Context: an optimization exercise on an open-source flow, tuned for small area. The choices shown serve that exercise and are no tape-out recipe. RTL that was checked went through simulation tests only; none was proved equivalent to the original. The series may have gaps, and a smaller design here may also do less where the tests do not look. The RTL of runs 4 to 6, 8 and 9 was laid out without a check of its function. The flow treats the clock pin as an ideal source, which a real chip does not have.

==> design.v <==
module MULTI_32bit(clk, rst,A, B, F);
   input clk, rst;
   input [31:0]A;
   input [31:0]B;
   output [31:0]F;
   reg [31:0]F;
reg [62:0] P1;
reg [66:0] P2;
reg [31:1] P3;
wire [1:0]sign;
wire [49:0]mantissa;
assign sign = A[31]+B[31];
always @ ( posedge clk )
begin
	P1[0] <= (sign == 1'b1) ? 1'b1 : 1'b0;
	P1[31:1] <= A[30:0];
	P1[62:32] <= B[30:0];
	P2[0] <= P1[0];
	P2[50:1] <= P1[23:1] * P1[54:32];
	P2[58:51] <= P1[31:24];
	P2[66:59] <= P1[62:55];
	F[31] <= P2[0];
	F[30:0] <= P3[31:1];
end
always @ (*)
begin
	if(P2[50:24] == 0) begin
	   P3[23:1] = P2[23:1];
	   P3[31:24] = P2[58:51] + P2[66:59] - 8'b01111111 + 8'h00;
	end
	else if(P2[50] == 1) begin
	   P3[23:1] = P2[49:27];
	   P3[31:24] = P2[58:51] + P2[66:59] - 8'b01111111 + 8'h1a;
	end
	else if(P2[49] == 1) begin
	   P3[23:1] = P2[48:26];
	   P3[31:24] = P2[58:51] + P2[66:59] - 8'b01111111 + 8'h19;
	end
	else if(P2[48] == 1) begin
	   P3[23:1] = P2[47:25];
	   P3[31:24] = P2[58:51] + P2[66:59] - 8'b01111111 + 8'h18;
	end
	else if(P2[47] == 1) begin
	   P3[23:1] = P2[46:24];
	   P3[31:24] = P2[58:51] + P2[66:59] - 8'b01111111 + 8'h17;
	end			
	else if(P2[46] == 1) begin
	   P3[23:1] = P2[45:23];
	   P3[31:24] = P2[58:51] + P2[66:59] - 8'b01111111 + 8'h16;
	end	
	else if(P2[45] == 1) begin
	   P3[23:1] = P2[44:22];
	   P3[31:24] = P2[58:51] + P2[66:59] - 8'b01111111 + 8'h15;
	end	
	else if(P2[44] == 1) begin
	   P3[23:1] = P2[43:21];
	   P3[31:24] = P2[58:51] + P2[66:59] - 8'b01111111 + 8'h14;
	end
	else if(P2[43] == 1) begin
	   P3[23:1] = P2[42:20];
	   P3[31:24] = P2[58:51] + P2[66:59] - 8'b01111111 + 8'h13;
	end
	else if(P2[42] == 1) begin
	   P3[23:1] = P2[41:19];
	   P3[31:24] = P2[58:51] + P2[66:59] - 8'b01111111 + 8'h12;
	end
	else if(P2[41] == 1) begin
	   P3[23:1] = P2[40:18];
	   P3[31:24] = P2[58:51] + P2[66:59] - 8'b01111111 + 8'h11;
	end
	else if(P2[40] == 1) begin
	   P3[23:1] = P2[39:17];
	   P3[31:24] = P2[58:51] + P2[66:59] - 8'b01111111 + 8'h10;
	end
	else if(P2[39] == 1) begin
	   P3[23:1] = P2[38:16];
	   P3[31:24] = P2[58:51] + P2[66:59] - 8'b01111111 + 8'h0f;
	end
	else if(P2[38] == 1) begin
	   P3[23:1] = P2[37:15];
	   P3[31:24] = P2[58:51] + P2[66:59] - 8'b01111111 + 8'h0e;
	end
	else if(P2[37] == 1) begin
	   P3[23:1] = P2[36:14];
	   P3[31:24] = P2[58:51] + P2[66:59] - 8'b01111111 + 8'h0d;
	end
	else if(P2[36] == 1) begin
	   P3[23:1] = P2[35:13];
	   P3[31:24] = P2[58:51] + P2[66:59] - 8'b01111111 + 8'h0c;
	end
	else if(P2[35] == 1) begin
	   P3[23:1] = P2[34:12];
	   P3[31:24] = P2[58:51] + P2[66:59] - 8'b01111111 + 8'h0b;
	end
	else if(P2[34] == 1) begin
	   P3[23:1] = P2[33:11];
	   P3[31:24] = P2[58:51] + P2[66:59] - 8'b01111111 + 8'h0a;
	end
	else if(P2[33] == 1) begin
	   P3[23:1] = P2[32:10];
	   P3[31:24] = P2[58:51] + P2[66:59] - 8'b01111111 + 8'h09;
	end
	else if(P2[32] == 1) begin
	   P3[23:1] = P2[31:09];
	   P3[31:24] = P2[58:51] + P2[66:59] - 8'b01111111 + 8'h08;
	end
	else if(P2[31] == 1) begin
	   P3[23:1] = P2[30:08];
	   P3[31:24] = P2[58:51] + P2[66:59] - 8'b01111111 + 8'h07;
	end
	else if(P2[30] == 1) begin
	   P3[23:1] = P2[29:07];
	   P3[31:24] = P2[58:51] + P2[66:59] - 8'b01111111 + 8'h06;
	end
	else if(P2[29] == 1) begin
	   P3[23:1] = P2[28:06];
	   P3[31:24] = P2[58:51] + P2[66:59] - 8'b01111111 + 8'h05;
	end
	else if(P2[28] == 1) begin
	   P3[23:1] = P2[27:05];
	   P3[31:24] = P2[58:51] + P2[66:59] - 8'b01111111 + 8'h04;
	end
	else if(P2[27] == 1) begin
	   P3[23:1] = P2[26:04];
	   P3[31:24] = P2[58:51] + P2[66:59] - 8'b01111111 + 8'h03;
	end
	else if(P2[26] == 1) begin
	   P3[23:1] = P2[25:03];
	   P3[31:24] = P2[58:51] + P2[66:59] - 8'b01111111 + 8'h02;
	end
	else begin
	   P3[23:1] = P2[24:02];
	   P3[31:24] = P2[58:51] + P2[66:59] - 8'b01111111 + 8'h01;
	end
end
endmodule
==> run.sh <==
#!/bin/bash
# synth_recipe.tcl (not shown) runs the flow's synth.tcl, then flattens the netlist and writes it again
# the make line also repeats each setting of config.mk as NAME=value (left out here)
make -C /OpenROAD-flow-scripts/flow DESIGN_CONFIG=/design/flow/config.mk WORK_HOME=/design/flow/orfs CLKGATE_MAP_FILE= SYNTH_SCRIPT=/design/flow/synth_recipe.tcl finish
==> config.mk <==
export PLATFORM = sky130hd
export DESIGN_NAME = MULTI_32bit
export DESIGN_NICKNAME = MULTI_32bit
export VERILOG_FILES = /design/flow/design.v
export SDC_FILE = /design/flow/constraint.sdc
export NUM_CORES = 4
export LEC_CHECK = 0
export CAP_MARGIN = 20
export CORE_MARGIN = 2
export CORE_UTILIZATION = 40
export SLEW_MARGIN = 20
==> constraint.sdc <==
create_clock -name core_clock -period 8.0 [get_ports {clk}]
set_input_delay 1.6000 -clock core_clock [delete_from_list [all_inputs] [get_ports {clk}]]
set_output_delay 1.6000 -clock core_clock [all_outputs]
set_load 0.01 [all_outputs]
==> run notes, run 1 <==
status=finished clean; grt ovf=0; Clock transition at path regs=~70 ps; Data required, critical path=8420 ps; R2R Path End=P2[45]; Final #Nets=just over 4,000; Pins Over Slew Limit=0; critical path arrival=about 7800 ps; crit path kind=register to register; Crit path buffers/inverters=6; postcts setup bufs=0; post-route clock period utilization=between 90% and 100%; FP Rows=97; IO Pins=98; die height=between 200 and 300 µm; number of inserted diodes=0; FF-to-FF Start=P1[41]; measured slew at the worst slew-check pin=between 1000 and 1500 ps; area grow syn2layout=8.30%; RePlAce Congestion=about 0.94; Tmin final=7420 ps; Top Usage Layer GRT=met2; net count after synthesis=4,122; final setup TNS=0 ps; relative max-transition margin=5.72%; YS warnings=1; asr flop ratio synth=0%; CP max-delay cell=dfxtp_1; DP Area=29,900 µm²; Syn Area/Cell=8.25 µm²; hpwl dp=64,000 µm; CP top delay family=adder cells; first-pass GRT wire length=between 100,000 and 150,000 µm; Antenna Nets Post-Route=0; EDFF count, synth=0; Final Skew=a little under 30 ps; leading area contributor after synthesis=fa_1; core footprint=between 60,000 and 70,000 µm²; flop2flop setup slack=580 ps; Fmax=approximately 130 MHz; Detailed Routing Iterations Pass 1=9; CTS buffer count=17; Reg2Reg Depth=23; clock sinks=roughly 160; Hold WC Path Type=register to register; Clock Tree Root=clkbuf_16; share of the synthesized area in the top cell type=between 30 and 40%; most common cell in the synthesized netlist=inv_1; met3 Use GR=4.51%; global routing usage on met2=between 30% and 40%; crit path launch type=register; routed length per instance=about 20 µm; RSZ-0062 raised after global routing=false; CP peak stage delay=~840 ps; Clock Latency Late Sink=about 520 ps; vias in the first global route=~25,000; Initial Util=between 40% and 50%; type of element capturing the critical path=register; Non-Filler Cell Area, Final=30,500 µm²; layout cells sized above 1=under 10%; Total Routing Usage GR=between 20% and 30%; hold depth=0; Final Non-Filler Cells=4,301; Max FO, Critical Path=17; most frequent CP cell=fa_1; largest net degree at the start of global routing=between 60 and 70
-- run 1: worst max-delay path by stage --
stage	from	endpoint	cells after the start
CTS	P1[41]	P2[45]	23
detailed placement	P1[41]	P2[45]	23
global placement	P1[41]	P2[43]	23
floorplan	P1[11]	P2[45]	24
finish	P1[41]	P2[45]	23
global route	P1[41]	P2[45]	23
-- run 1: layer usage --
layer	routed length, µm	vias to the layer above
li1	-	11000
met1	36200	12000
met2	39700	1124
met3	7050	257
met4	3900	0
met5	0	-
-- run 1: stage by stage --
stage	worst slack (ps)	utilization, %	hold slack (ps)
2_1_floorplan	1510	-	310
3_3_place_gp	633	42.7	310
3_5_place_dp	591	42.7	313
4_1_cts	557	43.6	331
5_1_grt	191	43.6	336
6_report	582	43.6	329
-- run 1: cells by family (layout without fill, tap and decap cells) --
group / after synthesis / count (layout) / synth area share (%)
flops: 158 / 158 / 11.2
simple gates: 960 / 960 / 16.1
mux: 26 / 26 / 0.951
buf+inv: 820 / 767 / 11.2
compound gates: 730 / 730 / 17.8
fa+ha+maj: 642 / 642 / 40.2
xor+xnor: 78 / 78 / 2.47
-- run 1: layout by cell type (no fill, tap or decap), types with 27 or more instances in the layout --
cell type,n
a211oi_1,59
o31ai_1,31
ha_1,203
o21ai_0,99
buf_4,87
xnor2_1,63
o211ai_1,27
clkdlybuf4s50_1,96
fa_1,439
a21oi_1,192
inv_1,543
nor2b_1,27
nand3_1,32
and2_1,230
dfxtp_1,153
nor2_1,128
a221oi_1,38
nor3_1,39
nand2_1,443
a31oi_1,31
-- run 1: cell type report --
class / instances / area (µm²)
multi-input cells: 2436 / 21800
clock buffers: 17 / 425
inverters: 552 / 2070
repair buffers: 183 / 1610
well taps: 940 / 1180
fillers: 7020 / 39400
clock inverters: 15 / 200
flip-flops and latches: 158 / 3170
-- run 1: state kept, by name, summed over array words and instances, names as in the netlist --
name	count
F	32
P1	63
P2	63
run_1/placement.png
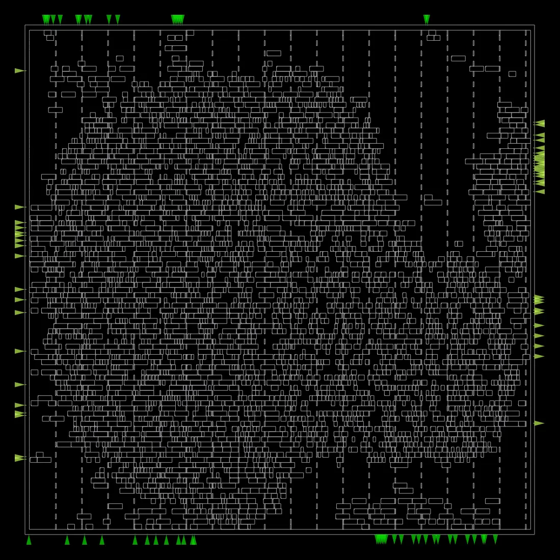
fill cell count: 7,020
Tap Count: 940
final core occ: 43.6%

run_1/wires.png
The bar under the picture is 100 µm long. Only two layers are drawn.
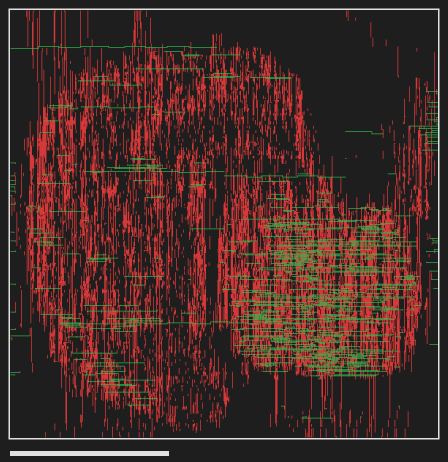
[metal 2] red | wire length: 39.7 mm
[metal 3] green | wire length: 7,050 µm

run_1/ir_drop.png
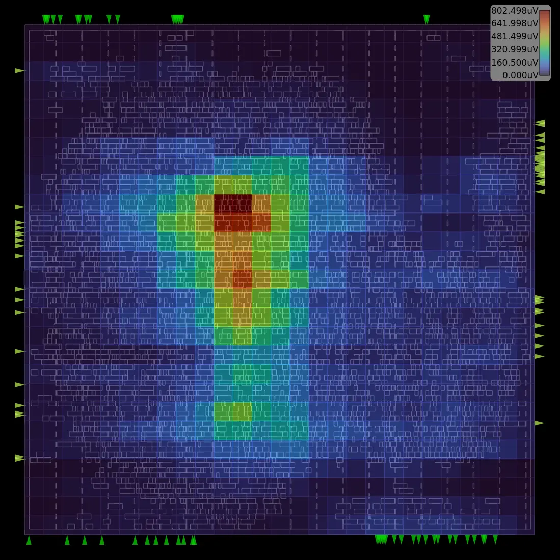

run_1/layer_met1.png
The bar under the picture is 100 µm long. Supply wires on this layer in grey.
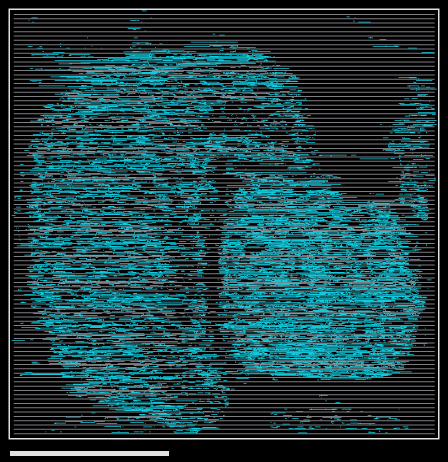
longest straight run: 69.9 µm
share of all routed wire: 42%
total wire length: 86,800 µm
M1 GR Usage: 31.6%
via count: 24,400

--- run 2: outline of the changes from run 1 ---
design.v: 136 -> 2558 lines; modules unchanged: 0
  MULTI_32bit: edited, 136 -> 2526 lines
  fa_cell: new, 6 lines
  ha_cell: new, 6 lines
  xnor_cell: new, 5 lines
  xor_cell: new, 5 lines
  or_cell: new, 5 lines
  nor_cell: new, 5 lines
==> module ha_cell as of run 2 <==
module ha_cell(a, b, s, co);
  input a, b;
  output s, co;
  assign s = a ^ b;
  assign co = a & b;
endmodule
==> module xnor_cell as of run 2 <==
module xnor_cell(a, b, y);
  input a, b;
  output y;
  assign y = ~(a ^ b);
endmodule
==> module nor_cell as of run 2 <==
module nor_cell(a, b, y);
  input a, b;
  output y;
  assign y = ~(a | b);
endmodule
==> module or_cell as of run 2 <==
module or_cell(a, b, y);
  input a, b;
  output y;
  assign y = a | b;
endmodule
==> module fa_cell as of run 2 <==
module fa_cell(a, b, c, s, co);
  input a, b, c;
  output s, co;
  assign s = a ^ b ^ c;
  assign co = (a & b) | (a & c) | (b & c);
endmodule
==> module xor_cell as of run 2 <==
module xor_cell(a, b, y);
  input a, b;
  output y;
  assign y = a ^ b;
endmodule
--- a/config.mk
+++ b/config.mk
@@ -8,4 +8,7 @@
 export CAP_MARGIN = 20
 export CORE_MARGIN = 2
-export CORE_UTILIZATION = 40
+export CORE_UTILIZATION = 55
+export CTS_BUF_LIST = sky130_fd_sc_hd__clkbuf_4
 export SLEW_MARGIN = 20
+export SYNTH_HIERARCHICAL = 1
+export SYNTH_MINIMUM_KEEP_SIZE = 0
run_2/wires.png
The bar under the picture is 50 µm long. Only two layers are drawn.
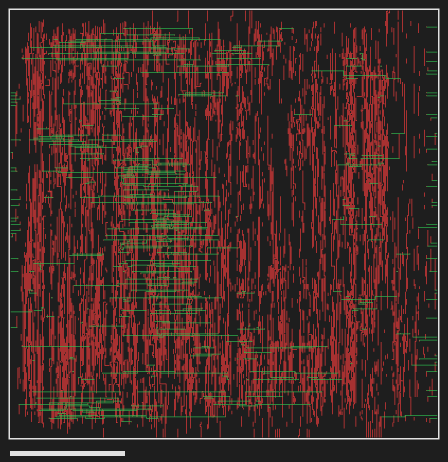
[metal 2] red | wire length: 24.3 mm
[metal 3] green | wire length: 4,120 µm
total wire length: 49,100 µm
via count: 14,000
Total Routing Usage GR: 30.6%
routed length per instance: 20.1 µm

run_2/layer_met1.png
The bar under the picture is 50 µm long. Supply wires on this layer in grey.
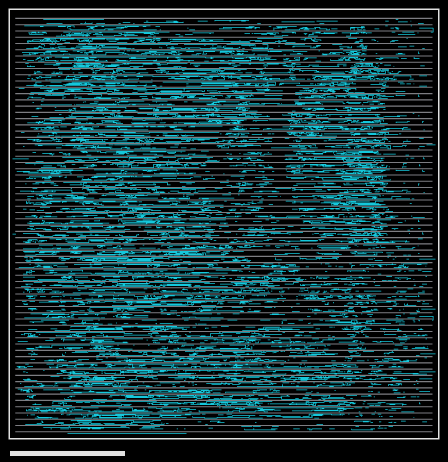
nets with wire on the layer: 2,257
longest straight run: 65.3 µm
share of all routed wire: 40%

==> run 2 against run 1 <==
Synthesized cell count shrank 46%. Hold slack improved by 6.5 ps. Synthesized area shrank 35%. Largest cell class unchanged. Maximum frequency down 3.8%.
==> run notes, run 2 <==
status=finished clean (unchanged); most common cell after layout, fill and taps aside=nand2_1 (was inv_1); CP top delay family=adder cells (unchanged); Clock transition at path regs=100 ps (was 70 ps); H-tree depth=4 (unchanged); Yosys cell types=59 (was 85); most common cell in the synthesized netlist=nand2_1 (was inv_1); Synth area leaders=fa_1 (49%), dfxtp_1 (13%), nand2_1 (12%) (was fa_1 (31%), dfxtp_1 (11%), ha_1 (9.0%)); grt ovf=0 (unchanged); asr flop ratio synth=0% (unchanged); Cell Chain, Critical Path=clkdlybuf4s50_1 -> buf_12 -> nand2_1 -> fa_1 -> fa_1 -> fa_1 -> fa_1 -> fa_1 -> fa_1 -> fa_1 -> xor2_1 -> a21oi_1 -> o21ai_0 -> a2111oi_1 -> a211oi_1 -> a31o_2 -> o31a_1 -> a31o_2 -> nand3_1 -> nand2_1 -> ha_1 -> or2_2 (was buf_4 -> nand2_1 -> fa_1 -> inv_1 -> fa_1 -> inv_1 -> fa_1 -> inv_1 -> fa_1 -> fa_1 -> fa_1 -> inv_1 -> fa_1 -> inv_1 -> ha_1 -> a21o_1 -> a21oi_1 -> o21ai_0 -> a21oi_1 -> o41a_2 -> o211ai_2 -> a311oi_1 -> xnor2_1); measured slew at the worst slew-check pin=839 ps (was 1380 ps); Tmin final=7710 ps (was 7420 ps); mapped cell area=18,200 µm² (was 28,200 µm²); Hold WC Path Type=register to register (unchanged); Crit path buffers/inverters=2 (was 6); Hold-fix buffers, CTS=0 (unchanged); Clock Latency Late Sink=530 ps (was 520 ps); most flop-heavy register=r1p; most frequent CP cell=fa_1 (unchanged); fill cell count=2,770 (was 7,020); CTS buffer count=17 (unchanged); RePlAce Congestion=0.899 (was 0.939); Detailed Routing Iterations Pass 1=5 (was 9); mux cell area share after synthesis=5.10% (was 0.951%); DR DRC count=0 (unchanged); vias in the first global route=15,100 (was 24,600); Simple-Gate Fraction of Synth Area=15.7% (was 16.1%); TritonCTS clock tree=done (unchanged); post-route clock period utilization=96.4% (was 92.7%); leading area contributor after synthesis=fa_1 (unchanged); Fmax=130 MHz (was 135 MHz); Seq. cell area=2380 µm² (was 3170 µm²); compound-cell area share of the yosys netlist=6.37% (was 17.8%); first-pass GRT wire length=80,100 µm (was 139,000 µm); max reg flops=46; YS warnings=7 (was 1); RSZ-0062 raised after global routing=false (unchanged); relative max-transition margin=42.6% (was 5.72%); commonest cells after routing, fill and taps aside=nand2_1 (558), fa_1 (442), buf_4 (122) (was inv_1 (543), nand2_1 (443), fa_1 (439)); core footprint=32,500 µm² (was 69,900 µm²); multi-input logic area=15,200 µm² (was 21,800 µm²); Clock Path Buffers=2 (unchanged); layout cells sized above 1=10.2% (was 4.58%); CP max-delay cell=fa_1 (was dfxtp_1); clock sinks=119 (was 158); max cap viols=0 (unchanged); Max FO, Critical Path=7 (was 17); type of element capturing the critical path=register (unchanged); register area share after synthesis=13.1% (was 11.2%); largest net degree at the start of global routing=37 (was 61); Final #Nets=2,542 (was 4,056); IO buf count=96 (unchanged); hpwl dp=39,900 µm (was 64,000 µm); Die X=186 µm (was 269 µm); vias per cell=5.70 (was 5.66); Main synth FF type=dfxtp_1 (unchanged); Post-Syn Instances=1,837 (was 3,414); Hold Fails Final Rpt=0 (unchanged); area grow syn2layout=16.0% (was 8.30%); Pins Over Slew Limit=0 (unchanged); net count after synthesis=2,385 (was 4,122); XOR/XNOR Fraction of Synth Area=4.86% (was 2.47%); die height=186 µm (was 269 µm); critical path arrival=8120 ps (was 7840 ps); crit path kind=input port to register (was register to register); Antenna Nets Post-Route=0 (unchanged); Synth Area in Adders=51.4% (was 40.2%); Top Registers=r1p: 46 flops, F: 32 flops, r2: 32 flops (was P1: 63 flops, P2: 63 flops, F: 32 flops); final setup fails=0 (unchanged); IO Pins=98 (unchanged); Post-synth top cells=nand2_1 (558), fa_1 (442), dfxtp_1 (119), clkbuf_1 (98), nor2_1 (93) (was inv_1 (543), nand2_1 (443), fa_1 (439), and2_1 (230), clkbuf_1 (222)); final core occ=64.9% (was 43.6%); main combinational cell family by area after synthesis=adder cells (unchanged); Die ar.=34,600 µm² (was 72,500 µm²); Final WS setup=291 ps (was 582 ps); share of the synthesized area in the top cell type=48.6% (was 31.2%); Syn Area/Cell=9.91 µm² (was 8.25 µm²); FP Rows=66 (was 97); crit path launch type=input port (was register); Clock Tree Root=clkbuf_4 (was clkbuf_16); CP peak stage delay=620 ps (was 840 ps); Initial Util=55.9% (was 40.3%); EDFF count, synth=0 (unchanged); pre-CTS WS=-315 ps (was 591 ps); initial DRC count=957 (was 2,421); Final Skew=21.8 ps (was 29.0 ps); Data required, critical path=8410 ps (was 8420 ps); Seq cells post-synth=119 (was 158); initial antenna violation count=1 (was 2)
run_2/ir_drop.png
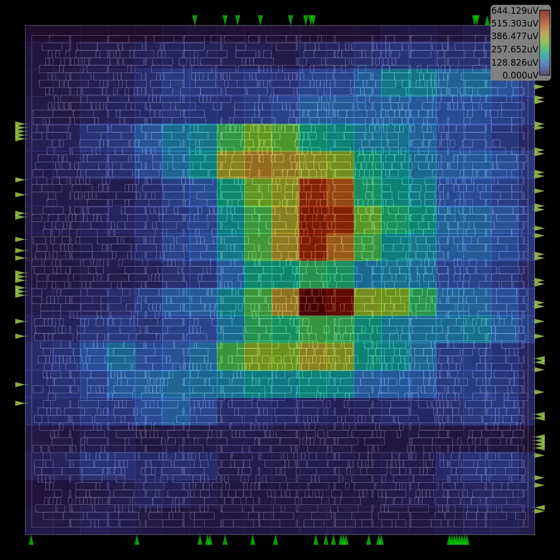

run_2/placement.png
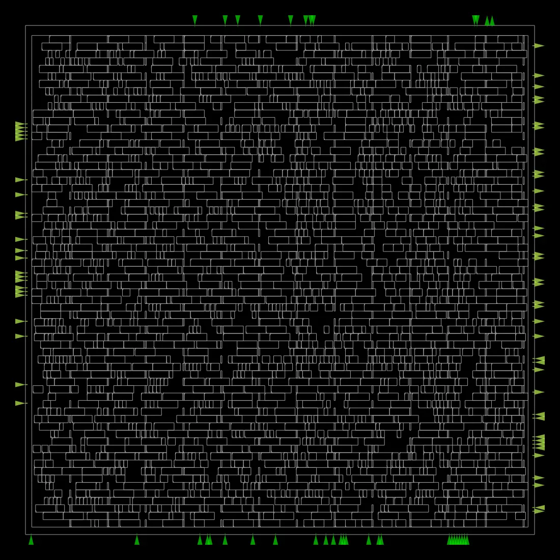
seq_cells: 119
Final Non-Filler Cells: 2,450
Tap Count: 442

[run 2: changes by cell type after synthesis, sizes merged, moves of 54 or more]
cell,change
a211oi,-54
a21oi,-156
and2,-228
clkbuf,-124
ha,-163
inv,-505
mux2i,+66
nand2,+114
o21ai,-73
[run 2: layer usage]
layer,vias up,wire length [µm],GRT usage (%),part of all wire [%]
met3,75,4120,4.72,8.4
met4,0,872,8.03,1.8
met1,7106,19900,40.9,40
met2,623,24300,52.3,49
li1,6150,-,-,-
met5,-,0,0,0
[run 2: layout make-up]
type	count	share of cell area, %
Timing Repair Buffer	250	11.9
Sequential cell	119	11.3
Tap cell	442	2.62
Antenna cell	1	0.0119
Clock inverter	15	0.842
Multi-Input combinational cell	1565	72.0
Clock buffer	17	0.604
Inverter	41	0.753
[run 2: final timing paths]
| kind | end | slack (ps) | from | depth (start not counted) |
|---|---|---|---|---|
| max | r1p[45] | 290 | A[4] | 22 |
| min | F[2] | 330 | r2[2] | 0 |
| max reg2reg | r2[30] | 3930 | r1p[38] | 9 |
| min reg2reg | F[2] | 330 | r2[2] | 0 |
[run 2: cell families (layout without fill, tap and decap cells)]
kind of cell    after synthesis  after routing
simple gates                719            719
fa+ha+maj                   482            482
compound gates              171            171
buf+inv                     153            323
flops                       119            119
xor+xnor                    101            101
mux                          92             92
other cells                   0              1
[run 2: metrics by stage]
stage               instances  setup TNS, ps  area [µm²]  hold slack (ps)
detailed placement       2417          -1100       20800              312
floorplan                1837              0       18200              310
finish                   2450              0       21100              335
global route             2450              0       21100              337
global placement         2417           -523       20800              310
CTS                      2449              0       21100              331
[run 2: per-module statistics from Yosys (local to each module, per instance)]
module	times used	flip-flops and latches	cell area, µm²
MULTI_32bit	1	119	8510
fa_cell	440	0	20.0
nor_cell	44	0	3.75
or_cell	22	0	6.26
xnor_cell	22	0	8.76
xor_cell	44	0	8.76
[run 2: repair_timing]
item,CTS,global route
buffers inserted,0,0
endpoints found under the setup margin,0,2
resized for setup,0,4
--- run 3 (diff from run 2) ---
--- a/config.mk
+++ b/config.mk
@@ -8,6 +8,5 @@
 export CAP_MARGIN = 20
 export CORE_MARGIN = 2
-export CORE_UTILIZATION = 55
-export CTS_BUF_LIST = sky130_fd_sc_hd__clkbuf_4
+export CORE_UTILIZATION = 40
 export SLEW_MARGIN = 20
 export SYNTH_HIERARCHICAL = 1
run_3/layer_met1.png
The bar under the picture is 50 µm long. Supply wires on this layer in grey.
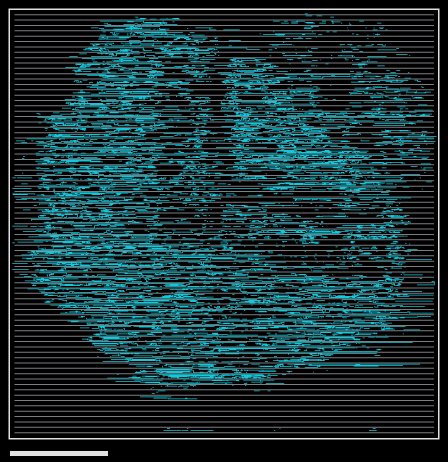
nets with wire on the layer: 2,242
wire length on this layer: 21.0 mm
share of all routed wire: 42%
main direction: horizontal
M1 GR Usage: 29.0%
total wire length: 50,300 µm
via count: 14,000

run_3/placement.png
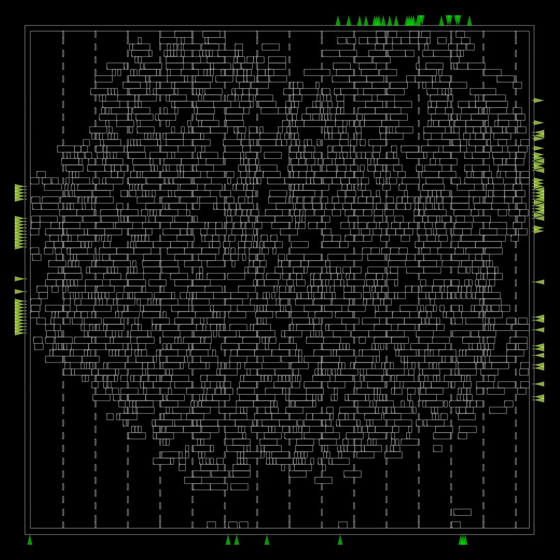
final core occ: 48.1%
Final Non-Filler Cells: 2,615
fill cell count: 4,161

==> run 3 against run 2 <==
Still clean on timing, DRC and antenna. Worst setup slack got worse by 68 ps. Cell count rose by 6.7%. Count of clock-buffer cells in the layout did not move. Wire length rose by 2.4%. Non-clock buffer count rose by 8. Maximum frequency fell by 0.87%. Die area rose by 37%. Critical endpoint unchanged.
==> run notes, run 3 <==
asr flop ratio synth=0% (unchanged); Pins Over Slew Limit=0 (unchanged); Clock Path Buffers=2 (unchanged); Antenna Nets Post-Route=0 (unchanged); clock sinks=119 (unchanged); Main synth FF type=dfxtp_1 (unchanged); Detailed Routing Iterations Pass 1=5 (unchanged); Total Routing Usage GR=22.1% (was 30.6%); max cap viols=0 (unchanged); largest net degree at the start of global routing=37 (unchanged); Clock Tree Root=clkbuf_16 (was clkbuf_4); Final #Nets=2,550 (was 2,542); mapped cell area=18,200 µm² (unchanged); hold_sp=r2[20] (was r2[2]); met3 Use GR=4.04% (was 4.72%); Hold Fails Final Rpt=0 (unchanged); RSZ-0062 raised after global routing=false (unchanged); share of the synthesized area in the top cell type=48.6% (unchanged); relative max-transition margin=36.8% (was 42.6%); Hold-fix buffers, CTS=0 (unchanged); Max FO, Critical Path=18 (was 7); number of inserted diodes=0 (was 1); Tmin final=7780 ps (was 7710 ps); Final Skew=11.4 ps (was 21.8 ps); CTS buffer count=17 (unchanged); vias in the first global route=15,700 (was 15,100); global routing usage on met2=37.8% (was 52.3%); die height=217 µm (was 186 µm); post-route clock period utilization=97.2% (was 96.4%); leading area contributor after synthesis=fa_1 (unchanged); IO Pins=98 (unchanged); final setup fails=0 (unchanged); layout cells sized above 1=11.0% (was 10.2%); EDFF count, synth=0 (unchanged); IO buf count=96 (unchanged); TritonCTS clock tree=done (unchanged); measured slew at the worst slew-check pin=924 ps (was 839 ps); Die X=217 µm (was 186 µm); Data required, critical path=8300 ps (was 8410 ps); Top Usage Layer GRT=met2 (unchanged); register area share after synthesis=13.1% (unchanged); H-tree depth=4 (unchanged); Yosys cell types=59 (unchanged); Syn Area/Cell=9.91 µm² (unchanged); YS warnings=7 (unchanged); commonest cells after routing, fill and taps aside=nand2_1 (558), fa_1 (442), buf_4 (132) (was nand2_1 (558), fa_1 (442), buf_4 (122)); most common cell in the synthesized netlist=nand2_1 (unchanged); net count after synthesis=2,385 (unchanged); critical path arrival=8080 ps (was 8120 ps); Clock Latency Late Sink=410 ps (was 530 ps); Initial Util=40.3% (was 55.9%); most common cell after layout, fill and taps aside=nand2_1 (unchanged); worst hold margin=321 ps (was 335 ps); Seq cells post-synth=119 (unchanged); Hold WC Path Type=register to register (unchanged); initial antenna violation count=0 (was 1); DR DRC count=0 (unchanged); area grow syn2layout=19.4% (was 16.0%); FF-to-FF Start=r1p[38] (unchanged); initial DRC count=1,114 (was 957); Top Registers=r1p: 46 flops, F: 32 flops, r2: 32 flops (unchanged); CP Launch Point=A[2] (was A[4]); routed length per instance=19.2 µm (was 20.1 µm); grt ovf=0 (unchanged); crit path launch type=input port (unchanged); Synth area leaders=fa_1 (49%), dfxtp_1 (13%), nand2_1 (12%) (unchanged); RePlAce Congestion=0.901 (was 0.899); max reg flops=46 (unchanged); hpwl dp=40,900 µm (was 39,900 µm); placed instance count=2,583 (was 2,417); crit path kind=input port to register (unchanged); vias per cell=5.35 (was 5.70); Post-Syn Instances=1,837 (unchanged); status=finished clean (unchanged); Fmax=129 MHz (was 130 MHz); first-pass GRT wire length=81,900 µm (was 80,100 µm); DP Area=21,000 µm² (was 20,800 µm²); Die ar.=47,200 µm² (was 34,600 µm²); most flop-heavy register=r1p (unchanged); Post-synth top cells=nand2_1 (558), fa_1 (442), dfxtp_1 (119), clkbuf_1 (98), nor2_1 (93) (unchanged); type of element capturing the critical path=register (unchanged); Clock transition at path regs=60 ps (was 100 ps)
run_3/ir_drop.png
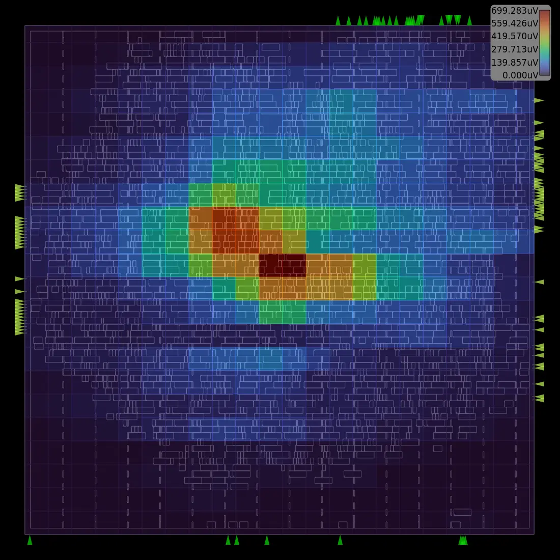

run_3/placement_by_type.png
The bar under the picture is 50 µm long. Fill, decap, tap and diode cells in grey.
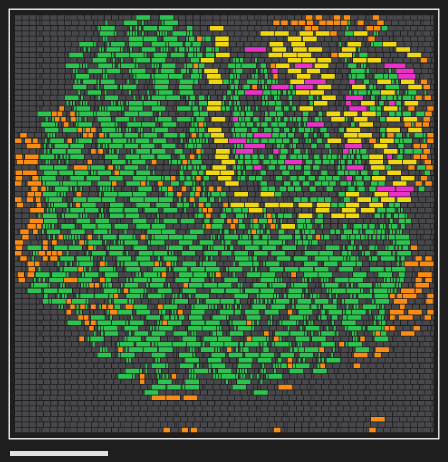
[other buffers and delay cells] orange | cells: 258
[clock drivers and dummy loads] magenta | cells: 32
[combinational and other logic] green | cells: 1,606
[flops] yellow | cells: 119
core footprint: 45,200 µm²
Non-Filler Cell Area, Final: 21,700 µm²
sequential cell area share: 11.0%
FP Rows: 78

==> run 3: metal layers <==
layer / vias up / wire length (µm)
met5: - / 0
met4: 0 / 1140
met3: 92 / 3950
met2: 630 / 24200
met1: 7110 / 21000
li1: 6165 / -
==> run 3: cell type report <==
cell class	count	area, µm²
Fill cell	4161	23500
Multi-Input combinational cell	1565	15200
Timing Repair Buffer	258	2530
Sequential cell	119	2380
Tap cell	600	751
Clock buffer	17	425
Clock inverter	15	239
Inverter	41	159
==> run 3: final timing paths <==
path | endpoint | slack (ps) | cells after the start
worst max-delay path | r1p[45] | 220 | 23
worst min-delay path | F[20] | 320 | 0
worst max register to register | r2[30] | 3890 | 9
worst min register to register | F[20] | 320 | 0
==> run 3: metrics by stage <==
| stage | utilization (%) | setup TNS (ps) | setup WS, ps |
|---|---|---|---|
| finish | 48.1 | 0 | 223 |
| global route | 48.1 | 0 | 0.468 |
| CTS | 48.0 | 0 | 30.0 |
| detailed placement | 46.5 | -3280 | -454 |
| global placement | 46.5 | -506 | -189 |
| floorplan | - | 0 | 539 |
==> run 3: repair_timing <==
action / CTS / global route
resized for setup: 1 / 14
buffers inserted: 0 / 0
setup endpoints to repair: 1 / 9
==> run 3: per-module statistics from Yosys (local to each module, per instance) <==
module,flops+latches,cells inside
MULTI_32bit,119,1265
fa_cell,0,1
xnor_cell,0,1
xor_cell,0,1
or_cell,0,1
nor_cell,0,1
==> run 3: worst max-delay path, stage by stage <==
cell	delay, ps
clkdlybuf4s50_1	570
buf_4	170
buf_6	210
nand2_1	100
fa_1	520
fa_1	440
fa_1	480
fa_1	440
fa_1	550
fa_1	450
xor2_1	170
a21oi_1	220
o21ai_0	200
a221oi_2	330
o21ai_1	140
buf_4	160
a31o_2	220
o31a_1	250
a31o_2	260
nand3_1	70
nand2_1	60
ha_1	170
or2_2	280
==> run 3: logic make-up after synthesis <==
kind of cell / after synthesis / synth area share (%)
AOI/OAI and AO/OA: 171 / 6.37
xor gates and xnor gates: 101 / 4.86
adders and majority gates: 482 / 51.4
buffers and inverters: 153 / 3.51
DFF: 119 / 13.1
muxes: 92 / 5.10
and+or+nand+nor: 719 / 15.7
--- run 4: outline of the changes from run 3 ---
design.v: 2558 -> 2083 lines; modules unchanged: 6
  MULTI_32bit: edited, 2526 -> 2029 lines
  bsel: new, 7 lines
  aoi22_cell: new, 5 lines
  bsel1: new, 5 lines
  bsel_pos: new, 5 lines
==> module bsel1 as of run 4 <==
module bsel1(a, s, neg, y);
  input a, s, neg;
  output y;
  assign y = ~(s & a) ^ neg;
endmodule
==> module aoi22_cell as of run 4 <==
module aoi22_cell(a0, a1, one, two, y);
  input a0, a1, one, two;
  output y;
  assign y = ~((one & a0) | (two & a1));
endmodule
==> module bsel_pos as of run 4 <==
module bsel_pos(a0, a1, one, two, y);
  input a0, a1, one, two;
  output y;
  assign y = ~((one & a0) | (two & a1));
endmodule
==> module bsel as of run 4 <==
module bsel(a0, a1, one, two, neg, y);
  input a0, a1, one, two, neg;
  output y;
  wire t;
  aoi22_cell u_aoi (.a0(a0), .a1(a1), .one(one), .two(two), .y(t));
  xor_cell u_x (.a(t), .b(neg), .y(y));
endmodule
--- a/config.mk
+++ b/config.mk
@@ -8,5 +8,6 @@
 export CAP_MARGIN = 20
 export CORE_MARGIN = 2
-export CORE_UTILIZATION = 40
+export CORE_UTILIZATION = 55
+export CTS_BUF_LIST = sky130_fd_sc_hd__clkbuf_4
 export SLEW_MARGIN = 20
 export SYNTH_HIERARCHICAL = 1
run_4/power_grid.png
The bar under the picture is 50 µm long. Pins as bars on the die edge.
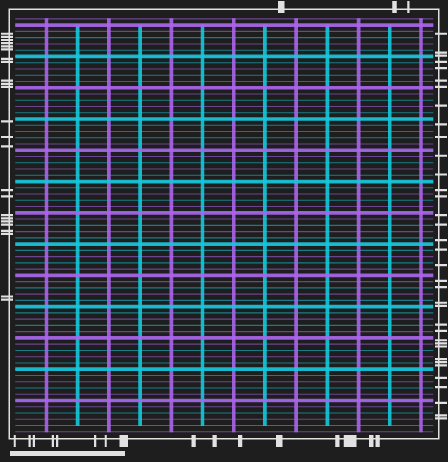
[VDD] cyan
[VSS] purple
met5 straps: 13
met1 rails: 67
signal pins: 98
rows: 66
core footprint: 32,600 µm²
Die X: 186 µm
die height: 186 µm

run_4/wires.png
The bar under the picture is 50 µm long. Only two layers are drawn.
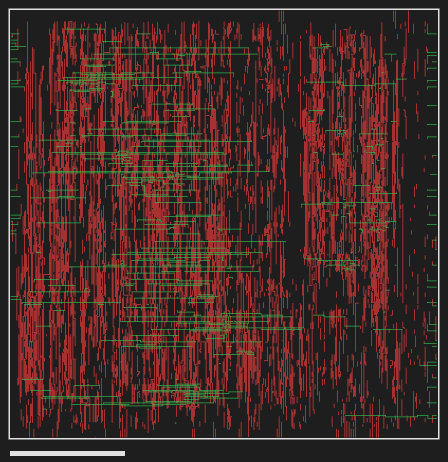
[metal 3] green | wire length: 3,900 µm
[metal 2] red | wire length: 25.2 mm

==> run 4 against run 3 <==
Still clean on timing, DRC and antenna. Register-to-register slack got worse by 170 ps. Wire length increased by 5.4%. Critical path type unchanged.
==> run notes, run 4 <==
IO Pins=98 (unchanged); first-pass GRT wire length=84,400 µm (was 81,900 µm); H-tree depth=4 (unchanged); Clock Tree Root=clkbuf_4 (was clkbuf_16); critical path arrival=8190 ps (was 8080 ps); worst hold margin=334 ps (was 321 ps); fill cell count=2,727 (was 4,161); Crit path buffers/inverters=1 (was 4); most common cell after layout, fill and taps aside=xor2_1 (was nand2_1); YS warnings=7 (unchanged); Setup crit end=r1p[45] (unchanged); routed length per instance=22.3 µm (was 19.2 µm); Top Registers=r1p: 46 flops, F: 32 flops, r2: 32 flops (unchanged); Total Routing Usage GR=31.7% (was 22.1%); Simple-Gate Fraction of Synth Area=8.05% (was 15.7%); Final #Nets=2,271 (was 2,550); Syn Area/Cell=10.6 µm² (was 9.91 µm²); Post-Syn Instances=1,728 (was 1,837); Yosys cell types=76 (was 59); Initial Util=55.9% (was 40.3%); Synth area leaders=fa_1 (24%), a22oi_2 (18%), xor2_1 (15%) (was fa_1 (49%), dfxtp_1 (13%), nand2_1 (12%)); total wire length=53,100 µm (was 50,300 µm); XOR/XNOR Fraction of Synth Area=18.1% (was 4.86%); type of element capturing the critical path=register (unchanged); via count=14,700 (was 14,000); RSZ-0062 raised after global routing=false (unchanged); postcts setup bufs=0 (unchanged); RePlAce Congestion=0.905 (was 0.901); layout cells sized above 1=23.5% (was 11.0%); area grow syn2layout=15.7% (was 19.4%); leading area contributor after synthesis=fa_1 (unchanged); compound-cell area share of the yosys netlist=27.0% (was 6.37%); Clock Path Buffers=2 (unchanged); measured slew at the worst slew-check pin=1010 ps (was 924 ps); Post-synth top cells=xor2_1 (316), a22oi_2 (264), fa_1 (221), dfxtp_1 (119), nor2_1 (113) (was nand2_1 (558), fa_1 (442), dfxtp_1 (119), clkbuf_1 (98), nor2_1 (93)); CP max-delay cell=clkdlybuf4s50_1 (unchanged); EDFF count, synth=0 (unchanged); post-route clock period utilization=96.8% (was 97.2%); flop2flop setup slack=3720 ps (was 3890 ps); FF-to-FF Start=r1p[45] (was r1p[38]); most flop-heavy register=r1p (unchanged); Synth Area in Adders=28.6% (was 51.4%); max reg flops=46 (unchanged); Max FO, Critical Path=6 (was 18); pre-CTS WS=-317 ps (was -454 ps); main combinational cell family by area after synthesis=adder cells (unchanged); final setup fails=0 (unchanged); Antenna Nets Post-Route=0 (unchanged); Reg2Reg Depth=12 (was 9); initial DRC count=1,198 (was 1,114); net count after synthesis=2,078 (was 2,385); relative max-transition margin=32.4% (was 36.8%); Detailed Routing Iterations Pass 1=5 (unchanged); CTS buffer count=17 (unchanged); TritonCTS clock tree=done (unchanged); CP peak stage delay=590 ps (was 570 ps); Cell Chain, Critical Path=clkdlybuf4s50_1 -> nand2b_1 -> o21ai_2 -> a22oi_2 -> xor2_1 -> fa_1 -> fa_1 -> fa_1 -> fa_1 -> fa_1 -> xor2_1 -> nand4_1 -> nor2_1 -> a2111oi_0 -> o41ai_2 -> a41o_1 -> a31o_2 -> a41oi_1 -> a21oi_1 -> ha_1 -> nor2_1 -> xnor2_1 (was clkdlybuf4s50_1 -> buf_4 -> buf_6 -> nand2_1 -> fa_1 -> fa_1 -> fa_1 -> fa_1 -> fa_1 -> fa_1 -> xor2_1 -> a21oi_1 -> o21ai_0 -> a221oi_2 -> o21ai_1 -> buf_4 -> a31o_2 -> o31a_1 -> a31o_2 -> nand3_1 -> nand2_1 -> ha_1 -> or2_2); vias in the first global route=15,000 (was 15,700); hpwl dp=39,700 µm (was 40,900 µm); Final WS setup=256 ps (was 223 ps); Final Skew=15.1 ps (was 11.4 ps); Hold WC Path Type=register to register (unchanged); Data required, critical path=8450 ps (was 8300 ps); vias per cell=6.19 (was 5.35); R2R Path End=r2[30] (unchanged); crit path launch type=input port (unchanged); Hold Fails Final Rpt=0 (unchanged); register area share after synthesis=13.1% (about the same); Critical Path Stages=22 (was 23); Tmin final=7740 ps (was 7780 ps); initial antenna violation count=2 (was 0); DR DRC count=0 (unchanged); status=finished clean (unchanged); max cap viols=0 (unchanged); Seq cells post-synth=119 (unchanged); FP Rows=66 (was 78); mux cell area share after synthesis=3.20% (was 5.10%); final setup TNS=0 ps (unchanged); largest net degree at the start of global routing=62 (was 37); Clock transition at path regs=100 ps (was 60 ps); IO buf count=96 (unchanged); clock sinks=119 (unchanged); Main synth FF type=dfxtp_1 (unchanged); commonest cells after routing, fill and taps aside=xor2_1 (316), a22oi_2 (264), fa_1 (221) (was nand2_1 (558), fa_1 (442), buf_4 (132)); CP top delay family=adder cells (unchanged); most common cell in the synthesized netlist=xor2_1 (was nand2_1); Fmax=129 MHz (about the same); CP Launch Point=B[3] (was A[2]); Clock Latency Late Sink=530 ps (was 410 ps); share of the synthesized area in the top cell type=24.3% (was 48.6%); crit path kind=input port to register (unchanged); Die ar.=34,600 µm² (was 47,200 µm²); grt ovf=0 (unchanged); Pins Over Slew Limit=0 (unchanged); asr flop ratio synth=0% (unchanged); most frequent CP cell=fa_1 (unchanged); mapped cell area=18,200 µm² (about the same)
run_4/ir_drop.png
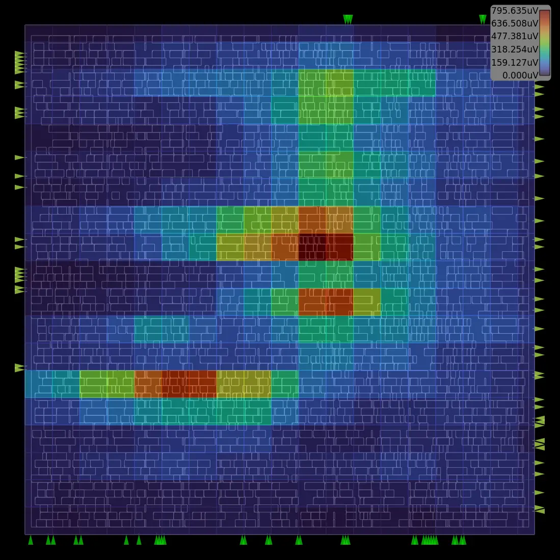

run_4/layer_met1.png
The bar under the picture is 50 µm long. Supply wires on this layer in grey.
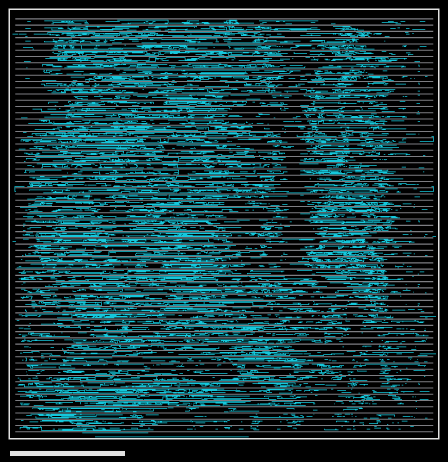
wire length on this layer: 22.8 mm
nets with wire on the layer: 2,038
longest straight run: 73.6 µm
share of all routed wire: 43%

run 4: cell types whose count changed after synthesis, moves of 48 or more:
cell / change
nand2_1: -493
a22oi_2: +264
fa_1: -221
clkbuf_1: -85
xor2_1: +265
mux2i_1: -48
run 4: logic make-up after synthesis:
group / Yosys count
buffers and inverters: 86
xor gates and xnor gates: 376
adders and majority gates: 284
AOI/OAI and AO/OA: 502
DFF: 119
and+or+nand+nor: 305
muxes: 56
run 4: what timing repair did:
| item | 4_1_cts | 5_1_grt |
|---|---|---|
| gates resized for setup | 0 | 2 |
| endpoints found under the setup margin | 0 | 1 |
| hold buffers | 0 | 0 |
run 4: worst min path at each step:
stage / start / to / slack (ps) / cells past startpoint
6_report: r2[8] / F[8] / 330 / 0
5_1_grt: r2[10] / F[10] / 330 / 0
3_5_place_dp: r2[14] / F[14] / 310 / 0
4_1_cts: r2[27] / F[27] / 330 / 0
3_3_place_gp: r2[27] / F[27] / 310 / 0
2_1_floorplan: r2[0] / F[0] / 310 / 0
run 4: metal layers:
layer / vias to the layer above / part of all wire, % / track usage [%]
li1: 6640 / - / -
met1: 7362 / 43 / 42.7
met2: 602 / 48 / 53.0
met3: 107 / 7.4 / 4.87
met4: 0 / 2.2 / 9.04
met5: - / 0 / 0
run 4: modules after synthesis (local to each module, per instance), excerpt:
| module | flip-flops and latches | cell area, µm² | times used |
|---|---|---|---|
| MULTI_32bit | 119 | 7000 | 1 |
| aoi22_cell | 0 | 12.5 | 242 |
| bsel1 | 0 | 12.5 | 22 |
| bsel_pos | 0 | 12.5 | 22 |
| fa_cell | 0 | 20.0 | 219 |
| ha_cell | 0 | 12.5 | 11 |
| nor_cell | 0 | 3.75 | 44 |
| or_cell | 0 | 6.26 | 31 |
| xnor_cell | 0 | 8.76 | 31 |
| xor_cell | 0 | 8.76 | 287 |
run 4: layout make-up:
cell class	count	area [µm²]	area share [%]
Tap cell	442	553	2.62
Timing Repair Buffer	207	2160	10.3
Clock buffer	17	128	0.605
Clock inverter	15	133	0.628
Antenna cell	2	5.00	0.0237
Sequential cell	119	2380	11.3
Multi-Input combinational cell	1523	15500	73.6
Inverter	53	201	0.954
run 4: through the flow:
stage / cells / utilization [%] / cell area [µm²]
6_report: 2378 / 64.7 / 21100
5_1_grt: 2377 / 64.7 / 21100
4_1_cts: 2376 / 64.6 / 21100
3_5_place_dp: 2344 / 63.8 / 20800
3_3_place_gp: 2344 / 63.8 / 20800
2_1_floorplan: 1728 / - / 18200
--- run 5 (diff from run 4) ---
==> flow/run.sh (new file) <==
#!/bin/bash
# Own layout flow: the standard ORFS flow (standard.sh, unchanged synthesis) with
#  - port buffers of a small buffer cell instead of the default delay buffer,
#  - every combinational cell set to its smallest drive strength after floorplan,
#    so that the later repair steps only upsize what timing, slew and load need.
set -euo pipefail
W=$(pwd)
export POST_FLOORPLAN_TCL=$W/flow/downsize.tcl
if [[ -f $W/flow/port_buffer ]]; then
  export BUFFER_PORTS_ARGS="-buffer_cell $(cat $W/flow/port_buffer)"
fi
bash standard.sh > $W/standard_flow.log 2>&1
==> flow/downsize.tcl (new file) <==
# Generated table: each combinational cell -> the smallest-area cell with the same footprint and function.
set downsize_map [dict create \
  sky130_fd_sc_hd__a2111o_2 sky130_fd_sc_hd__a2111o_1 \
  sky130_fd_sc_hd__a2111o_4 sky130_fd_sc_hd__a2111o_1 \
  sky130_fd_sc_hd__a2111oi_1 sky130_fd_sc_hd__a2111oi_0 \
  sky130_fd_sc_hd__a2111oi_2 sky130_fd_sc_hd__a2111oi_0 \
  sky130_fd_sc_hd__a2111oi_4 sky130_fd_sc_hd__a2111oi_0 \
  sky130_fd_sc_hd__a211o_2 sky130_fd_sc_hd__a211o_1 \
  sky130_fd_sc_hd__a211o_4 sky130_fd_sc_hd__a211o_1 \
  sky130_fd_sc_hd__a211oi_2 sky130_fd_sc_hd__a211oi_1 \
  sky130_fd_sc_hd__a211oi_4 sky130_fd_sc_hd__a211oi_1 \
  sky130_fd_sc_hd__a21bo_4 sky130_fd_sc_hd__a21bo_1 \
  sky130_fd_sc_hd__a21boi_2 sky130_fd_sc_hd__a21boi_0 \
  sky130_fd_sc_hd__a21boi_4 sky130_fd_sc_hd__a21boi_0 \
  sky130_fd_sc_hd__a21o_2 sky130_fd_sc_hd__a21o_1 \
  sky130_fd_sc_hd__a21o_4 sky130_fd_sc_hd__a21o_1 \
  sky130_fd_sc_hd__a21oi_2 sky130_fd_sc_hd__a21oi_1 \
  sky130_fd_sc_hd__a21oi_4 sky130_fd_sc_hd__a21oi_1 \
  sky130_fd_sc_hd__a221o_2 sky130_fd_sc_hd__a221o_1 \
  sky130_fd_sc_hd__a221o_4 sky130_fd_sc_hd__a221o_1 \
  sky130_fd_sc_hd__a221oi_2 sky130_fd_sc_hd__a221oi_1 \
  sky130_fd_sc_hd__a221oi_4 sky130_fd_sc_hd__a221oi_1 \
  sky130_fd_sc_hd__a22o_2 sky130_fd_sc_hd__a22o_1 \
  sky130_fd_sc_hd__a22o_4 sky130_fd_sc_hd__a22o_1 \
  sky130_fd_sc_hd__a22oi_2 sky130_fd_sc_hd__a22oi_1 \
  sky130_fd_sc_hd__a22oi_4 sky130_fd_sc_hd__a22oi_1 \
  sky130_fd_sc_hd__a2bb2o_2 sky130_fd_sc_hd__a2bb2o_1 \
  sky130_fd_sc_hd__a2bb2o_4 sky130_fd_sc_hd__a2bb2o_1 \
  sky130_fd_sc_hd__a2bb2oi_2 sky130_fd_sc_hd__a2bb2oi_1 \
  sky130_fd_sc_hd__a2bb2oi_4 sky130_fd_sc_hd__a2bb2oi_1 \
  sky130_fd_sc_hd__a311o_2 sky130_fd_sc_hd__a311o_1 \
  sky130_fd_sc_hd__a311o_4 sky130_fd_sc_hd__a311o_1 \
  sky130_fd_sc_hd__a311oi_2 sky130_fd_sc_hd__a311oi_1 \
  sky130_fd_sc_hd__a311oi_4 sky130_fd_sc_hd__a311oi_1 \
  sky130_fd_sc_hd__a31o_4 sky130_fd_sc_hd__a31o_1 \
  sky130_fd_sc_hd__a31oi_2 sky130_fd_sc_hd__a31oi_1 \
  sky130_fd_sc_hd__a31oi_4 sky130_fd_sc_hd__a31oi_1 \
  sky130_fd_sc_hd__a32o_2 sky130_fd_sc_hd__a32o_1 \
  sky130_fd_sc_hd__a32o_4 sky130_fd_sc_hd__a32o_1 \
  sky130_fd_sc_hd__a32oi_2 sky130_fd_sc_hd__a32oi_1 \
  sky130_fd_sc_hd__a32oi_4 sky130_fd_sc_hd__a32oi_1 \
  sky130_fd_sc_hd__a41o_2 sky130_fd_sc_hd__a41o_1 \
  sky130_fd_sc_hd__a41o_4 sky130_fd_sc_hd__a41o_1 \
  sky130_fd_sc_hd__a41oi_2 sky130_fd_sc_hd__a41oi_1 \
  sky130_fd_sc_hd__a41oi_4 sky130_fd_sc_hd__a41oi_1 \
  sky130_fd_sc_hd__and2_2 sky130_fd_sc_hd__and2_0 \
  sky130_fd_sc_hd__and2_4 sky130_fd_sc_hd__and2_0 \
  sky130_fd_sc_hd__and2b_2 sky130_fd_sc_hd__and2b_1 \
  sky130_fd_sc_hd__and2b_4 sky130_fd_sc_hd__and2b_1 \
  sky130_fd_sc_hd__and3_2 sky130_fd_sc_hd__and3_1 \
  sky130_fd_sc_hd__and3_4 sky130_fd_sc_hd__and3_1 \
  sky130_fd_sc_hd__and3b_2 sky130_fd_sc_hd__and3b_1 \
  sky130_fd_sc_hd__and3b_4 sky130_fd_sc_hd__and3b_1 \
  sky130_fd_sc_hd__and4_2 sky130_fd_sc_hd__and4_1 \
  sky130_fd_sc_hd__and4_4 sky130_fd_sc_hd__and4_1 \
  sky130_fd_sc_hd__and4b_2 sky130_fd_sc_hd__and4b_1 \
  sky130_fd_sc_hd__and4b_4 sky130_fd_sc_hd__and4b_1 \
  sky130_fd_sc_hd__and4bb_4 sky130_fd_sc_hd__and4bb_1 \
  sky130_fd_sc_hd__buf_12 sky130_fd_sc_hd__buf_1 \
  sky130_fd_sc_hd__buf_16 sky130_fd_sc_hd__buf_1 \
  sky130_fd_sc_hd__buf_2 sky130_fd_sc_hd__buf_1 \
  sky130_fd_sc_hd__buf_4 sky130_fd_sc_hd__buf_1 \
  sky130_fd_sc_hd__buf_6 sky130_fd_sc_hd__buf_1 \
  sky130_fd_sc_hd__buf_8 sky130_fd_sc_hd__buf_1 \
  sky130_fd_sc_hd__bufbuf_16 sky130_fd_sc_hd__buf_1 \
  sky130_fd_sc_hd__bufbuf_8 sky130_fd_sc_hd__buf_1 \
  sky130_fd_sc_hd__bufinv_16 sky130_fd_sc_hd__inv_1 \
  sky130_fd_sc_hd__bufinv_8 sky130_fd_sc_hd__inv_1 \
  sky130_fd_sc_hd__clkbuf_16 sky130_fd_sc_hd__clkbuf_1 \
  sky130_fd_sc_hd__clkbuf_2 sky130_fd_sc_hd__clkbuf_1 \
  sky130_fd_sc_hd__clkbuf_4 sky130_fd_sc_hd__clkbuf_1 \
  sky130_fd_sc_hd__clkbuf_8 sky130_fd_sc_hd__clkbuf_1 \
  sky130_fd_sc_hd__clkinv_16 sky130_fd_sc_hd__clkinv_1 \
  sky130_fd_sc_hd__clkinv_2 sky130_fd_sc_hd__clkinv_1 \
  sky130_fd_sc_hd__clkinv_4 sky130_fd_sc_hd__clkinv_1 \
  sky130_fd_sc_hd__clkinv_8 sky130_fd_sc_hd__clkinv_1 \
  sky130_fd_sc_hd__clkinvlp_2 sky130_fd_sc_hd__inv_1 \
  sky130_fd_sc_hd__clkinvlp_4 sky130_fd_sc_hd__inv_1 \
  sky130_fd_sc_hd__ebufn_2 sky130_fd_sc_hd__ebufn_1 \
  sky130_fd_sc_hd__ebufn_4 sky130_fd_sc_hd__ebufn_1 \
  sky130_fd_sc_hd__ebufn_8 sky130_fd_sc_hd__ebufn_1 \
  sky130_fd_sc_hd__einvn_1 sky130_fd_sc_hd__einvn_0 \
  sky130_fd_sc_hd__einvn_2 sky130_fd_sc_hd__einvn_0 \
  sky130_fd_sc_hd__einvn_4 sky130_fd_sc_hd__einvn_0 \
  sky130_fd_sc_hd__einvn_8 sky130_fd_sc_hd__einvn_0 \
  sky130_fd_sc_hd__einvp_2 sky130_fd_sc_hd__einvp_1 \
  sky130_fd_sc_hd__einvp_4 sky130_fd_sc_hd__einvp_1 \
  sky130_fd_sc_hd__einvp_8 sky130_fd_sc_hd__einvp_1 \
  sky130_fd_sc_hd__fa_2 sky130_fd_sc_hd__fa_1 \
  sky130_fd_sc_hd__fa_4 sky130_fd_sc_hd__fa_1 \
  sky130_fd_sc_hd__ha_2 sky130_fd_sc_hd__ha_1 \
  sky130_fd_sc_hd__ha_4 sky130_fd_sc_hd__ha_1 \
  sky130_fd_sc_hd__inv_12 sky130_fd_sc_hd__inv_1 \
  sky130_fd_sc_hd__inv_16 sky130_fd_sc_hd__inv_1 \
  sky130_fd_sc_hd__inv_4 sky130_fd_sc_hd__inv_1 \
  sky130_fd_sc_hd__inv_6 sky130_fd_sc_hd__inv_1 \
  sky130_fd_sc_hd__inv_8 sky130_fd_sc_hd__inv_1 \
  sky130_fd_sc_hd__maj3_2 sky130_fd_sc_hd__maj3_1 \
  sky130_fd_sc_hd__maj3_4 sky130_fd_sc_hd__maj3_1 \
  sky130_fd_sc_hd__mux2_4 sky130_fd_sc_hd__mux2_1 \
  sky130_fd_sc_hd__mux2_8 sky130_fd_sc_hd__mux2_1 \
  sky130_fd_sc_hd__mux2i_2 sky130_fd_sc_hd__mux2i_1 \
  sky130_fd_sc_hd__mux2i_4 sky130_fd_sc_hd__mux2i_1 \
  sky130_fd_sc_hd__mux4_1 sky130_fd_sc_hd__mux4_2 \
  sky130_fd_sc_hd__mux4_4 sky130_fd_sc_hd__mux4_2 \
  sky130_fd_sc_hd__nand2_2 sky130_fd_sc_hd__nand2_1 \
  sky130_fd_sc_hd__nand2_4 sky130_fd_sc_hd__nand2_1 \
  sky130_fd_sc_hd__nand2_8 sky130_fd_sc_hd__nand2_1 \
  sky130_fd_sc_hd__nand2b_2 sky130_fd_sc_hd__nand2b_1 \
  sky130_fd_sc_hd__nand2b_4 sky130_fd_sc_hd__nand2b_1 \
  sky130_fd_sc_hd__nand3_2 sky130_fd_sc_hd__nand3_1 \
  sky130_fd_sc_hd__nand3_4 sky130_fd_sc_hd__nand3_1 \
  sky130_fd_sc_hd__nand3b_2 sky130_fd_sc_hd__nand3b_1 \
  sky130_fd_sc_hd__nand3b_4 sky130_fd_sc_hd__nand3b_1 \
  sky130_fd_sc_hd__nand4_2 sky130_fd_sc_hd__nand4_1 \
  sky130_fd_sc_hd__nand4_4 sky130_fd_sc_hd__nand4_1 \
  sky130_fd_sc_hd__nand4b_2 sky130_fd_sc_hd__nand4b_1 \
  sky130_fd_sc_hd__nand4b_4 sky130_fd_sc_hd__nand4b_1 \
  sky130_fd_sc_hd__nand4bb_2 sky130_fd_sc_hd__nand4bb_1 \
  sky130_fd_sc_hd__nand4bb_4 sky130_fd_sc_hd__nand4bb_1 \
  sky130_fd_sc_hd__nor2_2 sky130_fd_sc_hd__nor2_1 \
  sky130_fd_sc_hd__nor2_4 sky130_fd_sc_hd__nor2_1 \
  sky130_fd_sc_hd__nor2_8 sky130_fd_sc_hd__nor2_1 \
  sky130_fd_sc_hd__nor2b_2 sky130_fd_sc_hd__nor2b_1 \
  sky130_fd_sc_hd__nor2b_4 sky130_fd_sc_hd__nor2b_1 \
  sky130_fd_sc_hd__nor3_2 sky130_fd_sc_hd__nor3_1 \
  sky130_fd_sc_hd__nor3_4 sky130_fd_sc_hd__nor3_1 \
  sky130_fd_sc_hd__nor3b_2 sky130_fd_sc_hd__nor3b_1 \
  sky130_fd_sc_hd__nor3b_4 sky130_fd_sc_hd__nor3b_1 \
  sky130_fd_sc_hd__nor4_2 sky130_fd_sc_hd__nor4_1 \
  sky130_fd_sc_hd__nor4_4 sky130_fd_sc_hd__nor4_1 \
  sky130_fd_sc_hd__nor4b_2 sky130_fd_sc_hd__nor4b_1 \
  sky130_fd_sc_hd__nor4b_4 sky130_fd_sc_hd__nor4b_1 \
  sky130_fd_sc_hd__nor4bb_2 sky130_fd_sc_hd__nor4bb_1 \
  sky130_fd_sc_hd__nor4bb_4 sky130_fd_sc_hd__nor4bb_1 \
  sky130_fd_sc_hd__o2111a_2 sky130_fd_sc_hd__o2111a_1 \
  sky130_fd_sc_hd__o2111a_4 sky130_fd_sc_hd__o2111a_1 \
  sky130_fd_sc_hd__o2111ai_2 sky130_fd_sc_hd__o2111ai_1 \
  sky130_fd_sc_hd__o2111ai_4 sky130_fd_sc_hd__o2111ai_1 \
  sky130_fd_sc_hd__o211a_4 sky130_fd_sc_hd__o211a_1 \
  sky130_fd_sc_hd__o211ai_2 sky130_fd_sc_hd__o211ai_1 \
  sky130_fd_sc_hd__o211ai_4 sky130_fd_sc_hd__o211ai_1 \
  sky130_fd_sc_hd__o21a_2 sky130_fd_sc_hd__o21a_1 \
  sky130_fd_sc_hd__o21a_4 sky130_fd_sc_hd__o21a_1 \
  sky130_fd_sc_hd__o21ai_2 sky130_fd_sc_hd__o21ai_0 \
  sky130_fd_sc_hd__o21ai_4 sky130_fd_sc_hd__o21ai_0 \
  sky130_fd_sc_hd__o21ba_4 sky130_fd_sc_hd__o21ba_1 \
  sky130_fd_sc_hd__o21bai_2 sky130_fd_sc_hd__o21bai_1 \
  sky130_fd_sc_hd__o21bai_4 sky130_fd_sc_hd__o21bai_1 \
  sky130_fd_sc_hd__o221a_4 sky130_fd_sc_hd__o221a_1 \
  sky130_fd_sc_hd__o221ai_2 sky130_fd_sc_hd__o221ai_1 \
  sky130_fd_sc_hd__o221ai_4 sky130_fd_sc_hd__o221ai_1 \
  sky130_fd_sc_hd__o22a_2 sky130_fd_sc_hd__o22a_1 \
  sky130_fd_sc_hd__o22a_4 sky130_fd_sc_hd__o22a_1 \
  sky130_fd_sc_hd__o22ai_2 sky130_fd_sc_hd__o22ai_1 \
  sky130_fd_sc_hd__o22ai_4 sky130_fd_sc_hd__o22ai_1 \
  sky130_fd_sc_hd__o2bb2a_2 sky130_fd_sc_hd__o2bb2a_1 \
  sky130_fd_sc_hd__o2bb2a_4 sky130_fd_sc_hd__o2bb2a_1 \
  sky130_fd_sc_hd__o2bb2ai_2 sky130_fd_sc_hd__o2bb2ai_1 \
  sky130_fd_sc_hd__o2bb2ai_4 sky130_fd_sc_hd__o2bb2ai_1 \
  sky130_fd_sc_hd__o311a_2 sky130_fd_sc_hd__o311a_1 \
  sky130_fd_sc_hd__o311a_4 sky130_fd_sc_hd__o311a_1 \
  sky130_fd_sc_hd__o311ai_2 sky130_fd_sc_hd__o311ai_0 \
  sky130_fd_sc_hd__o311ai_4 sky130_fd_sc_hd__o311ai_0 \
  sky130_fd_sc_hd__o31a_2 sky130_fd_sc_hd__o31a_1 \
  sky130_fd_sc_hd__o31a_4 sky130_fd_sc_hd__o31a_1 \
  sky130_fd_sc_hd__o31ai_2 sky130_fd_sc_hd__o31ai_1 \
  sky130_fd_sc_hd__o31ai_4 sky130_fd_sc_hd__o31ai_1 \
  sky130_fd_sc_hd__o32a_2 sky130_fd_sc_hd__o32a_1 \
  sky130_fd_sc_hd__o32a_4 sky130_fd_sc_hd__o32a_1 \
  sky130_fd_sc_hd__o32ai_2 sky130_fd_sc_hd__o32ai_1 \
  sky130_fd_sc_hd__o32ai_4 sky130_fd_sc_hd__o32ai_1 \
  sky130_fd_sc_hd__o41a_2 sky130_fd_sc_hd__o41a_1 \
  sky130_fd_sc_hd__o41a_4 sky130_fd_sc_hd__o41a_1 \
  sky130_fd_sc_hd__o41ai_2 sky130_fd_sc_hd__o41ai_1 \
  sky130_fd_sc_hd__o41ai_4 sky130_fd_sc_hd__o41ai_1 \
  sky130_fd_sc_hd__or2_4 sky130_fd_sc_hd__or2_0 \
  sky130_fd_sc_hd__or2b_2 sky130_fd_sc_hd__or2b_1 \
  sky130_fd_sc_hd__or2b_4 sky130_fd_sc_hd__or2b_1 \
  sky130_fd_sc_hd__or3_2 sky130_fd_sc_hd__or3_1 \
  sky130_fd_sc_hd__or3_4 sky130_fd_sc_hd__or3_1 \
  sky130_fd_sc_hd__or3b_4 sky130_fd_sc_hd__or3b_1 \
  sky130_fd_sc_hd__or4_2 sky130_fd_sc_hd__or4_1 \
  sky130_fd_sc_hd__or4_4 sky130_fd_sc_hd__or4_1 \
  sky130_fd_sc_hd__or4b_4 sky130_fd_sc_hd__or4b_1 \
  sky130_fd_sc_hd__or4bb_2 sky130_fd_sc_hd__or4bb_1 \
  sky130_fd_sc_hd__or4bb_4 sky130_fd_sc_hd__or4bb_1 \
  sky130_fd_sc_hd__xnor2_2 sky130_fd_sc_hd__xnor2_1 \
  sky130_fd_sc_hd__xnor2_4 sky130_fd_sc_hd__xnor2_1 \
  sky130_fd_sc_hd__xnor3_2 sky130_fd_sc_hd__xnor3_1 \
  sky130_fd_sc_hd__xnor3_4 sky130_fd_sc_hd__xnor3_1 \
  sky130_fd_sc_hd__xor2_2 sky130_fd_sc_hd__xor2_1 \
  sky130_fd_sc_hd__xor2_4 sky130_fd_sc_hd__xor2_1 \
  sky130_fd_sc_hd__xor3_2 sky130_fd_sc_hd__xor3_1 \
  sky130_fd_sc_hd__xor3_4 sky130_fd_sc_hd__xor3_1 \
]
set n_down 0
set area_before 0.0
foreach inst [[ord::get_db_block] getInsts] {
  set m [[$inst getMaster] getName]
  if {[dict exists $downsize_map $m]} {
    replace_cell [$inst getName] [dict get $downsize_map $m]
    incr n_down
  }
}
puts "downsize.tcl: set $n_down instances to their smallest cell"
==> standard.sh (new file) <==
#!/bin/bash
# synth_recipe.tcl (not shown) runs the flow's synth.tcl, then flattens the netlist and writes it again
# the make line also repeats each setting of config.mk as NAME=value (left out here)
make -C /OpenROAD-flow-scripts/flow DESIGN_CONFIG=/design/flow/config.mk WORK_HOME=/design/flow/orfs CLKGATE_MAP_FILE= SYNTH_SCRIPT=/design/flow/synth_recipe.tcl "${@:-finish}"
removed: run.sh
run_5/wires.png
The bar under the picture is 50 µm long. Only two layers are drawn.
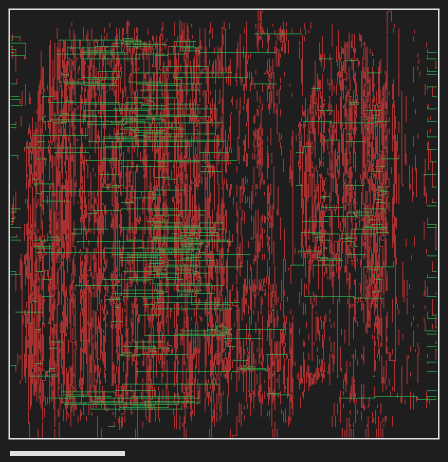
[metal 2] red | wire length: 24.4 mm
[metal 3] green | wire length: 4,390 µm

run_5/power_grid.png
The bar under the picture is 50 µm long. Pins as bars on the die edge.
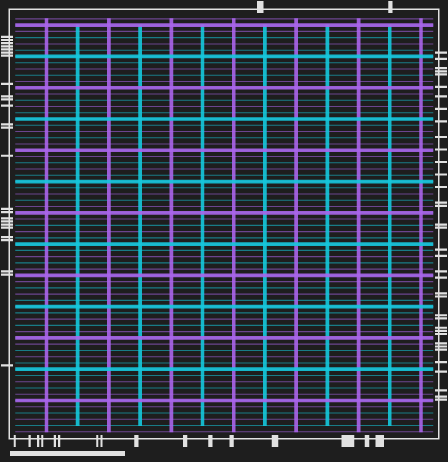
[VDD] cyan
[VSS] purple
rows: 66
signal pins: 98
met4 straps: 13
met5 straps: 13
met1 rails: 67

==> run 5 against run 4 <==
Still clean on timing, DRC and antenna. Final area down 7.0%. Sequential cell count is the same. Critical endpoint unchanged.
==> run notes, run 5 <==
first-pass GRT wire length=83,000 µm (was 84,400 µm); Synth area leaders=fa_1 (24%), a22oi_2 (18%), xor2_1 (15%) (unchanged); hold_sp=r2[19] (was r2[8]); clock sinks=119 (unchanged); Yosys cell types=76 (unchanged); Clock Latency Late Sink=520 ps (was 530 ps); Cell Chain, Critical Path=clkdlybuf4s50_1 -> nand3b_1 -> o21ai_1 -> buf_4 -> a22oi_1 -> xor2_1 -> fa_1 -> fa_1 -> fa_1 -> fa_1 -> fa_1 -> xor2_1 -> nand4_1 -> o41ai_1 -> a41o_1 -> a31o_2 -> a41oi_1 -> a21oi_1 -> ha_1 -> nor2_1 -> xnor2_1 (was clkdlybuf4s50_1 -> nand2b_1 -> o21ai_2 -> a22oi_2 -> xor2_1 -> fa_1 -> fa_1 -> fa_1 -> fa_1 -> fa_1 -> xor2_1 -> nand4_1 -> nor2_1 -> a2111oi_0 -> o41ai_2 -> a41o_1 -> a31o_2 -> a41oi_1 -> a21oi_1 -> ha_1 -> nor2_1 -> xnor2_1); Post-Syn Instances=1,728 (unchanged); DR DRC count=0 (unchanged); crit path kind=input port to register (unchanged); EDFF count, synth=0 (unchanged); Pins Over Slew Limit=0 (unchanged); vias in the first global route=14,900 (was 15,000); RePlAce Congestion=0.909 (was 0.905); Main synth FF type=dfxtp_1 (unchanged); FF-to-FF Start=r1p[45] (unchanged); CTS resizes=0 (unchanged); final setup TNS=0 ps (unchanged); commonest cells after routing, fill and taps aside=xor2_1 (316), a22oi_1 (272), fa_1 (221) (was xor2_1 (316), a22oi_2 (264), fa_1 (221)); Total Routing Usage GR=31.0% (was 31.7%); multi-input logic area=14,100 µm² (was 15,500 µm²); flop2flop setup slack=3850 ps (was 3720 ps); core footprint=32,600 µm² (unchanged); total wire length=52,200 µm (was 53,100 µm); Clock transition at path regs=120 ps (was 100 ps); Reg2Reg Depth=12 (unchanged); initial DRC count=1,484 (was 1,198); share of the synthesized area in the top cell type=24.3% (unchanged); vias per cell=6.16 (was 6.19); Die X=186 µm (unchanged); Final #Nets=2,266 (was 2,271); post-route clock period utilization=96.0% (was 96.8%); most common cell after layout, fill and taps aside=xor2_1 (unchanged); R2R Path End=r2[30] (unchanged); hpwl dp=38,100 µm (was 39,700 µm); pre-CTS WS=-130 ps (was -317 ps); layout cells sized above 1=8.50% (was 23.5%); relative max-transition margin=26.0% (was 32.4%); most common cell in the synthesized netlist=xor2_1 (unchanged); postcts setup bufs=0 (unchanged); Detailed Routing Iterations Pass 1=7 (was 5); worst hold margin=322 ps (was 334 ps); via count=14,600 (was 14,700); area grow syn2layout=7.67% (was 15.7%); Seq. cell area=2380 µm² (unchanged); die height=186 µm (unchanged); Clock Tree Root=clkbuf_4 (unchanged); CTS buffer count=17 (unchanged); Hold Fails Final Rpt=0 (unchanged); YS warnings=7 (unchanged); status=finished clean (unchanged); crit path launch type=input port (unchanged); asr flop ratio synth=0% (unchanged); Clock Path Buffers=2 (unchanged); Initial Util=55.9% (unchanged); Fmax=130 MHz (was 129 MHz); routed length per instance=22.0 µm (was 22.3 µm); IO buf count=96 (unchanged); measured slew at the worst slew-check pin=1100 ps (was 1010 ps); Antenna Nets Post-Route=0 (unchanged); register area share after synthesis=13.1% (unchanged); leading area contributor after synthesis=fa_1 (unchanged); Top Registers=r1p: 46 flops, F: 32 flops, r2: 32 flops (unchanged); max reg flops=46 (unchanged); largest net degree at the start of global routing=62 (unchanged); Final Skew=22.7 ps (was 15.1 ps)
run_5/ir_drop.png
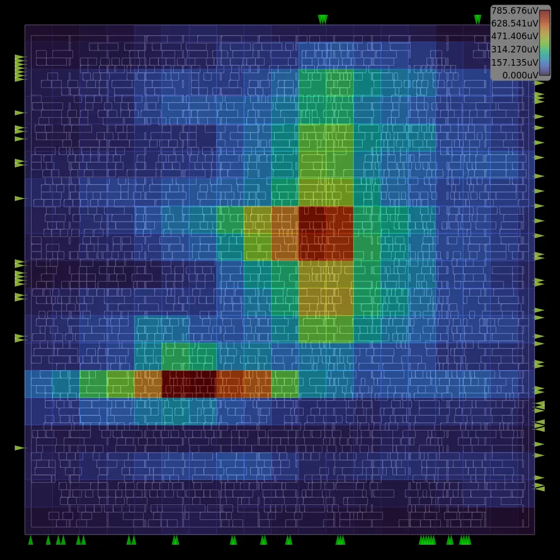

run_5/placement.png
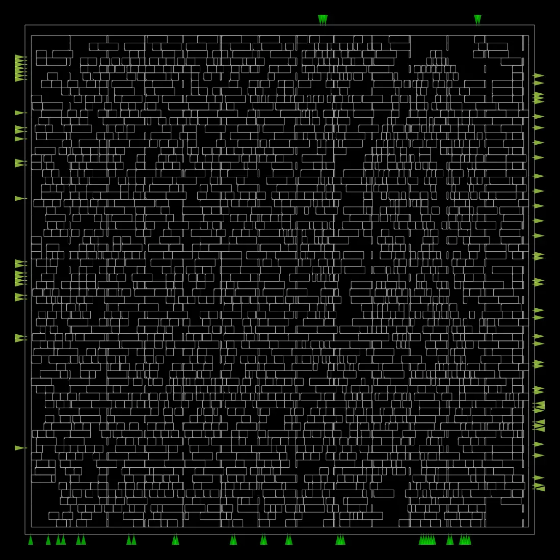
fill cell count: 2,851
Final Non-Filler Cells: 2,372
final core occ: 60.2%
FP Rows: 66

==> run 5: cell count changes in the layout (fill, tap and decap cells not counted), sizes merged <==
cell / change
inv: +2
clkinvlp: -4
bufinv: +2
diode: -1
clkinv: -1
clkbuf: +1
buf: -5
==> run 5: cell type report <==
class | instances | share of cell area [%]
Multi-Input combinational cell | 1523 | 71.9
Sequential cell | 119 | 12.1
Timing Repair Buffer | 202 | 10.6
Tap cell | 442 | 2.82
Inverter | 53 | 1.01
Clock inverter | 14 | 0.879
Clock buffer | 18 | 0.688
Antenna cell | 1 | 0.0127
==> run 5: cells by family (layout without fill, tap and decap cells) <==
family / Yosys count / count (layout) / synth area share [%]
and+or+nand+nor: 305 / 305 / 8.05
buffers and inverters: 86 / 287 / 2.08
muxes: 56 / 56 / 3.20
adders and majority gates: 284 / 284 / 28.6
other: 0 / 1 / 0
xor gates and xnor gates: 376 / 376 / 18.1
DFF: 119 / 119 / 13.1
AOI/OAI and AO/OA: 502 / 502 / 27.0
==> run 5: worst max-delay path: cells and delay by family <==
kind            cells  cell delay (ps)
xor+xnor            3              670
compound gates      7             2160
buf+inv             2              760
fa+ha+maj           6             2580
simple gates        3              350
==> run 5: worst max-delay path by stage <==
| stage | endpoint | cells after the start | startpoint |
|---|---|---|---|
| floorplan | r1p[37] | 21 | B[2] |
| global placement | r1p[45] | 21 | B[3] |
| detailed placement | r1p[45] | 21 | B[3] |
| CTS | r1p[45] | 21 | B[3] |
| global route | r1p[37] | 23 | B[3] |
| finish | r1p[45] | 21 | B[3] |
==> run 5: routing by layer <==
layer	vias to the layer above	global-route usage (%)	wire (µm)
met1	7159	42.0	22200
met5	-	0	0
met2	735	50.2	24400
li1	6629	-	-
met4	0	9.70	1230
met3	96	5.83	4390
==> run 5: per-stage QoR <==
step	area (µm²)	instances
after global routing	19600	2372
after global placement	19300	2339
after CTS	19600	2371
final	19600	2372
after detailed placement	19300	2339
after floorplan	18200	1728
==> run 5: per-module statistics from Yosys, one instance, submodules excluded, excerpt <==
module,cells,copies in the design,flops+latches
MULTI_32bit,797,1,119
xnor_cell,1,31,0
nor_cell,1,44,0
bsel_pos,1,22,0
bsel1,2,22,0
ha_cell,1,11,0
xor_cell,1,287,0
aoi22_cell,1,242,0
fa_cell,1,219,0
or_cell,1,31,0
--- run 6 (diff from run 5) ---
==> flow/port_buffer (new file) <==
sky130_fd_sc_hd__buf_1
run_6/wires.png
The bar under the picture is 50 µm long. Only two layers are drawn.
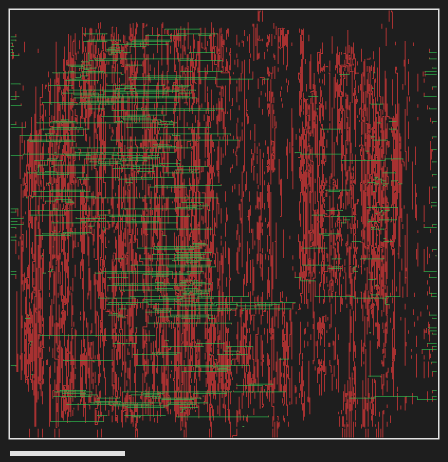
[metal 3] green | wire length: 4,690 µm
[metal 2] red | wire length: 23.8 mm

run_6/ir_drop.png
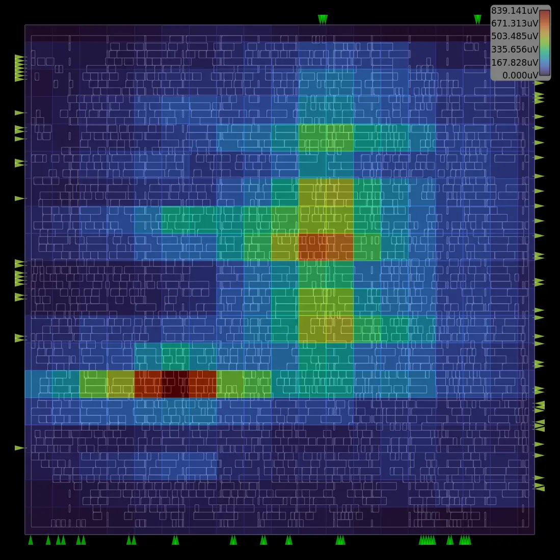

==> run 6 against run 5 <==
Global-route usage down 0.079 points. Die area unchanged. Critical path type unchanged. Sequential share of layout area up 0.58 points. Synthesized area unchanged. Final area down 4.5%. Critical endpoint is now r1p[37].
==> run notes, run 6 <==
IO Pins=98 (unchanged); Clock Tree Root=clkbuf_4 (unchanged); Synth area leaders=fa_1 (24%), a22oi_2 (18%), xor2_1 (15%) (unchanged); worst hold margin=324 ps (was 322 ps); Hold Path Sink=F[23] (was F[19]); max cap viols=0 (unchanged); area grow syn2layout=2.78% (was 7.67%); DP Area=18,500 µm² (was 19,300 µm²); Non-Filler Cell Area, Final=18,700 µm² (was 19,600 µm²); Clock transition at path regs=120 ps (about the same); type of element capturing the critical path=register (unchanged); final setup TNS=0 ps (unchanged); first-pass GRT wire length=82,800 µm (was 83,000 µm); Clock Latency Late Sink=530 ps (was 520 ps); crit path launch type=input port (unchanged); routed length per instance=21.9 µm (was 22.0 µm); vias per cell=6.16 (about the same); Max FO, Critical Path=10 (was 6); most common cell in the synthesized netlist=xor2_1 (unchanged); relative max-transition margin=37.2% (was 26.0%); hold_sp=r2[23] (was r2[19]); Initial Util=55.9% (unchanged); Post-Syn Instances=1,728 (unchanged); Hold Fails Final Rpt=0 (unchanged); via count=14,600 (about the same); measured slew at the worst slew-check pin=943 ps (was 1100 ps); commonest cells after routing, fill and taps aside=xor2_1 (316), a22oi_1 (272), fa_1 (221) (unchanged); Final Skew=19.5 ps (was 22.7 ps); Antenna Nets Post-Route=0 (unchanged); critical path arrival=7980 ps (was 8090 ps); Die X=186 µm (unchanged); Data required, critical path=8460 ps (was 8410 ps); Total Routing Usage GR=30.9% (was 31.0%); post-route clock period utilization=94.0% (was 96.0%); Fmax=133 MHz (was 130 MHz); share of the synthesized area in the top cell type=24.3% (unchanged); asr flop ratio synth=0% (unchanged); most common cell after layout, fill and taps aside=xor2_1 (unchanged); clock sinks=119 (unchanged); R2R Path End=r2[30] (unchanged); CTS resizes=0 (unchanged); postcts setup bufs=0 (unchanged); initial DRC count=1,370 (was 1,484); Main synth FF type=dfxtp_1 (unchanged); mapped cell area=18,200 µm² (unchanged); die height=186 µm (unchanged); layout cells sized above 1=8.03% (was 8.50%); status=finished clean (unchanged); net count after synthesis=2,078 (unchanged); hold depth=0 (unchanged); max reg flops=46 (unchanged); FP Rows=66 (unchanged); Detailed Routing Iterations Pass 1=6 (was 7); initial antenna violation count=2 (was 1); grt ovf=0 (unchanged); Seq cells post-synth=119 (unchanged); FF-to-FF Start=r1p[45] (unchanged); hpwl dp=38,100 µm (about the same); EDFF count, synth=0 (unchanged); H-tree depth=4 (unchanged); Pins Over Slew Limit=0 (unchanged); Tmin final=7520 ps (was 7680 ps); Hold WC Path Type=register to register (unchanged); IO buf count=96 (unchanged); TritonCTS clock tree=done (unchanged); register area share after synthesis=13.1% (unchanged); YS warnings=7 (unchanged); RSZ-0062 raised after global routing=false (unchanged); Reg2Reg Depth=12 (unchanged); Post-synth top cells=xor2_1 (316), a22oi_2 (264), fa_1 (221), dfxtp_1 (119), nor2_1 (113) (unchanged); most flop-heavy register=r1p (unchanged); Top Registers=r1p: 46 flops, F: 32 flops, r2: 32 flops (unchanged); RePlAce Congestion=0.899 (was 0.909); leading area contributor after synthesis=fa_1 (unchanged); crit path kind=input port to register (unchanged); flop2flop setup slack=3800 ps (was 3850 ps); Clock Path Buffers=2 (unchanged); Final #Nets=2,255 (was 2,266); vias in the first global route=14,900 (about the same); largest net degree at the start of global routing=62 (unchanged); CTS buffer count=17 (unchanged); DR DRC count=0 (unchanged); total wire length=51,600 µm (was 52,200 µm); Die ar.=34,600 µm² (unchanged); Hold-fix buffers, CTS=0 (unchanged); Syn Area/Cell=10.6 µm² (unchanged); Yosys cell types=76 (unchanged); final setup fails=0 (unchanged); core footprint=32,600 µm² (unchanged)
run_6/layer_met1.png
The bar under the picture is 50 µm long. Supply wires on this layer in grey.
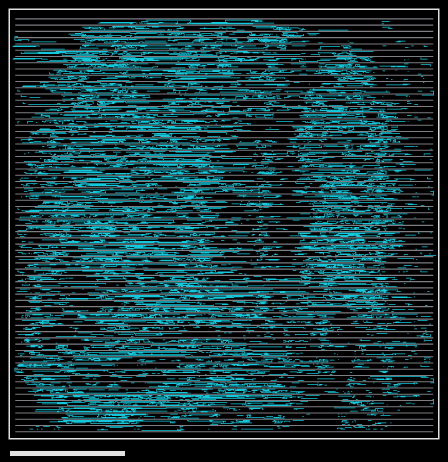
longest straight run: 63.0 µm
nets with wire on the layer: 2,041
main direction: horizontal
share of all routed wire: 43%

run_6/placement.png
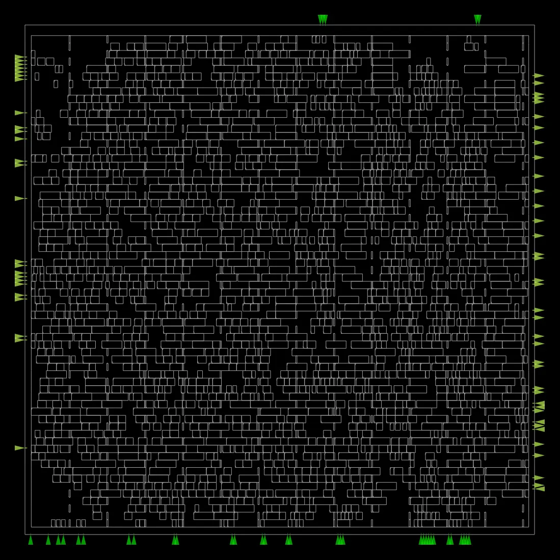
final core occ: 57.5%
fill cell count: 2,958
Final Non-Filler Cells: 2,362

==> run 6: logic make-up (layout without fill, tap and decap cells) <==
logic type / count (synthesis) / in the layout / share of synthesized area [%]
compound gates: 502 / 502 / 27.0
other cells: 0 / 2 / 0
fa+ha+maj: 284 / 284 / 28.6
xor+xnor: 376 / 376 / 18.1
flops: 119 / 119 / 13.1
simple gates: 305 / 305 / 8.05
buf+inv: 86 / 276 / 2.08
mux: 56 / 56 / 3.20
==> run 6: worst max-delay path, cell delays in order <==
cell,delay [ps]
clkbuf_2,250
ha_1,280
nand2b_1,190
inv_1,170
xor2_1,320
fa_1,500
fa_1,480
fa_1,410
fa_1,540
fa_1,450
xor2_1,200
nand4_1,140
nor2_1,70
a2111oi_0,490
o41ai_1,260
buf_4,220
a41o_1,290
a211oi_1,260
nor2_1,100
a221o_1,320
ha_1,170
nor2_1,120
xnor2_1,130
==> run 6: cell type report <==
type / count / area (µm²) / share of cell area (%)
diodes: 2 / 5.00 / 0.0267
clock inverters: 15 / 145 / 0.774
inverters: 53 / 199 / 1.06
multi-input cells: 1523 / 14100 / 75.3
well taps: 442 / 553 / 2.95
repair buffers: 191 / 1210 / 6.47
flip-flops and latches: 119 / 2380 / 12.7
clock buffers: 17 / 128 / 0.681
==> run 6: Yosys stat by module, one instance, submodules excluded, excerpt <==
module | times used | cell area (µm²) | cells inside | flops+latches
MULTI_32bit | 1 | 7000 | 797 | 119
aoi22_cell | 242 | 12.5 | 1 | 0
bsel1 | 22 | 12.5 | 2 | 0
bsel_pos | 22 | 12.5 | 1 | 0
fa_cell | 219 | 20.0 | 1 | 0
ha_cell | 11 | 12.5 | 1 | 0
nor_cell | 44 | 3.75 | 1 | 0
or_cell | 31 | 6.26 | 1 | 0
xnor_cell | 31 | 8.76 | 1 | 0
xor_cell | 287 | 8.76 | 1 | 0
==> run 6: worst max-delay path by stage <==
stage                    to  from
floorplan           r1p[37]  B[2]
global placement    r1p[37]  B[1]
detailed placement  r1p[37]  B[1]
CTS                 r1p[37]  B[1]
global route        r1p[37]  B[1]
finish              r1p[37]  B[1]
==> run 6: layer usage <==
layer | track usage (%) | share of wire (%)
met3 | 5.24 | 9.1
met2 | 50.6 | 46
met1 | 42.1 | 43
met4 | 8.94 | 2.2
met5 | 0 | 0
==> run 6: through the flow <==
stage / setup slack [ps]
3_3_place_gp: 167
6_report: 483
3_5_place_dp: 65.0
2_1_floorplan: 45.5
5_1_grt: 337
4_1_cts: 611
--- run 7 (diff from run 6) ---
--- a/design.v
+++ b/design.v
@@ -1957,50 +1957,50 @@
   assign G778 = g612 | (p613 & G712);
   assign P779 = p613 & P713;
-  assign prod[0] = p525;
-  assign prod[1] = p527 ^ g524;
-  assign prod[2] = p529 ^ G616;
-  assign prod[3] = p531 ^ G736;
-  assign prod[4] = p533 ^ G662;
-  assign prod[5] = p535 ^ G738;
-  assign prod[6] = p537 ^ G714;
-  assign prod[7] = p539 ^ G740;
-  assign prod[8] = p541 ^ G684;
-  assign prod[9] = p543 ^ G742;
-  assign prod[10] = p545 ^ G716;
-  assign prod[11] = p547 ^ G744;
-  assign prod[12] = p549 ^ G704;
-  assign prod[13] = p551 ^ G746;
-  assign prod[14] = p553 ^ G718;
-  assign prod[15] = p555 ^ G748;
-  assign prod[16] = p557 ^ G694;
-  assign prod[17] = p559 ^ G750;
-  assign prod[18] = p561 ^ G720;
-  assign prod[19] = p563 ^ G752;
-  assign prod[20] = p565 ^ G706;
-  assign prod[21] = p567 ^ G754;
-  assign prod[22] = p569 ^ G722;
-  assign prod[23] = p571 ^ G756;
-  assign prod[24] = p573 ^ G700;
-  assign prod[25] = p575 ^ G758;
-  assign prod[26] = p577 ^ G724;
-  assign prod[27] = p579 ^ G760;
-  assign prod[28] = p581 ^ G708;
-  assign prod[29] = p583 ^ G762;
-  assign prod[30] = p585 ^ G726;
-  assign prod[31] = p587 ^ G764;
-  assign prod[32] = p589 ^ G698;
-  assign prod[33] = p591 ^ G766;
-  assign prod[34] = p593 ^ G728;
-  assign prod[35] = p595 ^ G768;
-  assign prod[36] = p597 ^ G710;
-  assign prod[37] = p599 ^ G770;
-  assign prod[38] = p601 ^ G730;
-  assign prod[39] = p603 ^ G772;
-  assign prod[40] = p605 ^ G702;
-  assign prod[41] = p607 ^ G774;
-  assign prod[42] = p609 ^ G732;
-  assign prod[43] = p611 ^ G776;
-  assign prod[44] = p613 ^ G712;
-  assign prod[45] = p615 ^ G778;
+  assign prod[0] = ~p525;
+  assign prod[1] = ~(p527 ^ g524);
+  assign prod[2] = ~(p529 ^ G616);
+  assign prod[3] = ~(p531 ^ G736);
+  assign prod[4] = ~(p533 ^ G662);
+  assign prod[5] = ~(p535 ^ G738);
+  assign prod[6] = ~(p537 ^ G714);
+  assign prod[7] = ~(p539 ^ G740);
+  assign prod[8] = ~(p541 ^ G684);
+  assign prod[9] = ~(p543 ^ G742);
+  assign prod[10] = ~(p545 ^ G716);
+  assign prod[11] = ~(p547 ^ G744);
+  assign prod[12] = ~(p549 ^ G704);
+  assign prod[13] = ~(p551 ^ G746);
+  assign prod[14] = ~(p553 ^ G718);
+  assign prod[15] = ~(p555 ^ G748);
+  assign prod[16] = ~(p557 ^ G694);
+  assign prod[17] = ~(p559 ^ G750);
+  assign prod[18] = ~(p561 ^ G720);
+  assign prod[19] = ~(p563 ^ G752);
+  assign prod[20] = ~(p565 ^ G706);
+  assign prod[21] = ~(p567 ^ G754);
+  assign prod[22] = ~(p569 ^ G722);
+  assign prod[23] = ~(p571 ^ G756);
+  assign prod[24] = ~(p573 ^ G700);
+  assign prod[25] = ~(p575 ^ G758);
+  assign prod[26] = ~(p577 ^ G724);
+  assign prod[27] = ~(p579 ^ G760);
+  assign prod[28] = ~(p581 ^ G708);
+  assign prod[29] = ~(p583 ^ G762);
+  assign prod[30] = ~(p585 ^ G726);
+  assign prod[31] = ~(p587 ^ G764);
+  assign prod[32] = ~(p589 ^ G698);
+  assign prod[33] = ~(p591 ^ G766);
+  assign prod[34] = ~(p593 ^ G728);
+  assign prod[35] = ~(p595 ^ G768);
+  assign prod[36] = ~(p597 ^ G710);
+  assign prod[37] = ~(p599 ^ G770);
+  assign prod[38] = ~(p601 ^ G730);
+  assign prod[39] = ~(p603 ^ G772);
+  assign prod[40] = ~(p605 ^ G702);
+  assign prod[41] = ~(p607 ^ G774);
+  assign prod[42] = ~(p609 ^ G732);
+  assign prod[43] = ~(p611 ^ G776);
+  assign prod[44] = ~(p613 ^ G712);
+  assign prod[45] = ~(p615 ^ G778);
   reg [45:0] r1p;
   reg [7:0] r1e;
@@ -2012,15 +2012,8 @@
     r1s <= A[31] ^ B[31];
   end
-  reg [4:0] sh;
-  integer k;
-  wire [22:0] lzv = {r1p[45:25], r1p[24] | r1p[23], 1'b1};
-  always @(*) begin
-    sh = 5'd22;
-    for (k = 0; k < 23; k = k + 1)
-      if (lzv[k]) sh = 22 - k;
-  end
-  wire [45:0] nsh = r1p << sh;
-  wire [22:0] nman = nsh[44:22];
-  wire [7:0] nexp = r1e - {3'b0, sh};
+  wire [30:0] nres;
+  nrm u_nrm (.Dn(r1p), .e(r1e), .o(nres));
+  wire [7:0] nexp = nres[30:23];
+  wire [22:0] nman = nres[22:0];
   always @(posedge clk) begin
     r2 <= {r1s, nexp, nman};
@@ -2028,4 +2021,46 @@
   end
 endmodule
+module nrm(input [45:0] Dn, input [7:0] e, output [30:0] o);
+  wire [7:0] Z;
+  genvar g;
+  generate for (g = 0; g < 7; g = g + 1) begin : zg
+    if (g < 6) assign Z[g] = &Dn[45-3*g -: 3];
+    else assign Z[g] = &Dn[27:25];
+  end endgenerate
+  assign Z[7] = 1'b0;
+  wire q1 = Z[0] & Z[1] & Z[2];
+  wire q2 = q1 & Z[3] & Z[4] & Z[5];
+  wire qa0 = ~q1, qa1 = q1 & ~q2, qa2 = q2;
+  wire zr0 = qa0 ? Z[0] : (qa1 ? Z[3] : Z[6]);
+  wire zr1 = qa0 ? Z[1] : (qa1 & Z[4]);
+  wire rb0 = ~zr0, rb1 = zr0 & ~zr1, rb2 = zr0 & zr1;
+  wire [45:0] v1;    
+  wire [45:0] v2n;   
+  genvar x;
+  generate for (x = 0; x < 46; x = x + 1) begin : la
+    if (x < 14) assign v1[x] = 1'b0;
+    else if (x < 18) aoi22_cell ua (.a0(Dn[x]), .a1(Dn[x-9]), .one(qa0), .two(qa1), .y(v1[x]));
+    else aoi222_cell ua (.a(Dn[x]), .b(Dn[x-9]), .c(Dn[x-18]), .sa(qa0), .sb(qa1), .sc(qa2), .y(v1[x]));
+  end endgenerate
+  generate for (x = 0; x < 46; x = x + 1) begin : lb
+    if (x < 20) assign v2n[x] = 1'b1;
+    else aoi222_cell ub (.a(v1[x]), .b(v1[x-3]), .c(v1[x-6]), .sa(rb0), .sb(rb1), .sc(rb2), .y(v2n[x]));
+  end endgenerate
+  wire s21 = qa2 & rb1;
+  wire t0 = ~v2n[45] | (s21 & ~Dn[23]);
+  wire t1 = ~t0 & (~v2n[44] | s21);
+  wire t2 = ~t0 & ~t1;
+  wire [22:0] man;
+  generate for (x = 0; x < 23; x = x + 1) begin : lc
+    aoi222_cell uc (.a(v2n[22+x]), .b(v2n[21+x]), .c(v2n[20+x]), .sa(t0), .sb(t1), .sc(t2), .y(man[x]));
+  end endgenerate
+  wire [4:0] sh = (qa1 ? 5'd9 : qa2 ? 5'd18 : 5'd0) + (rb1 ? 5'd3 : rb2 ? 5'd6 : 5'd0) + (t1 ? 5'd1 : t2 ? 5'd2 : 5'd0);
+  assign o = {e - {3'b0, sh}, man};
+endmodule
+module aoi222_cell(a, b, c, sa, sb, sc, y);
+  input a, b, c, sa, sb, sc;
+  output y;
+  assign y = ~((sa & a) | (sb & b) | (sc & c));
+endmodule
 module fa_cell(a, b, c, s, co);
   input a, b, c;
--- a/flow/run.sh
+++ b/flow/run.sh
@@ -10,3 +10,6 @@
   export BUFFER_PORTS_ARGS="-buffer_cell $(cat $W/flow/port_buffer)"
 fi
+if [[ -f $W/flow/cts_args ]]; then
+  export CTS_ARGS="$(cat $W/flow/cts_args)"
+fi
 bash standard.sh > $W/standard_flow.log 2>&1
==> flow/cts_args (new file) <==
-sink_clustering_enable -repair_clock_nets -dont_use_dummy_load -buf_list {sky130_fd_sc_hd__clkbuf_4 sky130_fd_sc_hd__clkbuf_8}
--- a/config.mk
+++ b/config.mk
@@ -9,5 +9,4 @@
 export CORE_MARGIN = 2
 export CORE_UTILIZATION = 55
-export CTS_BUF_LIST = sky130_fd_sc_hd__clkbuf_4
 export SLEW_MARGIN = 20
 export SYNTH_HIERARCHICAL = 1
run_7/placement.png
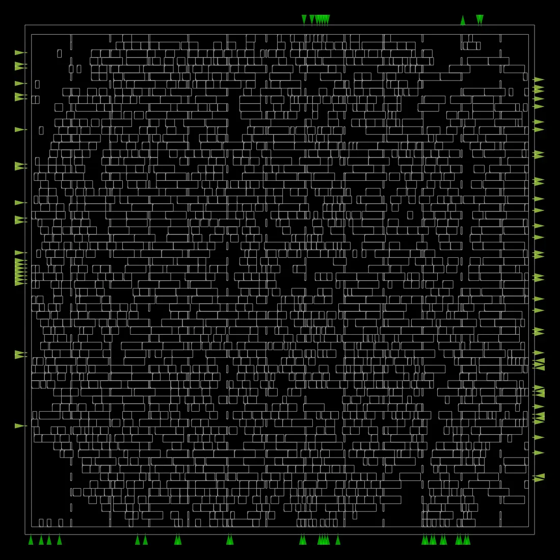
core footprint: 30,600 µm²
sequential cell area share: 13.5%
Tap Count: 396

run_7/power_grid.png
The bar under the picture is 50 µm long. Pins as bars on the die edge.
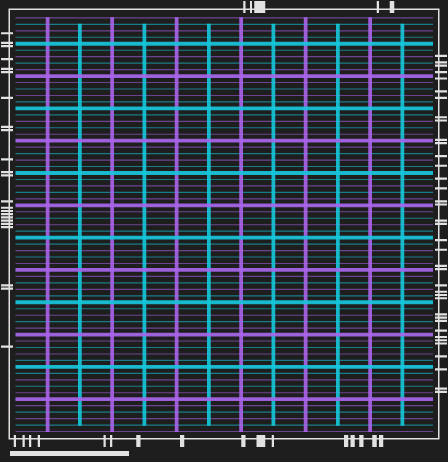
[VSS] purple
[VDD] cyan
met1 rails: 65
signal pins: 98
met4 straps: 12
rows: 64
met5 straps: 12
Die X: 180 µm
die height: 180 µm

==> run 7 against run 6 <==
First-iteration DRC count up 6.9%. Sequential cell count did not move. Register-to-register slack got worse by 1700 ps. Utilization is 0.27 points higher. Via count decreased by 9.6%. Worst setup slack gained 42 ps.
==> run notes, run 7 <==
most common cell in the synthesized netlist=xor2_1 (unchanged); final core occ=57.7% (was 57.5%); relative max-transition margin=46.3% (was 37.2%); Synth area leaders=fa_1 (26%), a22oi_2 (20%), xor2_1 (17%) (was fa_1 (24%), a22oi_2 (18%), xor2_1 (15%)); Seq cells post-synth=119 (unchanged); clock sinks=119 (unchanged); Die ar.=32,400 µm² (was 34,600 µm²); Post-synth top cells=xor2_1 (337), a22oi_2 (268), fa_1 (224), dfxtp_1 (119), a222oi_1 (77) (was xor2_1 (316), a22oi_2 (264), fa_1 (221), dfxtp_1 (119), nor2_1 (113)); EDFF count, synth=0 (unchanged); Final Non-Filler Cells=2,117 (was 2,362); max reg flops=46 (unchanged); layout cells sized above 1=7.90% (was 8.03%); Final Skew=29.9 ps (was 19.5 ps); Main synth FF type=dfxtp_1 (unchanged); max cap viols=0 (unchanged); share of the synthesized area in the top cell type=26.3% (was 24.3%); grt ovf=0 (unchanged); Tmin final=7480 ps (was 7520 ps); pre-CTS WS=156 ps (was 65.0 ps); vias in the first global route=13,200 (was 14,900); Final #Nets=2,078 (was 2,255); TritonCTS clock tree=done (unchanged); mapped cell area=17,100 µm² (was 18,200 µm²); IO Pins=98 (unchanged); Final WS setup=525 ps (was 483 ps); H-tree depth=4 (unchanged); hpwl dp=36,300 µm (was 38,100 µm); IO buf count=96 (unchanged); commonest cells after routing, fill and taps aside=xor2_1 (337), a22oi_1 (268), fa_1 (224) (was xor2_1 (316), a22oi_1 (272), fa_1 (221)); register area share after synthesis=14.0% (was 13.1%); crit path launch type=input port (unchanged); Hold Fails Final Rpt=0 (unchanged); placed instance count=2,100 (was 2,328); Non-Filler Cell Area, Final=17,700 µm² (was 18,700 µm²); status=finished clean (unchanged); Data required, critical path=8280 ps (was 8460 ps); most flop-heavy register=r1p (unchanged); critical path arrival=7760 ps (was 7980 ps); post-route clock period utilization=93.4% (was 94.0%); FP Rows=64 (was 66); Pins Over Slew Limit=0 (unchanged); Clock Tree Root=clkbuf_8 (was clkbuf_4); RePlAce Congestion=0.923 (was 0.899); vias per cell=6.22 (was 6.16); Clock Path Buffers=2 (unchanged); largest net degree at the start of global routing=40 (was 62); Syn Area/Cell=11.4 µm² (was 10.6 µm²); Top Registers=r1p: 46 flops, F: 32 flops, r2: 32 flops (unchanged); DR DRC count=0 (unchanged); initial antenna violation count=0 (was 2); Fmax=134 MHz (was 133 MHz); Clock Latency Late Sink=410 ps (was 530 ps); Post-Syn Instances=1,501 (was 1,728); Hold WC Path Type=register to register (unchanged); most common cell after layout, fill and taps aside=xor2_1 (unchanged); Clock transition at path regs=80 ps (was 120 ps); Detailed Routing Iterations Pass 1=12 (was 6); net count after synthesis=1,856 (was 2,078); DP Area=17,400 µm² (was 18,500 µm²); Max FO, Critical Path=14 (was 10); Yosys cell types=48 (was 76); final setup TNS=0 ps (unchanged); first-pass GRT wire length=73,000 µm (was 82,800 µm); crit path kind=input port to register (unchanged); asr flop ratio synth=0% (unchanged); area grow syn2layout=3.53% (was 2.78%); CTS resizes=0 (unchanged); initial DRC count=1,465 (was 1,370); RSZ-0062 raised after global routing=false (unchanged); CTS buffer count=17 (unchanged); YS warnings=7 (unchanged); postcts setup bufs=0 (unchanged); final setup fails=0 (unchanged); Initial Util=55.8% (was 55.9%); Hold-fix buffers, CTS=0 (unchanged); type of element capturing the critical path=register (unchanged); leading area contributor after synthesis=fa_1 (unchanged); measured slew at the worst slew-check pin=805 ps (was 943 ps); Antenna Nets Post-Route=0 (unchanged)
run_7/wires.png
The bar under the picture is 50 µm long. Only two layers are drawn.
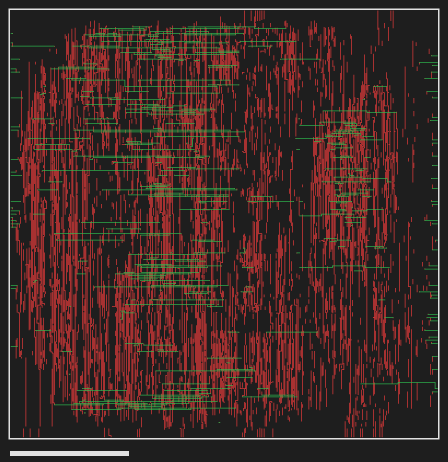
[metal 3] green | wire length: 3,780 µm
[metal 2] red | wire length: 21.1 mm
via count: 13,200
Total Routing Usage GR: 28.0%
total wire length: 45,200 µm
routed length per instance: 21.4 µm

run_7/layer_met1.png
The bar under the picture is 50 µm long. Supply wires on this layer in grey.
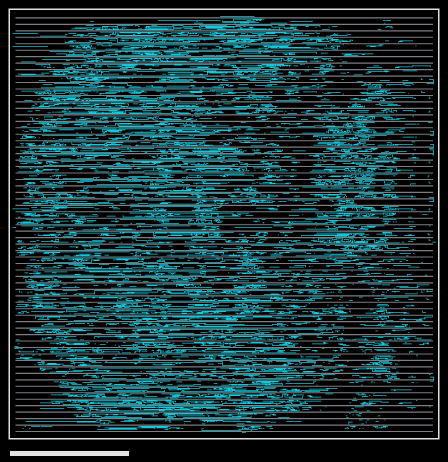
share of all routed wire: 44%
longest straight run: 51.5 µm
M1 GR Usage: 39.8%

==> run 7: cell count changes after synthesis, sizes merged, moves of 21 or more <==
cell,delta
mux2i,-38
xnor2,-23
nor2,-41
nand2,-29
o21ai,-32
xor2,+21
a222oi,+76
a21oi,-34
==> run 7: final timing paths <==
path	startpoint	to	slack (ps)	cells after the start
min	r2[13]	F[13]	300	0
max	B[5]	r1p[45]	520	22
max reg2reg	r1p[40]	r2[30]	2080	17
min reg2reg	r2[13]	F[13]	300	0
==> run 7: through the flow <==
stage	hold slack [ps]
2_1_floorplan	310
3_3_place_gp	310
3_5_place_dp	312
4_1_cts	298
5_1_grt	307
6_report	299
==> run 7: modules after synthesis (local to each module, per instance), a selection <==
module | times used | cells | flops+latches | area [µm²]
or_cell | 31 | 1 | 0 | 6.26
xor_cell | 287 | 1 | 0 | 8.76
ha_cell | 11 | 1 | 0 | 12.5
bsel1 | 22 | 2 | 0 | 12.5
xnor_cell | 31 | 1 | 0 | 8.76
aoi22_cell | 246 | 1 | 0 | 12.5
nor_cell | 44 | 1 | 0 | 3.75
fa_cell | 219 | 1 | 0 | 20.0
MULTI_32bit | 1 | 422 | 119 | 4460
nrm | 1 | 67 | 0 | 537
aoi222_cell | 77 | 1 | 0 | 10.0
==> run 7: worst max-delay path, cell delays in order <==
cell and delay [ps]:
buf_1 140, ha_1 620, buf_4 330, a22oi_1 130
xor2_1 170, or2_1 300, fa_1 500, fa_1 460
fa_1 470, fa_1 580, xor2_1 300, and4_1 280
nand3_1 130, or4_1 520, a2bb2oi_1 140, nand3_1 160
a31o_2 200, a41oi_1 140, a21oi_1 210, ha_1 170
nor2_1 50, xor2_1 130
==> run 7: cell families after synthesis <==
logic type / count (synthesis) / share of synthesized area [%]
simple gates: 217 / 6.42
compound gates: 437 / 27.9
flops: 119 / 14.0
fa+ha+maj: 289 / 31.1
xor+xnor: 374 / 19.2
buf+inv: 65 / 1.47
==> run 7: metal layers <==
metal	vias up	GRT usage [%]	part of all wire, %
li1	5975	-	-
met1	6519	39.8	44
met2	619	45.7	47
met3	50	4.39	8.3
met4	0	5.58	1.5
met5	-	0	0
==> run 7: cell type report <==
type | count | area [µm²]
Fill cell | 2776 | 12900
Multi-Input combinational cell | 1317 | 13100
Sequential cell | 119 | 2380
Clock buffer | 17 | 234
Timing Repair Buffer | 204 | 1230
Tap cell | 396 | 495
Inverter | 64 | 240
--- run 8 (diff from run 7) ---
--- a/design.v
+++ b/design.v
@@ -1958,49 +1958,49 @@
   assign P779 = p613 & P713;
   assign prod[0] = ~p525;
-  assign prod[1] = ~(p527 ^ g524);
-  assign prod[2] = ~(p529 ^ G616);
-  assign prod[3] = ~(p531 ^ G736);
-  assign prod[4] = ~(p533 ^ G662);
-  assign prod[5] = ~(p535 ^ G738);
-  assign prod[6] = ~(p537 ^ G714);
-  assign prod[7] = ~(p539 ^ G740);
-  assign prod[8] = ~(p541 ^ G684);
-  assign prod[9] = ~(p543 ^ G742);
-  assign prod[10] = ~(p545 ^ G716);
-  assign prod[11] = ~(p547 ^ G744);
-  assign prod[12] = ~(p549 ^ G704);
-  assign prod[13] = ~(p551 ^ G746);
-  assign prod[14] = ~(p553 ^ G718);
-  assign prod[15] = ~(p555 ^ G748);
-  assign prod[16] = ~(p557 ^ G694);
-  assign prod[17] = ~(p559 ^ G750);
-  assign prod[18] = ~(p561 ^ G720);
-  assign prod[19] = ~(p563 ^ G752);
-  assign prod[20] = ~(p565 ^ G706);
-  assign prod[21] = ~(p567 ^ G754);
-  assign prod[22] = ~(p569 ^ G722);
-  assign prod[23] = ~(p571 ^ G756);
-  assign prod[24] = ~(p573 ^ G700);
-  assign prod[25] = ~(p575 ^ G758);
-  assign prod[26] = ~(p577 ^ G724);
-  assign prod[27] = ~(p579 ^ G760);
-  assign prod[28] = ~(p581 ^ G708);
-  assign prod[29] = ~(p583 ^ G762);
-  assign prod[30] = ~(p585 ^ G726);
-  assign prod[31] = ~(p587 ^ G764);
-  assign prod[32] = ~(p589 ^ G698);
-  assign prod[33] = ~(p591 ^ G766);
-  assign prod[34] = ~(p593 ^ G728);
-  assign prod[35] = ~(p595 ^ G768);
-  assign prod[36] = ~(p597 ^ G710);
-  assign prod[37] = ~(p599 ^ G770);
-  assign prod[38] = ~(p601 ^ G730);
-  assign prod[39] = ~(p603 ^ G772);
-  assign prod[40] = ~(p605 ^ G702);
-  assign prod[41] = ~(p607 ^ G774);
-  assign prod[42] = ~(p609 ^ G732);
-  assign prod[43] = ~(p611 ^ G776);
-  assign prod[44] = ~(p613 ^ G712);
-  assign prod[45] = ~(p615 ^ G778);
+  xnor_cell u_sum1 (.a(p527), .b(g524), .y(prod[1]));
+  xnor_cell u_sum2 (.a(p529), .b(G616), .y(prod[2]));
+  xnor_cell u_sum3 (.a(p531), .b(G736), .y(prod[3]));
+  xnor_cell u_sum4 (.a(p533), .b(G662), .y(prod[4]));
+  xnor_cell u_sum5 (.a(p535), .b(G738), .y(prod[5]));
+  xnor_cell u_sum6 (.a(p537), .b(G714), .y(prod[6]));
+  xnor_cell u_sum7 (.a(p539), .b(G740), .y(prod[7]));
+  xnor_cell u_sum8 (.a(p541), .b(G684), .y(prod[8]));
+  xnor_cell u_sum9 (.a(p543), .b(G742), .y(prod[9]));
+  xnor_cell u_sum10 (.a(p545), .b(G716), .y(prod[10]));
+  xnor_cell u_sum11 (.a(p547), .b(G744), .y(prod[11]));
+  xnor_cell u_sum12 (.a(p549), .b(G704), .y(prod[12]));
+  xnor_cell u_sum13 (.a(p551), .b(G746), .y(prod[13]));
+  xnor_cell u_sum14 (.a(p553), .b(G718), .y(prod[14]));
+  xnor_cell u_sum15 (.a(p555), .b(G748), .y(prod[15]));
+  xnor_cell u_sum16 (.a(p557), .b(G694), .y(prod[16]));
+  xnor_cell u_sum17 (.a(p559), .b(G750), .y(prod[17]));
+  xnor_cell u_sum18 (.a(p561), .b(G720), .y(prod[18]));
+  xnor_cell u_sum19 (.a(p563), .b(G752), .y(prod[19]));
+  xnor_cell u_sum20 (.a(p565), .b(G706), .y(prod[20]));
+  xnor_cell u_sum21 (.a(p567), .b(G754), .y(prod[21]));
+  xnor_cell u_sum22 (.a(p569), .b(G722), .y(prod[22]));
+  xnor_cell u_sum23 (.a(p571), .b(G756), .y(prod[23]));
+  xnor_cell u_sum24 (.a(p573), .b(G700), .y(prod[24]));
+  xnor_cell u_sum25 (.a(p575), .b(G758), .y(prod[25]));
+  xnor_cell u_sum26 (.a(p577), .b(G724), .y(prod[26]));
+  xnor_cell u_sum27 (.a(p579), .b(G760), .y(prod[27]));
+  xnor_cell u_sum28 (.a(p581), .b(G708), .y(prod[28]));
+  xnor_cell u_sum29 (.a(p583), .b(G762), .y(prod[29]));
+  xnor_cell u_sum30 (.a(p585), .b(G726), .y(prod[30]));
+  xnor_cell u_sum31 (.a(p587), .b(G764), .y(prod[31]));
+  xnor_cell u_sum32 (.a(p589), .b(G698), .y(prod[32]));
+  xnor_cell u_sum33 (.a(p591), .b(G766), .y(prod[33]));
+  xnor_cell u_sum34 (.a(p593), .b(G728), .y(prod[34]));
+  xnor_cell u_sum35 (.a(p595), .b(G768), .y(prod[35]));
+  xnor_cell u_sum36 (.a(p597), .b(G710), .y(prod[36]));
+  xnor_cell u_sum37 (.a(p599), .b(G770), .y(prod[37]));
+  xnor_cell u_sum38 (.a(p601), .b(G730), .y(prod[38]));
+  xnor_cell u_sum39 (.a(p603), .b(G772), .y(prod[39]));
+  xnor_cell u_sum40 (.a(p605), .b(G702), .y(prod[40]));
+  xnor_cell u_sum41 (.a(p607), .b(G774), .y(prod[41]));
+  xnor_cell u_sum42 (.a(p609), .b(G732), .y(prod[42]));
+  xnor_cell u_sum43 (.a(p611), .b(G776), .y(prod[43]));
+  xnor_cell u_sum44 (.a(p613), .b(G712), .y(prod[44]));
+  xnor_cell u_sum45 (.a(p615), .b(G778), .y(prod[45]));
   reg [45:0] r1p;
   reg [7:0] r1e;
--- a/flow/run.sh
+++ b/flow/run.sh
@@ -10,4 +10,7 @@
   export BUFFER_PORTS_ARGS="-buffer_cell $(cat $W/flow/port_buffer)"
 fi
+if [[ -f $W/flow/recover.tcl ]]; then
+  export POST_CTS_TCL=$W/flow/recover.tcl
+fi
 if [[ -f $W/flow/cts_args ]]; then
   export CTS_ARGS="$(cat $W/flow/cts_args)"
==> flow/recover.tcl (new file) <==
# After CTS: downsize cells on paths that keep positive slack, then re-legalise the placement.
estimate_parasitics -placement
puts "recover.tcl: before"; report_design_area
repair_timing -recover_power 100 -setup_margin 0.05
detailed_placement
check_placement -verbose
estimate_parasitics -placement
puts "recover.tcl: after"; report_design_area
report_worst_slack -max
run_8/placement_by_type.png
The bar under the picture is 50 µm long. Fill, decap, tap and diode cells in grey.
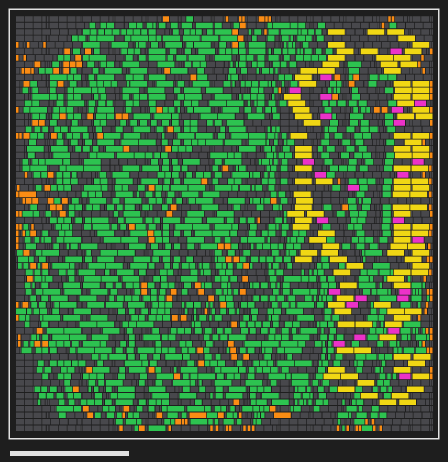
[other buffers and delay cells] orange | cells: 207
[clock drivers] magenta | cells: 25
[flops] yellow | cells: 119
[combinational and other logic] green | cells: 1,347

run_8/layer_met1.png
The bar under the picture is 50 µm long. Supply wires on this layer in grey.
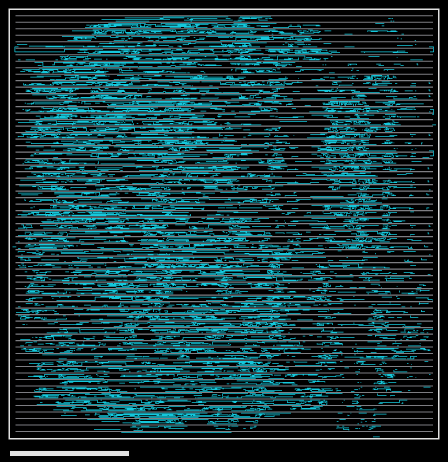
nets with wire on the layer: 1,857
wire length on this layer: 20.1 mm
main direction: horizontal
longest straight run: 46.0 µm
share of all routed wire: 43%

==> run 8 against run 7 <==
Hold slack gained 14 ps. Sequential cell count unchanged. First-iteration DRC count is 7.8% higher. Critical endpoint is now r1p[38]. Highest routed layer unchanged.
==> run notes, run 8 <==
status=finished clean (unchanged); DP Area=17,300 µm² (was 17,400 µm²); hpwl dp=36,400 µm (was 36,300 µm); Max FO, Critical Path=18 (was 14); Total Routing Usage GR=29.6% (was 28.0%); Die ar.=32,100 µm² (was 32,400 µm²); register area share after synthesis=14.1% (was 14.0%); grt ovf=0 (unchanged); placed instance count=2,069 (was 2,100); layout cells sized above 1=8.24% (was 7.90%); Final Skew=26.9 ps (was 29.9 ps); Syn Area/Cell=11.5 µm² (was 11.4 µm²); mapped cell area=16,900 µm² (was 17,100 µm²); most common cell in the synthesized netlist=xor2_1 (unchanged); R2R Path End=r2[30] (unchanged); YS warnings=7 (unchanged); vias in the first global route=13,000 (was 13,200); Pins Over Slew Limit=0 (unchanged); Reg2Reg Depth=16 (was 17); Tmin final=7510 ps (was 7480 ps); share of the synthesized area in the top cell type=26.6% (was 26.3%); Detailed Routing Iterations Pass 1=12 (unchanged); total wire length=46,600 µm (was 45,200 µm); TritonCTS clock tree=done (unchanged); Initial Util=55.5% (was 55.8%); routed length per instance=22.2 µm (was 21.4 µm); Post-Syn Instances=1,467 (was 1,501); measured slew at the worst slew-check pin=989 ps (was 805 ps); Clock transition at path regs=60 ps (was 80 ps); CP peak stage delay=670 ps (was 620 ps); RSZ-0062 raised after global routing=false (unchanged); Critical Path Stages=24 (was 22); crit path launch type=input port (unchanged); CP top delay family=adder cells (unchanged); final core occ=57.8% (was 57.7%); CP max-delay cell=clkbuf_1 (was ha_1); Non-Filler Cell Area, Final=17,600 µm² (was 17,700 µm²); initial antenna violation count=0 (unchanged); max reg flops=46 (unchanged); RePlAce Congestion=0.910 (was 0.923); IO Pins=98 (unchanged); area grow syn2layout=4.19% (was 3.53%); Crit path buffers/inverters=5 (was 2); Post-synth top cells=xor2_1 (315), a22oi_2 (268), fa_1 (224), dfxtp_1 (119), xnor2_1 (82) (was xor2_1 (337), a22oi_2 (268), fa_1 (224), dfxtp_1 (119), a222oi_1 (77)); EDFF count, synth=0 (unchanged); Antenna Nets Post-Route=0 (unchanged); number of inserted diodes=0 (unchanged); IO buf count=96 (unchanged); final setup fails=0 (unchanged); commonest cells after routing, fill and taps aside=xor2_1 (315), a22oi_1 (268), fa_1 (224) (was xor2_1 (337), a22oi_1 (268), fa_1 (224)); initial DRC count=1,579 (was 1,465); most flop-heavy register=r1p (unchanged); critical path arrival=7830 ps (was 7760 ps); FF-to-FF Start=r1p[40] (unchanged); clock sinks=119 (unchanged); most common cell after layout, fill and taps aside=xor2_1 (unchanged); Clock Latency Late Sink=460 ps (was 410 ps); Data required, critical path=8320 ps (was 8280 ps); vias per cell=6.27 (was 6.22); largest net degree at the start of global routing=31 (was 40); core footprint=30,400 µm² (was 30,600 µm²); Yosys cell types=43 (was 48); asr flop ratio synth=0% (unchanged); Fmax=133 MHz (was 134 MHz); Hold Fails Final Rpt=0 (unchanged)
run_8/ir_drop.png
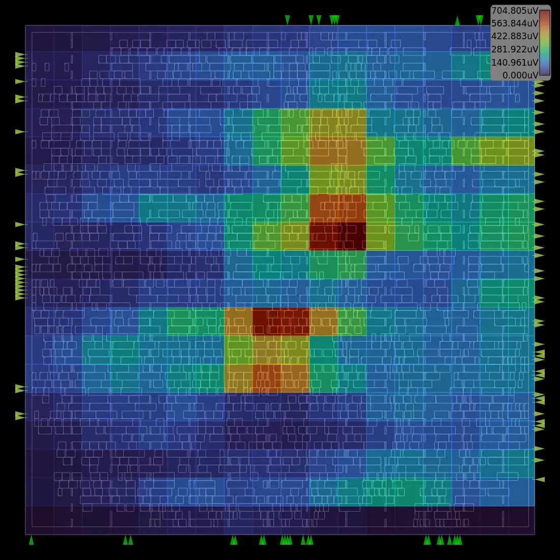

run_8/power_grid.png
The bar under the picture is 50 µm long. Pins as bars on the die edge.
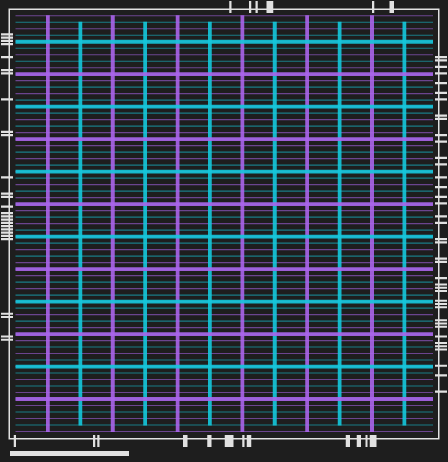
[VDD] cyan
[VSS] purple
signal pins: 98
met4 straps: 12
met1 rails: 65
met5 straps: 12

==> run 8: cell families after synthesis <==
| logic type | share of synthesized area [%] |
|---|---|
| flops | 14.1 |
| fa+ha+maj | 29.7 |
| buf+inv | 0.978 |
| compound gates | 29.1 |
| simple gates | 5.55 |
| xor+xnor | 20.6 |
==> run 8: worst reg2reg max path: cells and delay by family, from the launching register on <==
kind / cells / cell delay (ps)
compound gates: 4 / 1160
buf+inv: 2 / 690
flops: 1 / 390
simple gates: 6 / 2810
fa+ha+maj: 4 / 1650
==> run 8: area by class of cell <==
type / instances / area (µm²) / area share, %
timing repair buffer: 207 / 1220 / 6.92
multi-input combinational: 1306 / 13000 / 73.9
sequential: 119 / 2380 / 13.5
tap: 396 / 495 / 2.82
inverter: 41 / 154 / 0.875
clock buffer: 25 / 344 / 1.96
==> run 8: routing by layer <==
metal  up-vias  global-route usage, %  wire (µm)
met4         0                   9.24       1280
li1       5909                      -          -
met2       690                   47.1      21100
met5         -                      0          0
met1      6434                   41.1      20100
met3        90                   5.41       4090
==> run 8: per-module statistics from Yosys (local to each module, per instance), a selection <==
module	cells inside	flip-flops and latches
bsel_pos	1	0
fa_cell	1	0
nrm	67	0
xnor_cell	1	0
bsel1	2	0
aoi222_cell	1	0
MULTI_32bit	343	119
or_cell	1	0
ha_cell	1	0
xor_cell	1	0
nor_cell	1	0
aoi22_cell	1	0
==> run 8: how the worst min path moves through the flow <==
stage	from	end	slack, ps	cells after the start
final	r2[2]	F[2]	310	0
after detailed placement	r2[10]	F[10]	310	0
after global routing	r2[2]	F[2]	320	0
after global placement	r2[4]	F[4]	310	0
after floorplan	r2[0]	F[0]	310	0
==> run 8: metrics by stage <==
stage	hold slack [ps]	worst slack [ps]
detailed placement	312	423
floorplan	310	207
global placement	311	434
global route	320	75.1
finish	314	487
--- run 9: outline of the changes from run 8 ---
design.v: 2118 -> 2088 lines; modules unchanged: 10
  MULTI_32bit: edited, 2022 -> 2034 lines
  removed: nrm, aoi222_cell
--- a/flow/run.sh
+++ b/flow/run.sh
@@ -10,9 +10,3 @@
   export BUFFER_PORTS_ARGS="-buffer_cell $(cat $W/flow/port_buffer)"
 fi
-if [[ -f $W/flow/recover.tcl ]]; then
-  export POST_CTS_TCL=$W/flow/recover.tcl
-fi
-if [[ -f $W/flow/cts_args ]]; then
-  export CTS_ARGS="$(cat $W/flow/cts_args)"
-fi
 bash standard.sh > $W/standard_flow.log 2>&1
--- a/config.mk
+++ b/config.mk
@@ -9,4 +9,5 @@
 export CORE_MARGIN = 2
 export CORE_UTILIZATION = 55
+export CTS_BUF_LIST = sky130_fd_sc_hd__clkbuf_4 sky130_fd_sc_hd__clkbuf_8
 export SLEW_MARGIN = 20
 export SYNTH_HIERARCHICAL = 1
removed: flow/cts_args
removed: flow/recover.tcl
run_9/wires.png
The bar under the picture is 50 µm long. Only two layers are drawn.
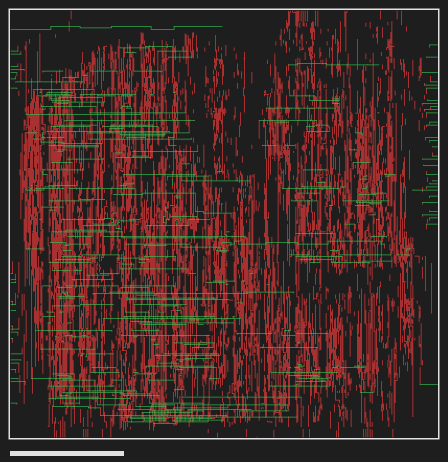
[metal 3] green | wire length: 4,540 µm
[metal 2] red | wire length: 24.4 mm

run_9/placement_by_type.png
The bar under the picture is 50 µm long. Fill, decap, tap and diode cells in grey.
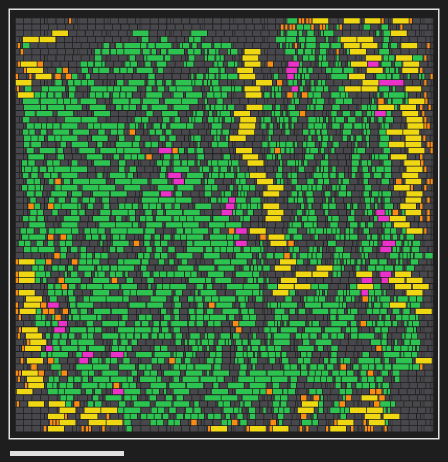
[clock drivers and dummy loads] magenta | cells: 32
[combinational and other logic] green | cells: 1,576
[flops] yellow | cells: 142
[other buffers and delay cells] orange | cells: 161
FP Rows: 67
Non-Filler Cell Area, Final: 19,000 µm²
sequential cell area share: 15.0%
core footprint: 33,500 µm²
final core occ: 56.7%

==> run 9 against run 8 <==
Sequential cell count rose by 23. Hold slack improved by 21 ps. Synthesized cell count grew 19%. Cell count increased by 13%. Sequential share of layout area is 1.4 points higher. Wire length rose by 13%. Clock skew shrank 3.4 ps. Worst setup slack improved by 700 ps. Maximum frequency up 10%. Critical path depth decreased by 2.
==> run notes, run 9 <==
status=finished clean (unchanged); RSZ-0062 raised after global routing=false (unchanged); CTS buffer count=17; IO Pins=98 (unchanged); postcts setup bufs=0; via count=14,700 (was 13,100); DP Area=18,600 µm² (was 17,300 µm²); H-tree depth=4; Initial Util=55.8% (was 55.5%); max cap viols=0 (unchanged); Post-Syn Instances=1,751 (was 1,467); hpwl dp=37,400 µm (was 36,400 µm); Pins Over Slew Limit=0 (unchanged); routed length per instance=22.4 µm (was 22.2 µm); most common cell in the synthesized netlist=xor2_1 (unchanged); vias in the first global route=15,000 (was 13,000); final setup fails=0 (unchanged); register area share after synthesis=15.2% (was 14.1%); Clock transition at path regs=90 ps (was 60 ps); Clock Latency Late Sink=510 ps (was 460 ps); number of inserted diodes=0 (unchanged); Hold Fails Final Rpt=0 (unchanged); first-pass GRT wire length=83,900 µm (was 73,100 µm); TritonCTS clock tree=done (unchanged); CP peak stage delay=850 ps (was 670 ps); Detailed Routing Iterations Pass 1=6 (was 12); Clock Tree Root=clkbuf_8; Die X=188 µm (was 179 µm); pre-CTS WS=1270 ps (was 423 ps); CP max-delay cell=o21ai_1 (was clkbuf_1); Seq cells post-synth=142 (was 119); CTS resizes=0; Max FO, Critical Path=14 (was 18); area grow syn2layout=1.59% (was 4.19%); most flop-heavy register=r2p (was r1p); Synth area leaders=fa_1 (24%), a22oi_2 (18%), dfxtp_1 (15%) (was fa_1 (27%), a22oi_2 (20%), xor2_1 (16%)); layout cells sized above 1=6.54% (was 8.24%); Fmax=147 MHz (was 133 MHz); CP Launch Point=r1b[15] (was B[1]); most common cell after layout, fill and taps aside=xor2_1 (unchanged); grt ovf=0 (unchanged); largest net degree at the start of global routing=62 (was 31); Yosys cell types=76 (was 43); Final Skew=23.5 ps (was 26.9 ps); total wire length=52,800 µm (was 46,600 µm); EDFF count, synth=0 (unchanged); Top Registers=r2p: 46 flops, F: 32 flops (was r1p: 46 flops, F: 32 flops, r2: 32 flops); Syn Area/Cell=10.7 µm² (was 11.5 µm²); post-route clock period utilization=85.1% (was 93.9%); Tmin final=6810 ps (was 7510 ps); IO buf count=96 (unchanged); max reg flops=46 (unchanged); clock sinks=142 (was 119); net count after synthesis=2,101 (was 1,799); relative max-transition margin=18.5% (was 34.1%); RePlAce Congestion=0.899 (was 0.910); Hold-fix buffers, CTS=0
run_9/placement.png
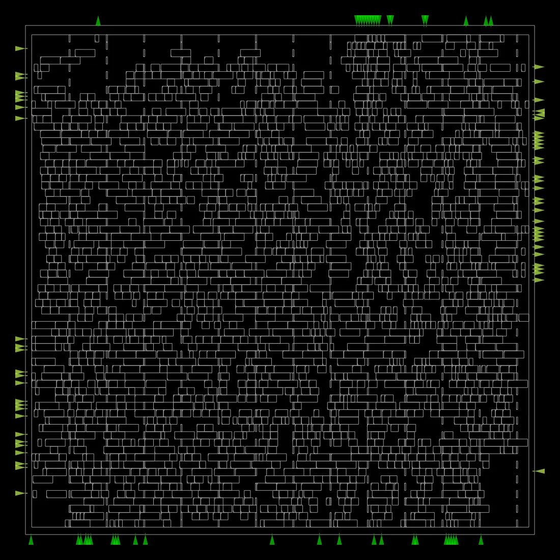
Tap Count: 448
Final Non-Filler Cells: 2,359

run_9/power_grid.png
The bar under the picture is 50 µm long. Pins as bars on the die edge.
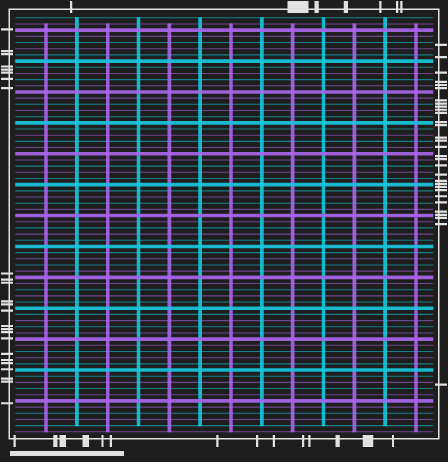
[VSS] purple
[VDD] cyan
signal pins: 98
met4 straps: 13
met1 rails: 68
rows: 67

run 9: changes by cell type after synthesis, sizes merged, moves of 22 or more:
cell / before / now
nand2: 34 / 65
a21oi: 20 / 56
o21ai: 19 / 48
a21o: 51 / 25
a222oi: 77 / 1
nor2: 55 / 115
dfxtp: 119 / 142
xnor2: 82 / 60
mux2i: 0 / 38
run 9: worst min-delay path by stage:
stage | from | to | slack (ps) | depth (start not counted)
floorplan | r2s | F[31] | 310 | 0
global placement | r1e[2] | r2e[2] | 310 | 0
detailed placement | r1e[1] | r2e[1] | 310 | 0
CTS | r1e[6] | r2e[6] | 340 | 0
global route | r1e[1] | r2e[1] | 340 | 0
finish | r1e[6] | r2e[6] | 330 | 0
run 9: cells by family after synthesis:
logic type,count (synthesis),share of synthesized area (%)
compound gates,502,26.3
xor+xnor,376,17.6
simple gates,305,7.85
fa+ha+maj,284,27.9
flops,142,15.2
buf+inv,86,2.03
mux,56,3.12
run 9: final cells by class:
type	instances	area (µm²)	share of cell area [%]
clock buffers	17	234	1.23
clock inverters	15	193	1.01
inverters	53	199	1.05
multi-input cells	1523	14100	74.3
flip-flops and latches	142	2850	15.0
well taps	448	561	2.95
repair buffers	161	848	4.47
run 9: worst max-delay path, delay by kind of cell, from the launching register on:
family                     cells  cell delay [ps]
DFF                            1              420
AOI/OAI and AO/OA              7             2460
xor gates and xnor gates       3              580
buffers and inverters          2              590
adders and majority gates      5             2180
and+or+nand+nor                5              530
run 9: through the flow:
step	instances	hold WS, ps
detailed placement	2327	312
CTS	2359	336
floorplan	1751	310
global route	2359	343
finish	2359	335
global placement	2327	312
run 9: modules after synthesis, one instance, submodules excluded, a selection:
module       flops+latches  cells inside  cell area [µm²]  times used
MULTI_32bit            142           820             7460           1
ha_cell                  0             1             12.5          11
or_cell                  0             1             6.26          31
xor_cell                 0             1             8.76         287
xnor_cell                0             1             8.76          31
bsel1                    0             2             12.5          22
nor_cell                 0             1             3.75          44
bsel_pos                 0             1             12.5          22
aoi22_cell               0             1             12.5         242
fa_cell                  0             1             20.0         219
run 9: per-layer routing:
| layer | global-route usage, % | part of all wire, % | vias to the layer above | routed length, µm |
|---|---|---|---|---|
| li1 | - | - | 6603 | - |
| met1 | 40.7 | 42 | 7209 | 22400 |
| met2 | 49.0 | 46 | 739 | 24400 |
| met3 | 6.00 | 8.6 | 102 | 4540 |
| met4 | 11.1 | 2.7 | 0 | 1410 |
| met5 | 0 | 0 | - | 0 |

re-timing with driven ports:
The results above use ideal ports. As a check the final layouts listed here were re-extracted and re-timed, cells and wires unchanged. Step 1 sets driving cells, clkbuf_16 on the clock port and buf_2 on the other inputs (assumed; they add their load-dependent delay and slew). Step 2 times the ports against the registers' clock, not the clock port: input delays grow and output delays shrink by t, the midpoint of the rising clock arrivals with the driver on. Slacks: ideal ports / drivers / drivers and shift; pairs: ideal ports / drivers.
| run | t, ns | slack for setup (ns) | latest minus earliest clock arrival (ns) | worst data-port slew with drivers (ns) | cell pins on the clock port's net |
|---|---|---|---|---|---|
| run 1 | 0.567 | 0.582 / 0.582 / 0.582 | 0.029 / 0.029 | 0.04 | 1 |
| run 2 | 0.560 | 0.291 / 0.254 / -0.306 | 0.025 / 0.025 | 0.07 | 1 |
| run 3 | 0.451 | 0.223 / 0.242 / -0.209 | 0.012 / 0.012 | 0.06 | 1 |
| run 4 | 0.564 | 0.256 / 0.273 / -0.290 | 0.015 / 0.015 | 0.08 | 1 |
| run 5 | 0.546 | 0.319 / 0.336 / -0.210 | 0.023 / 0.024 | 0.04 | 1 |
| run 6 | 0.563 | 0.483 / 0.500 / -0.063 | 0.020 / 0.020 | 0.04 | 1 |
| run 7 | 0.435 | 0.525 / 0.540 / 0.105 | 0.040 / 0.040 | 0.04 | 1 |
| run 8 | 0.487 | 0.487 / 0.496 / 0.009 | 0.030 / 0.029 | 0.04 | 1 |
| run 9 | 0.544 | 1.191 / 1.191 / 1.191 | 0.027 / 0.027 | 0.04 | 1 |
With both steps, setup timing fails in 5 of these runs, where it was met with ideal ports. The setup slack of run 2, which loses most, moves by -0.037 ns with the drivers and by -0.597 ns with both steps.
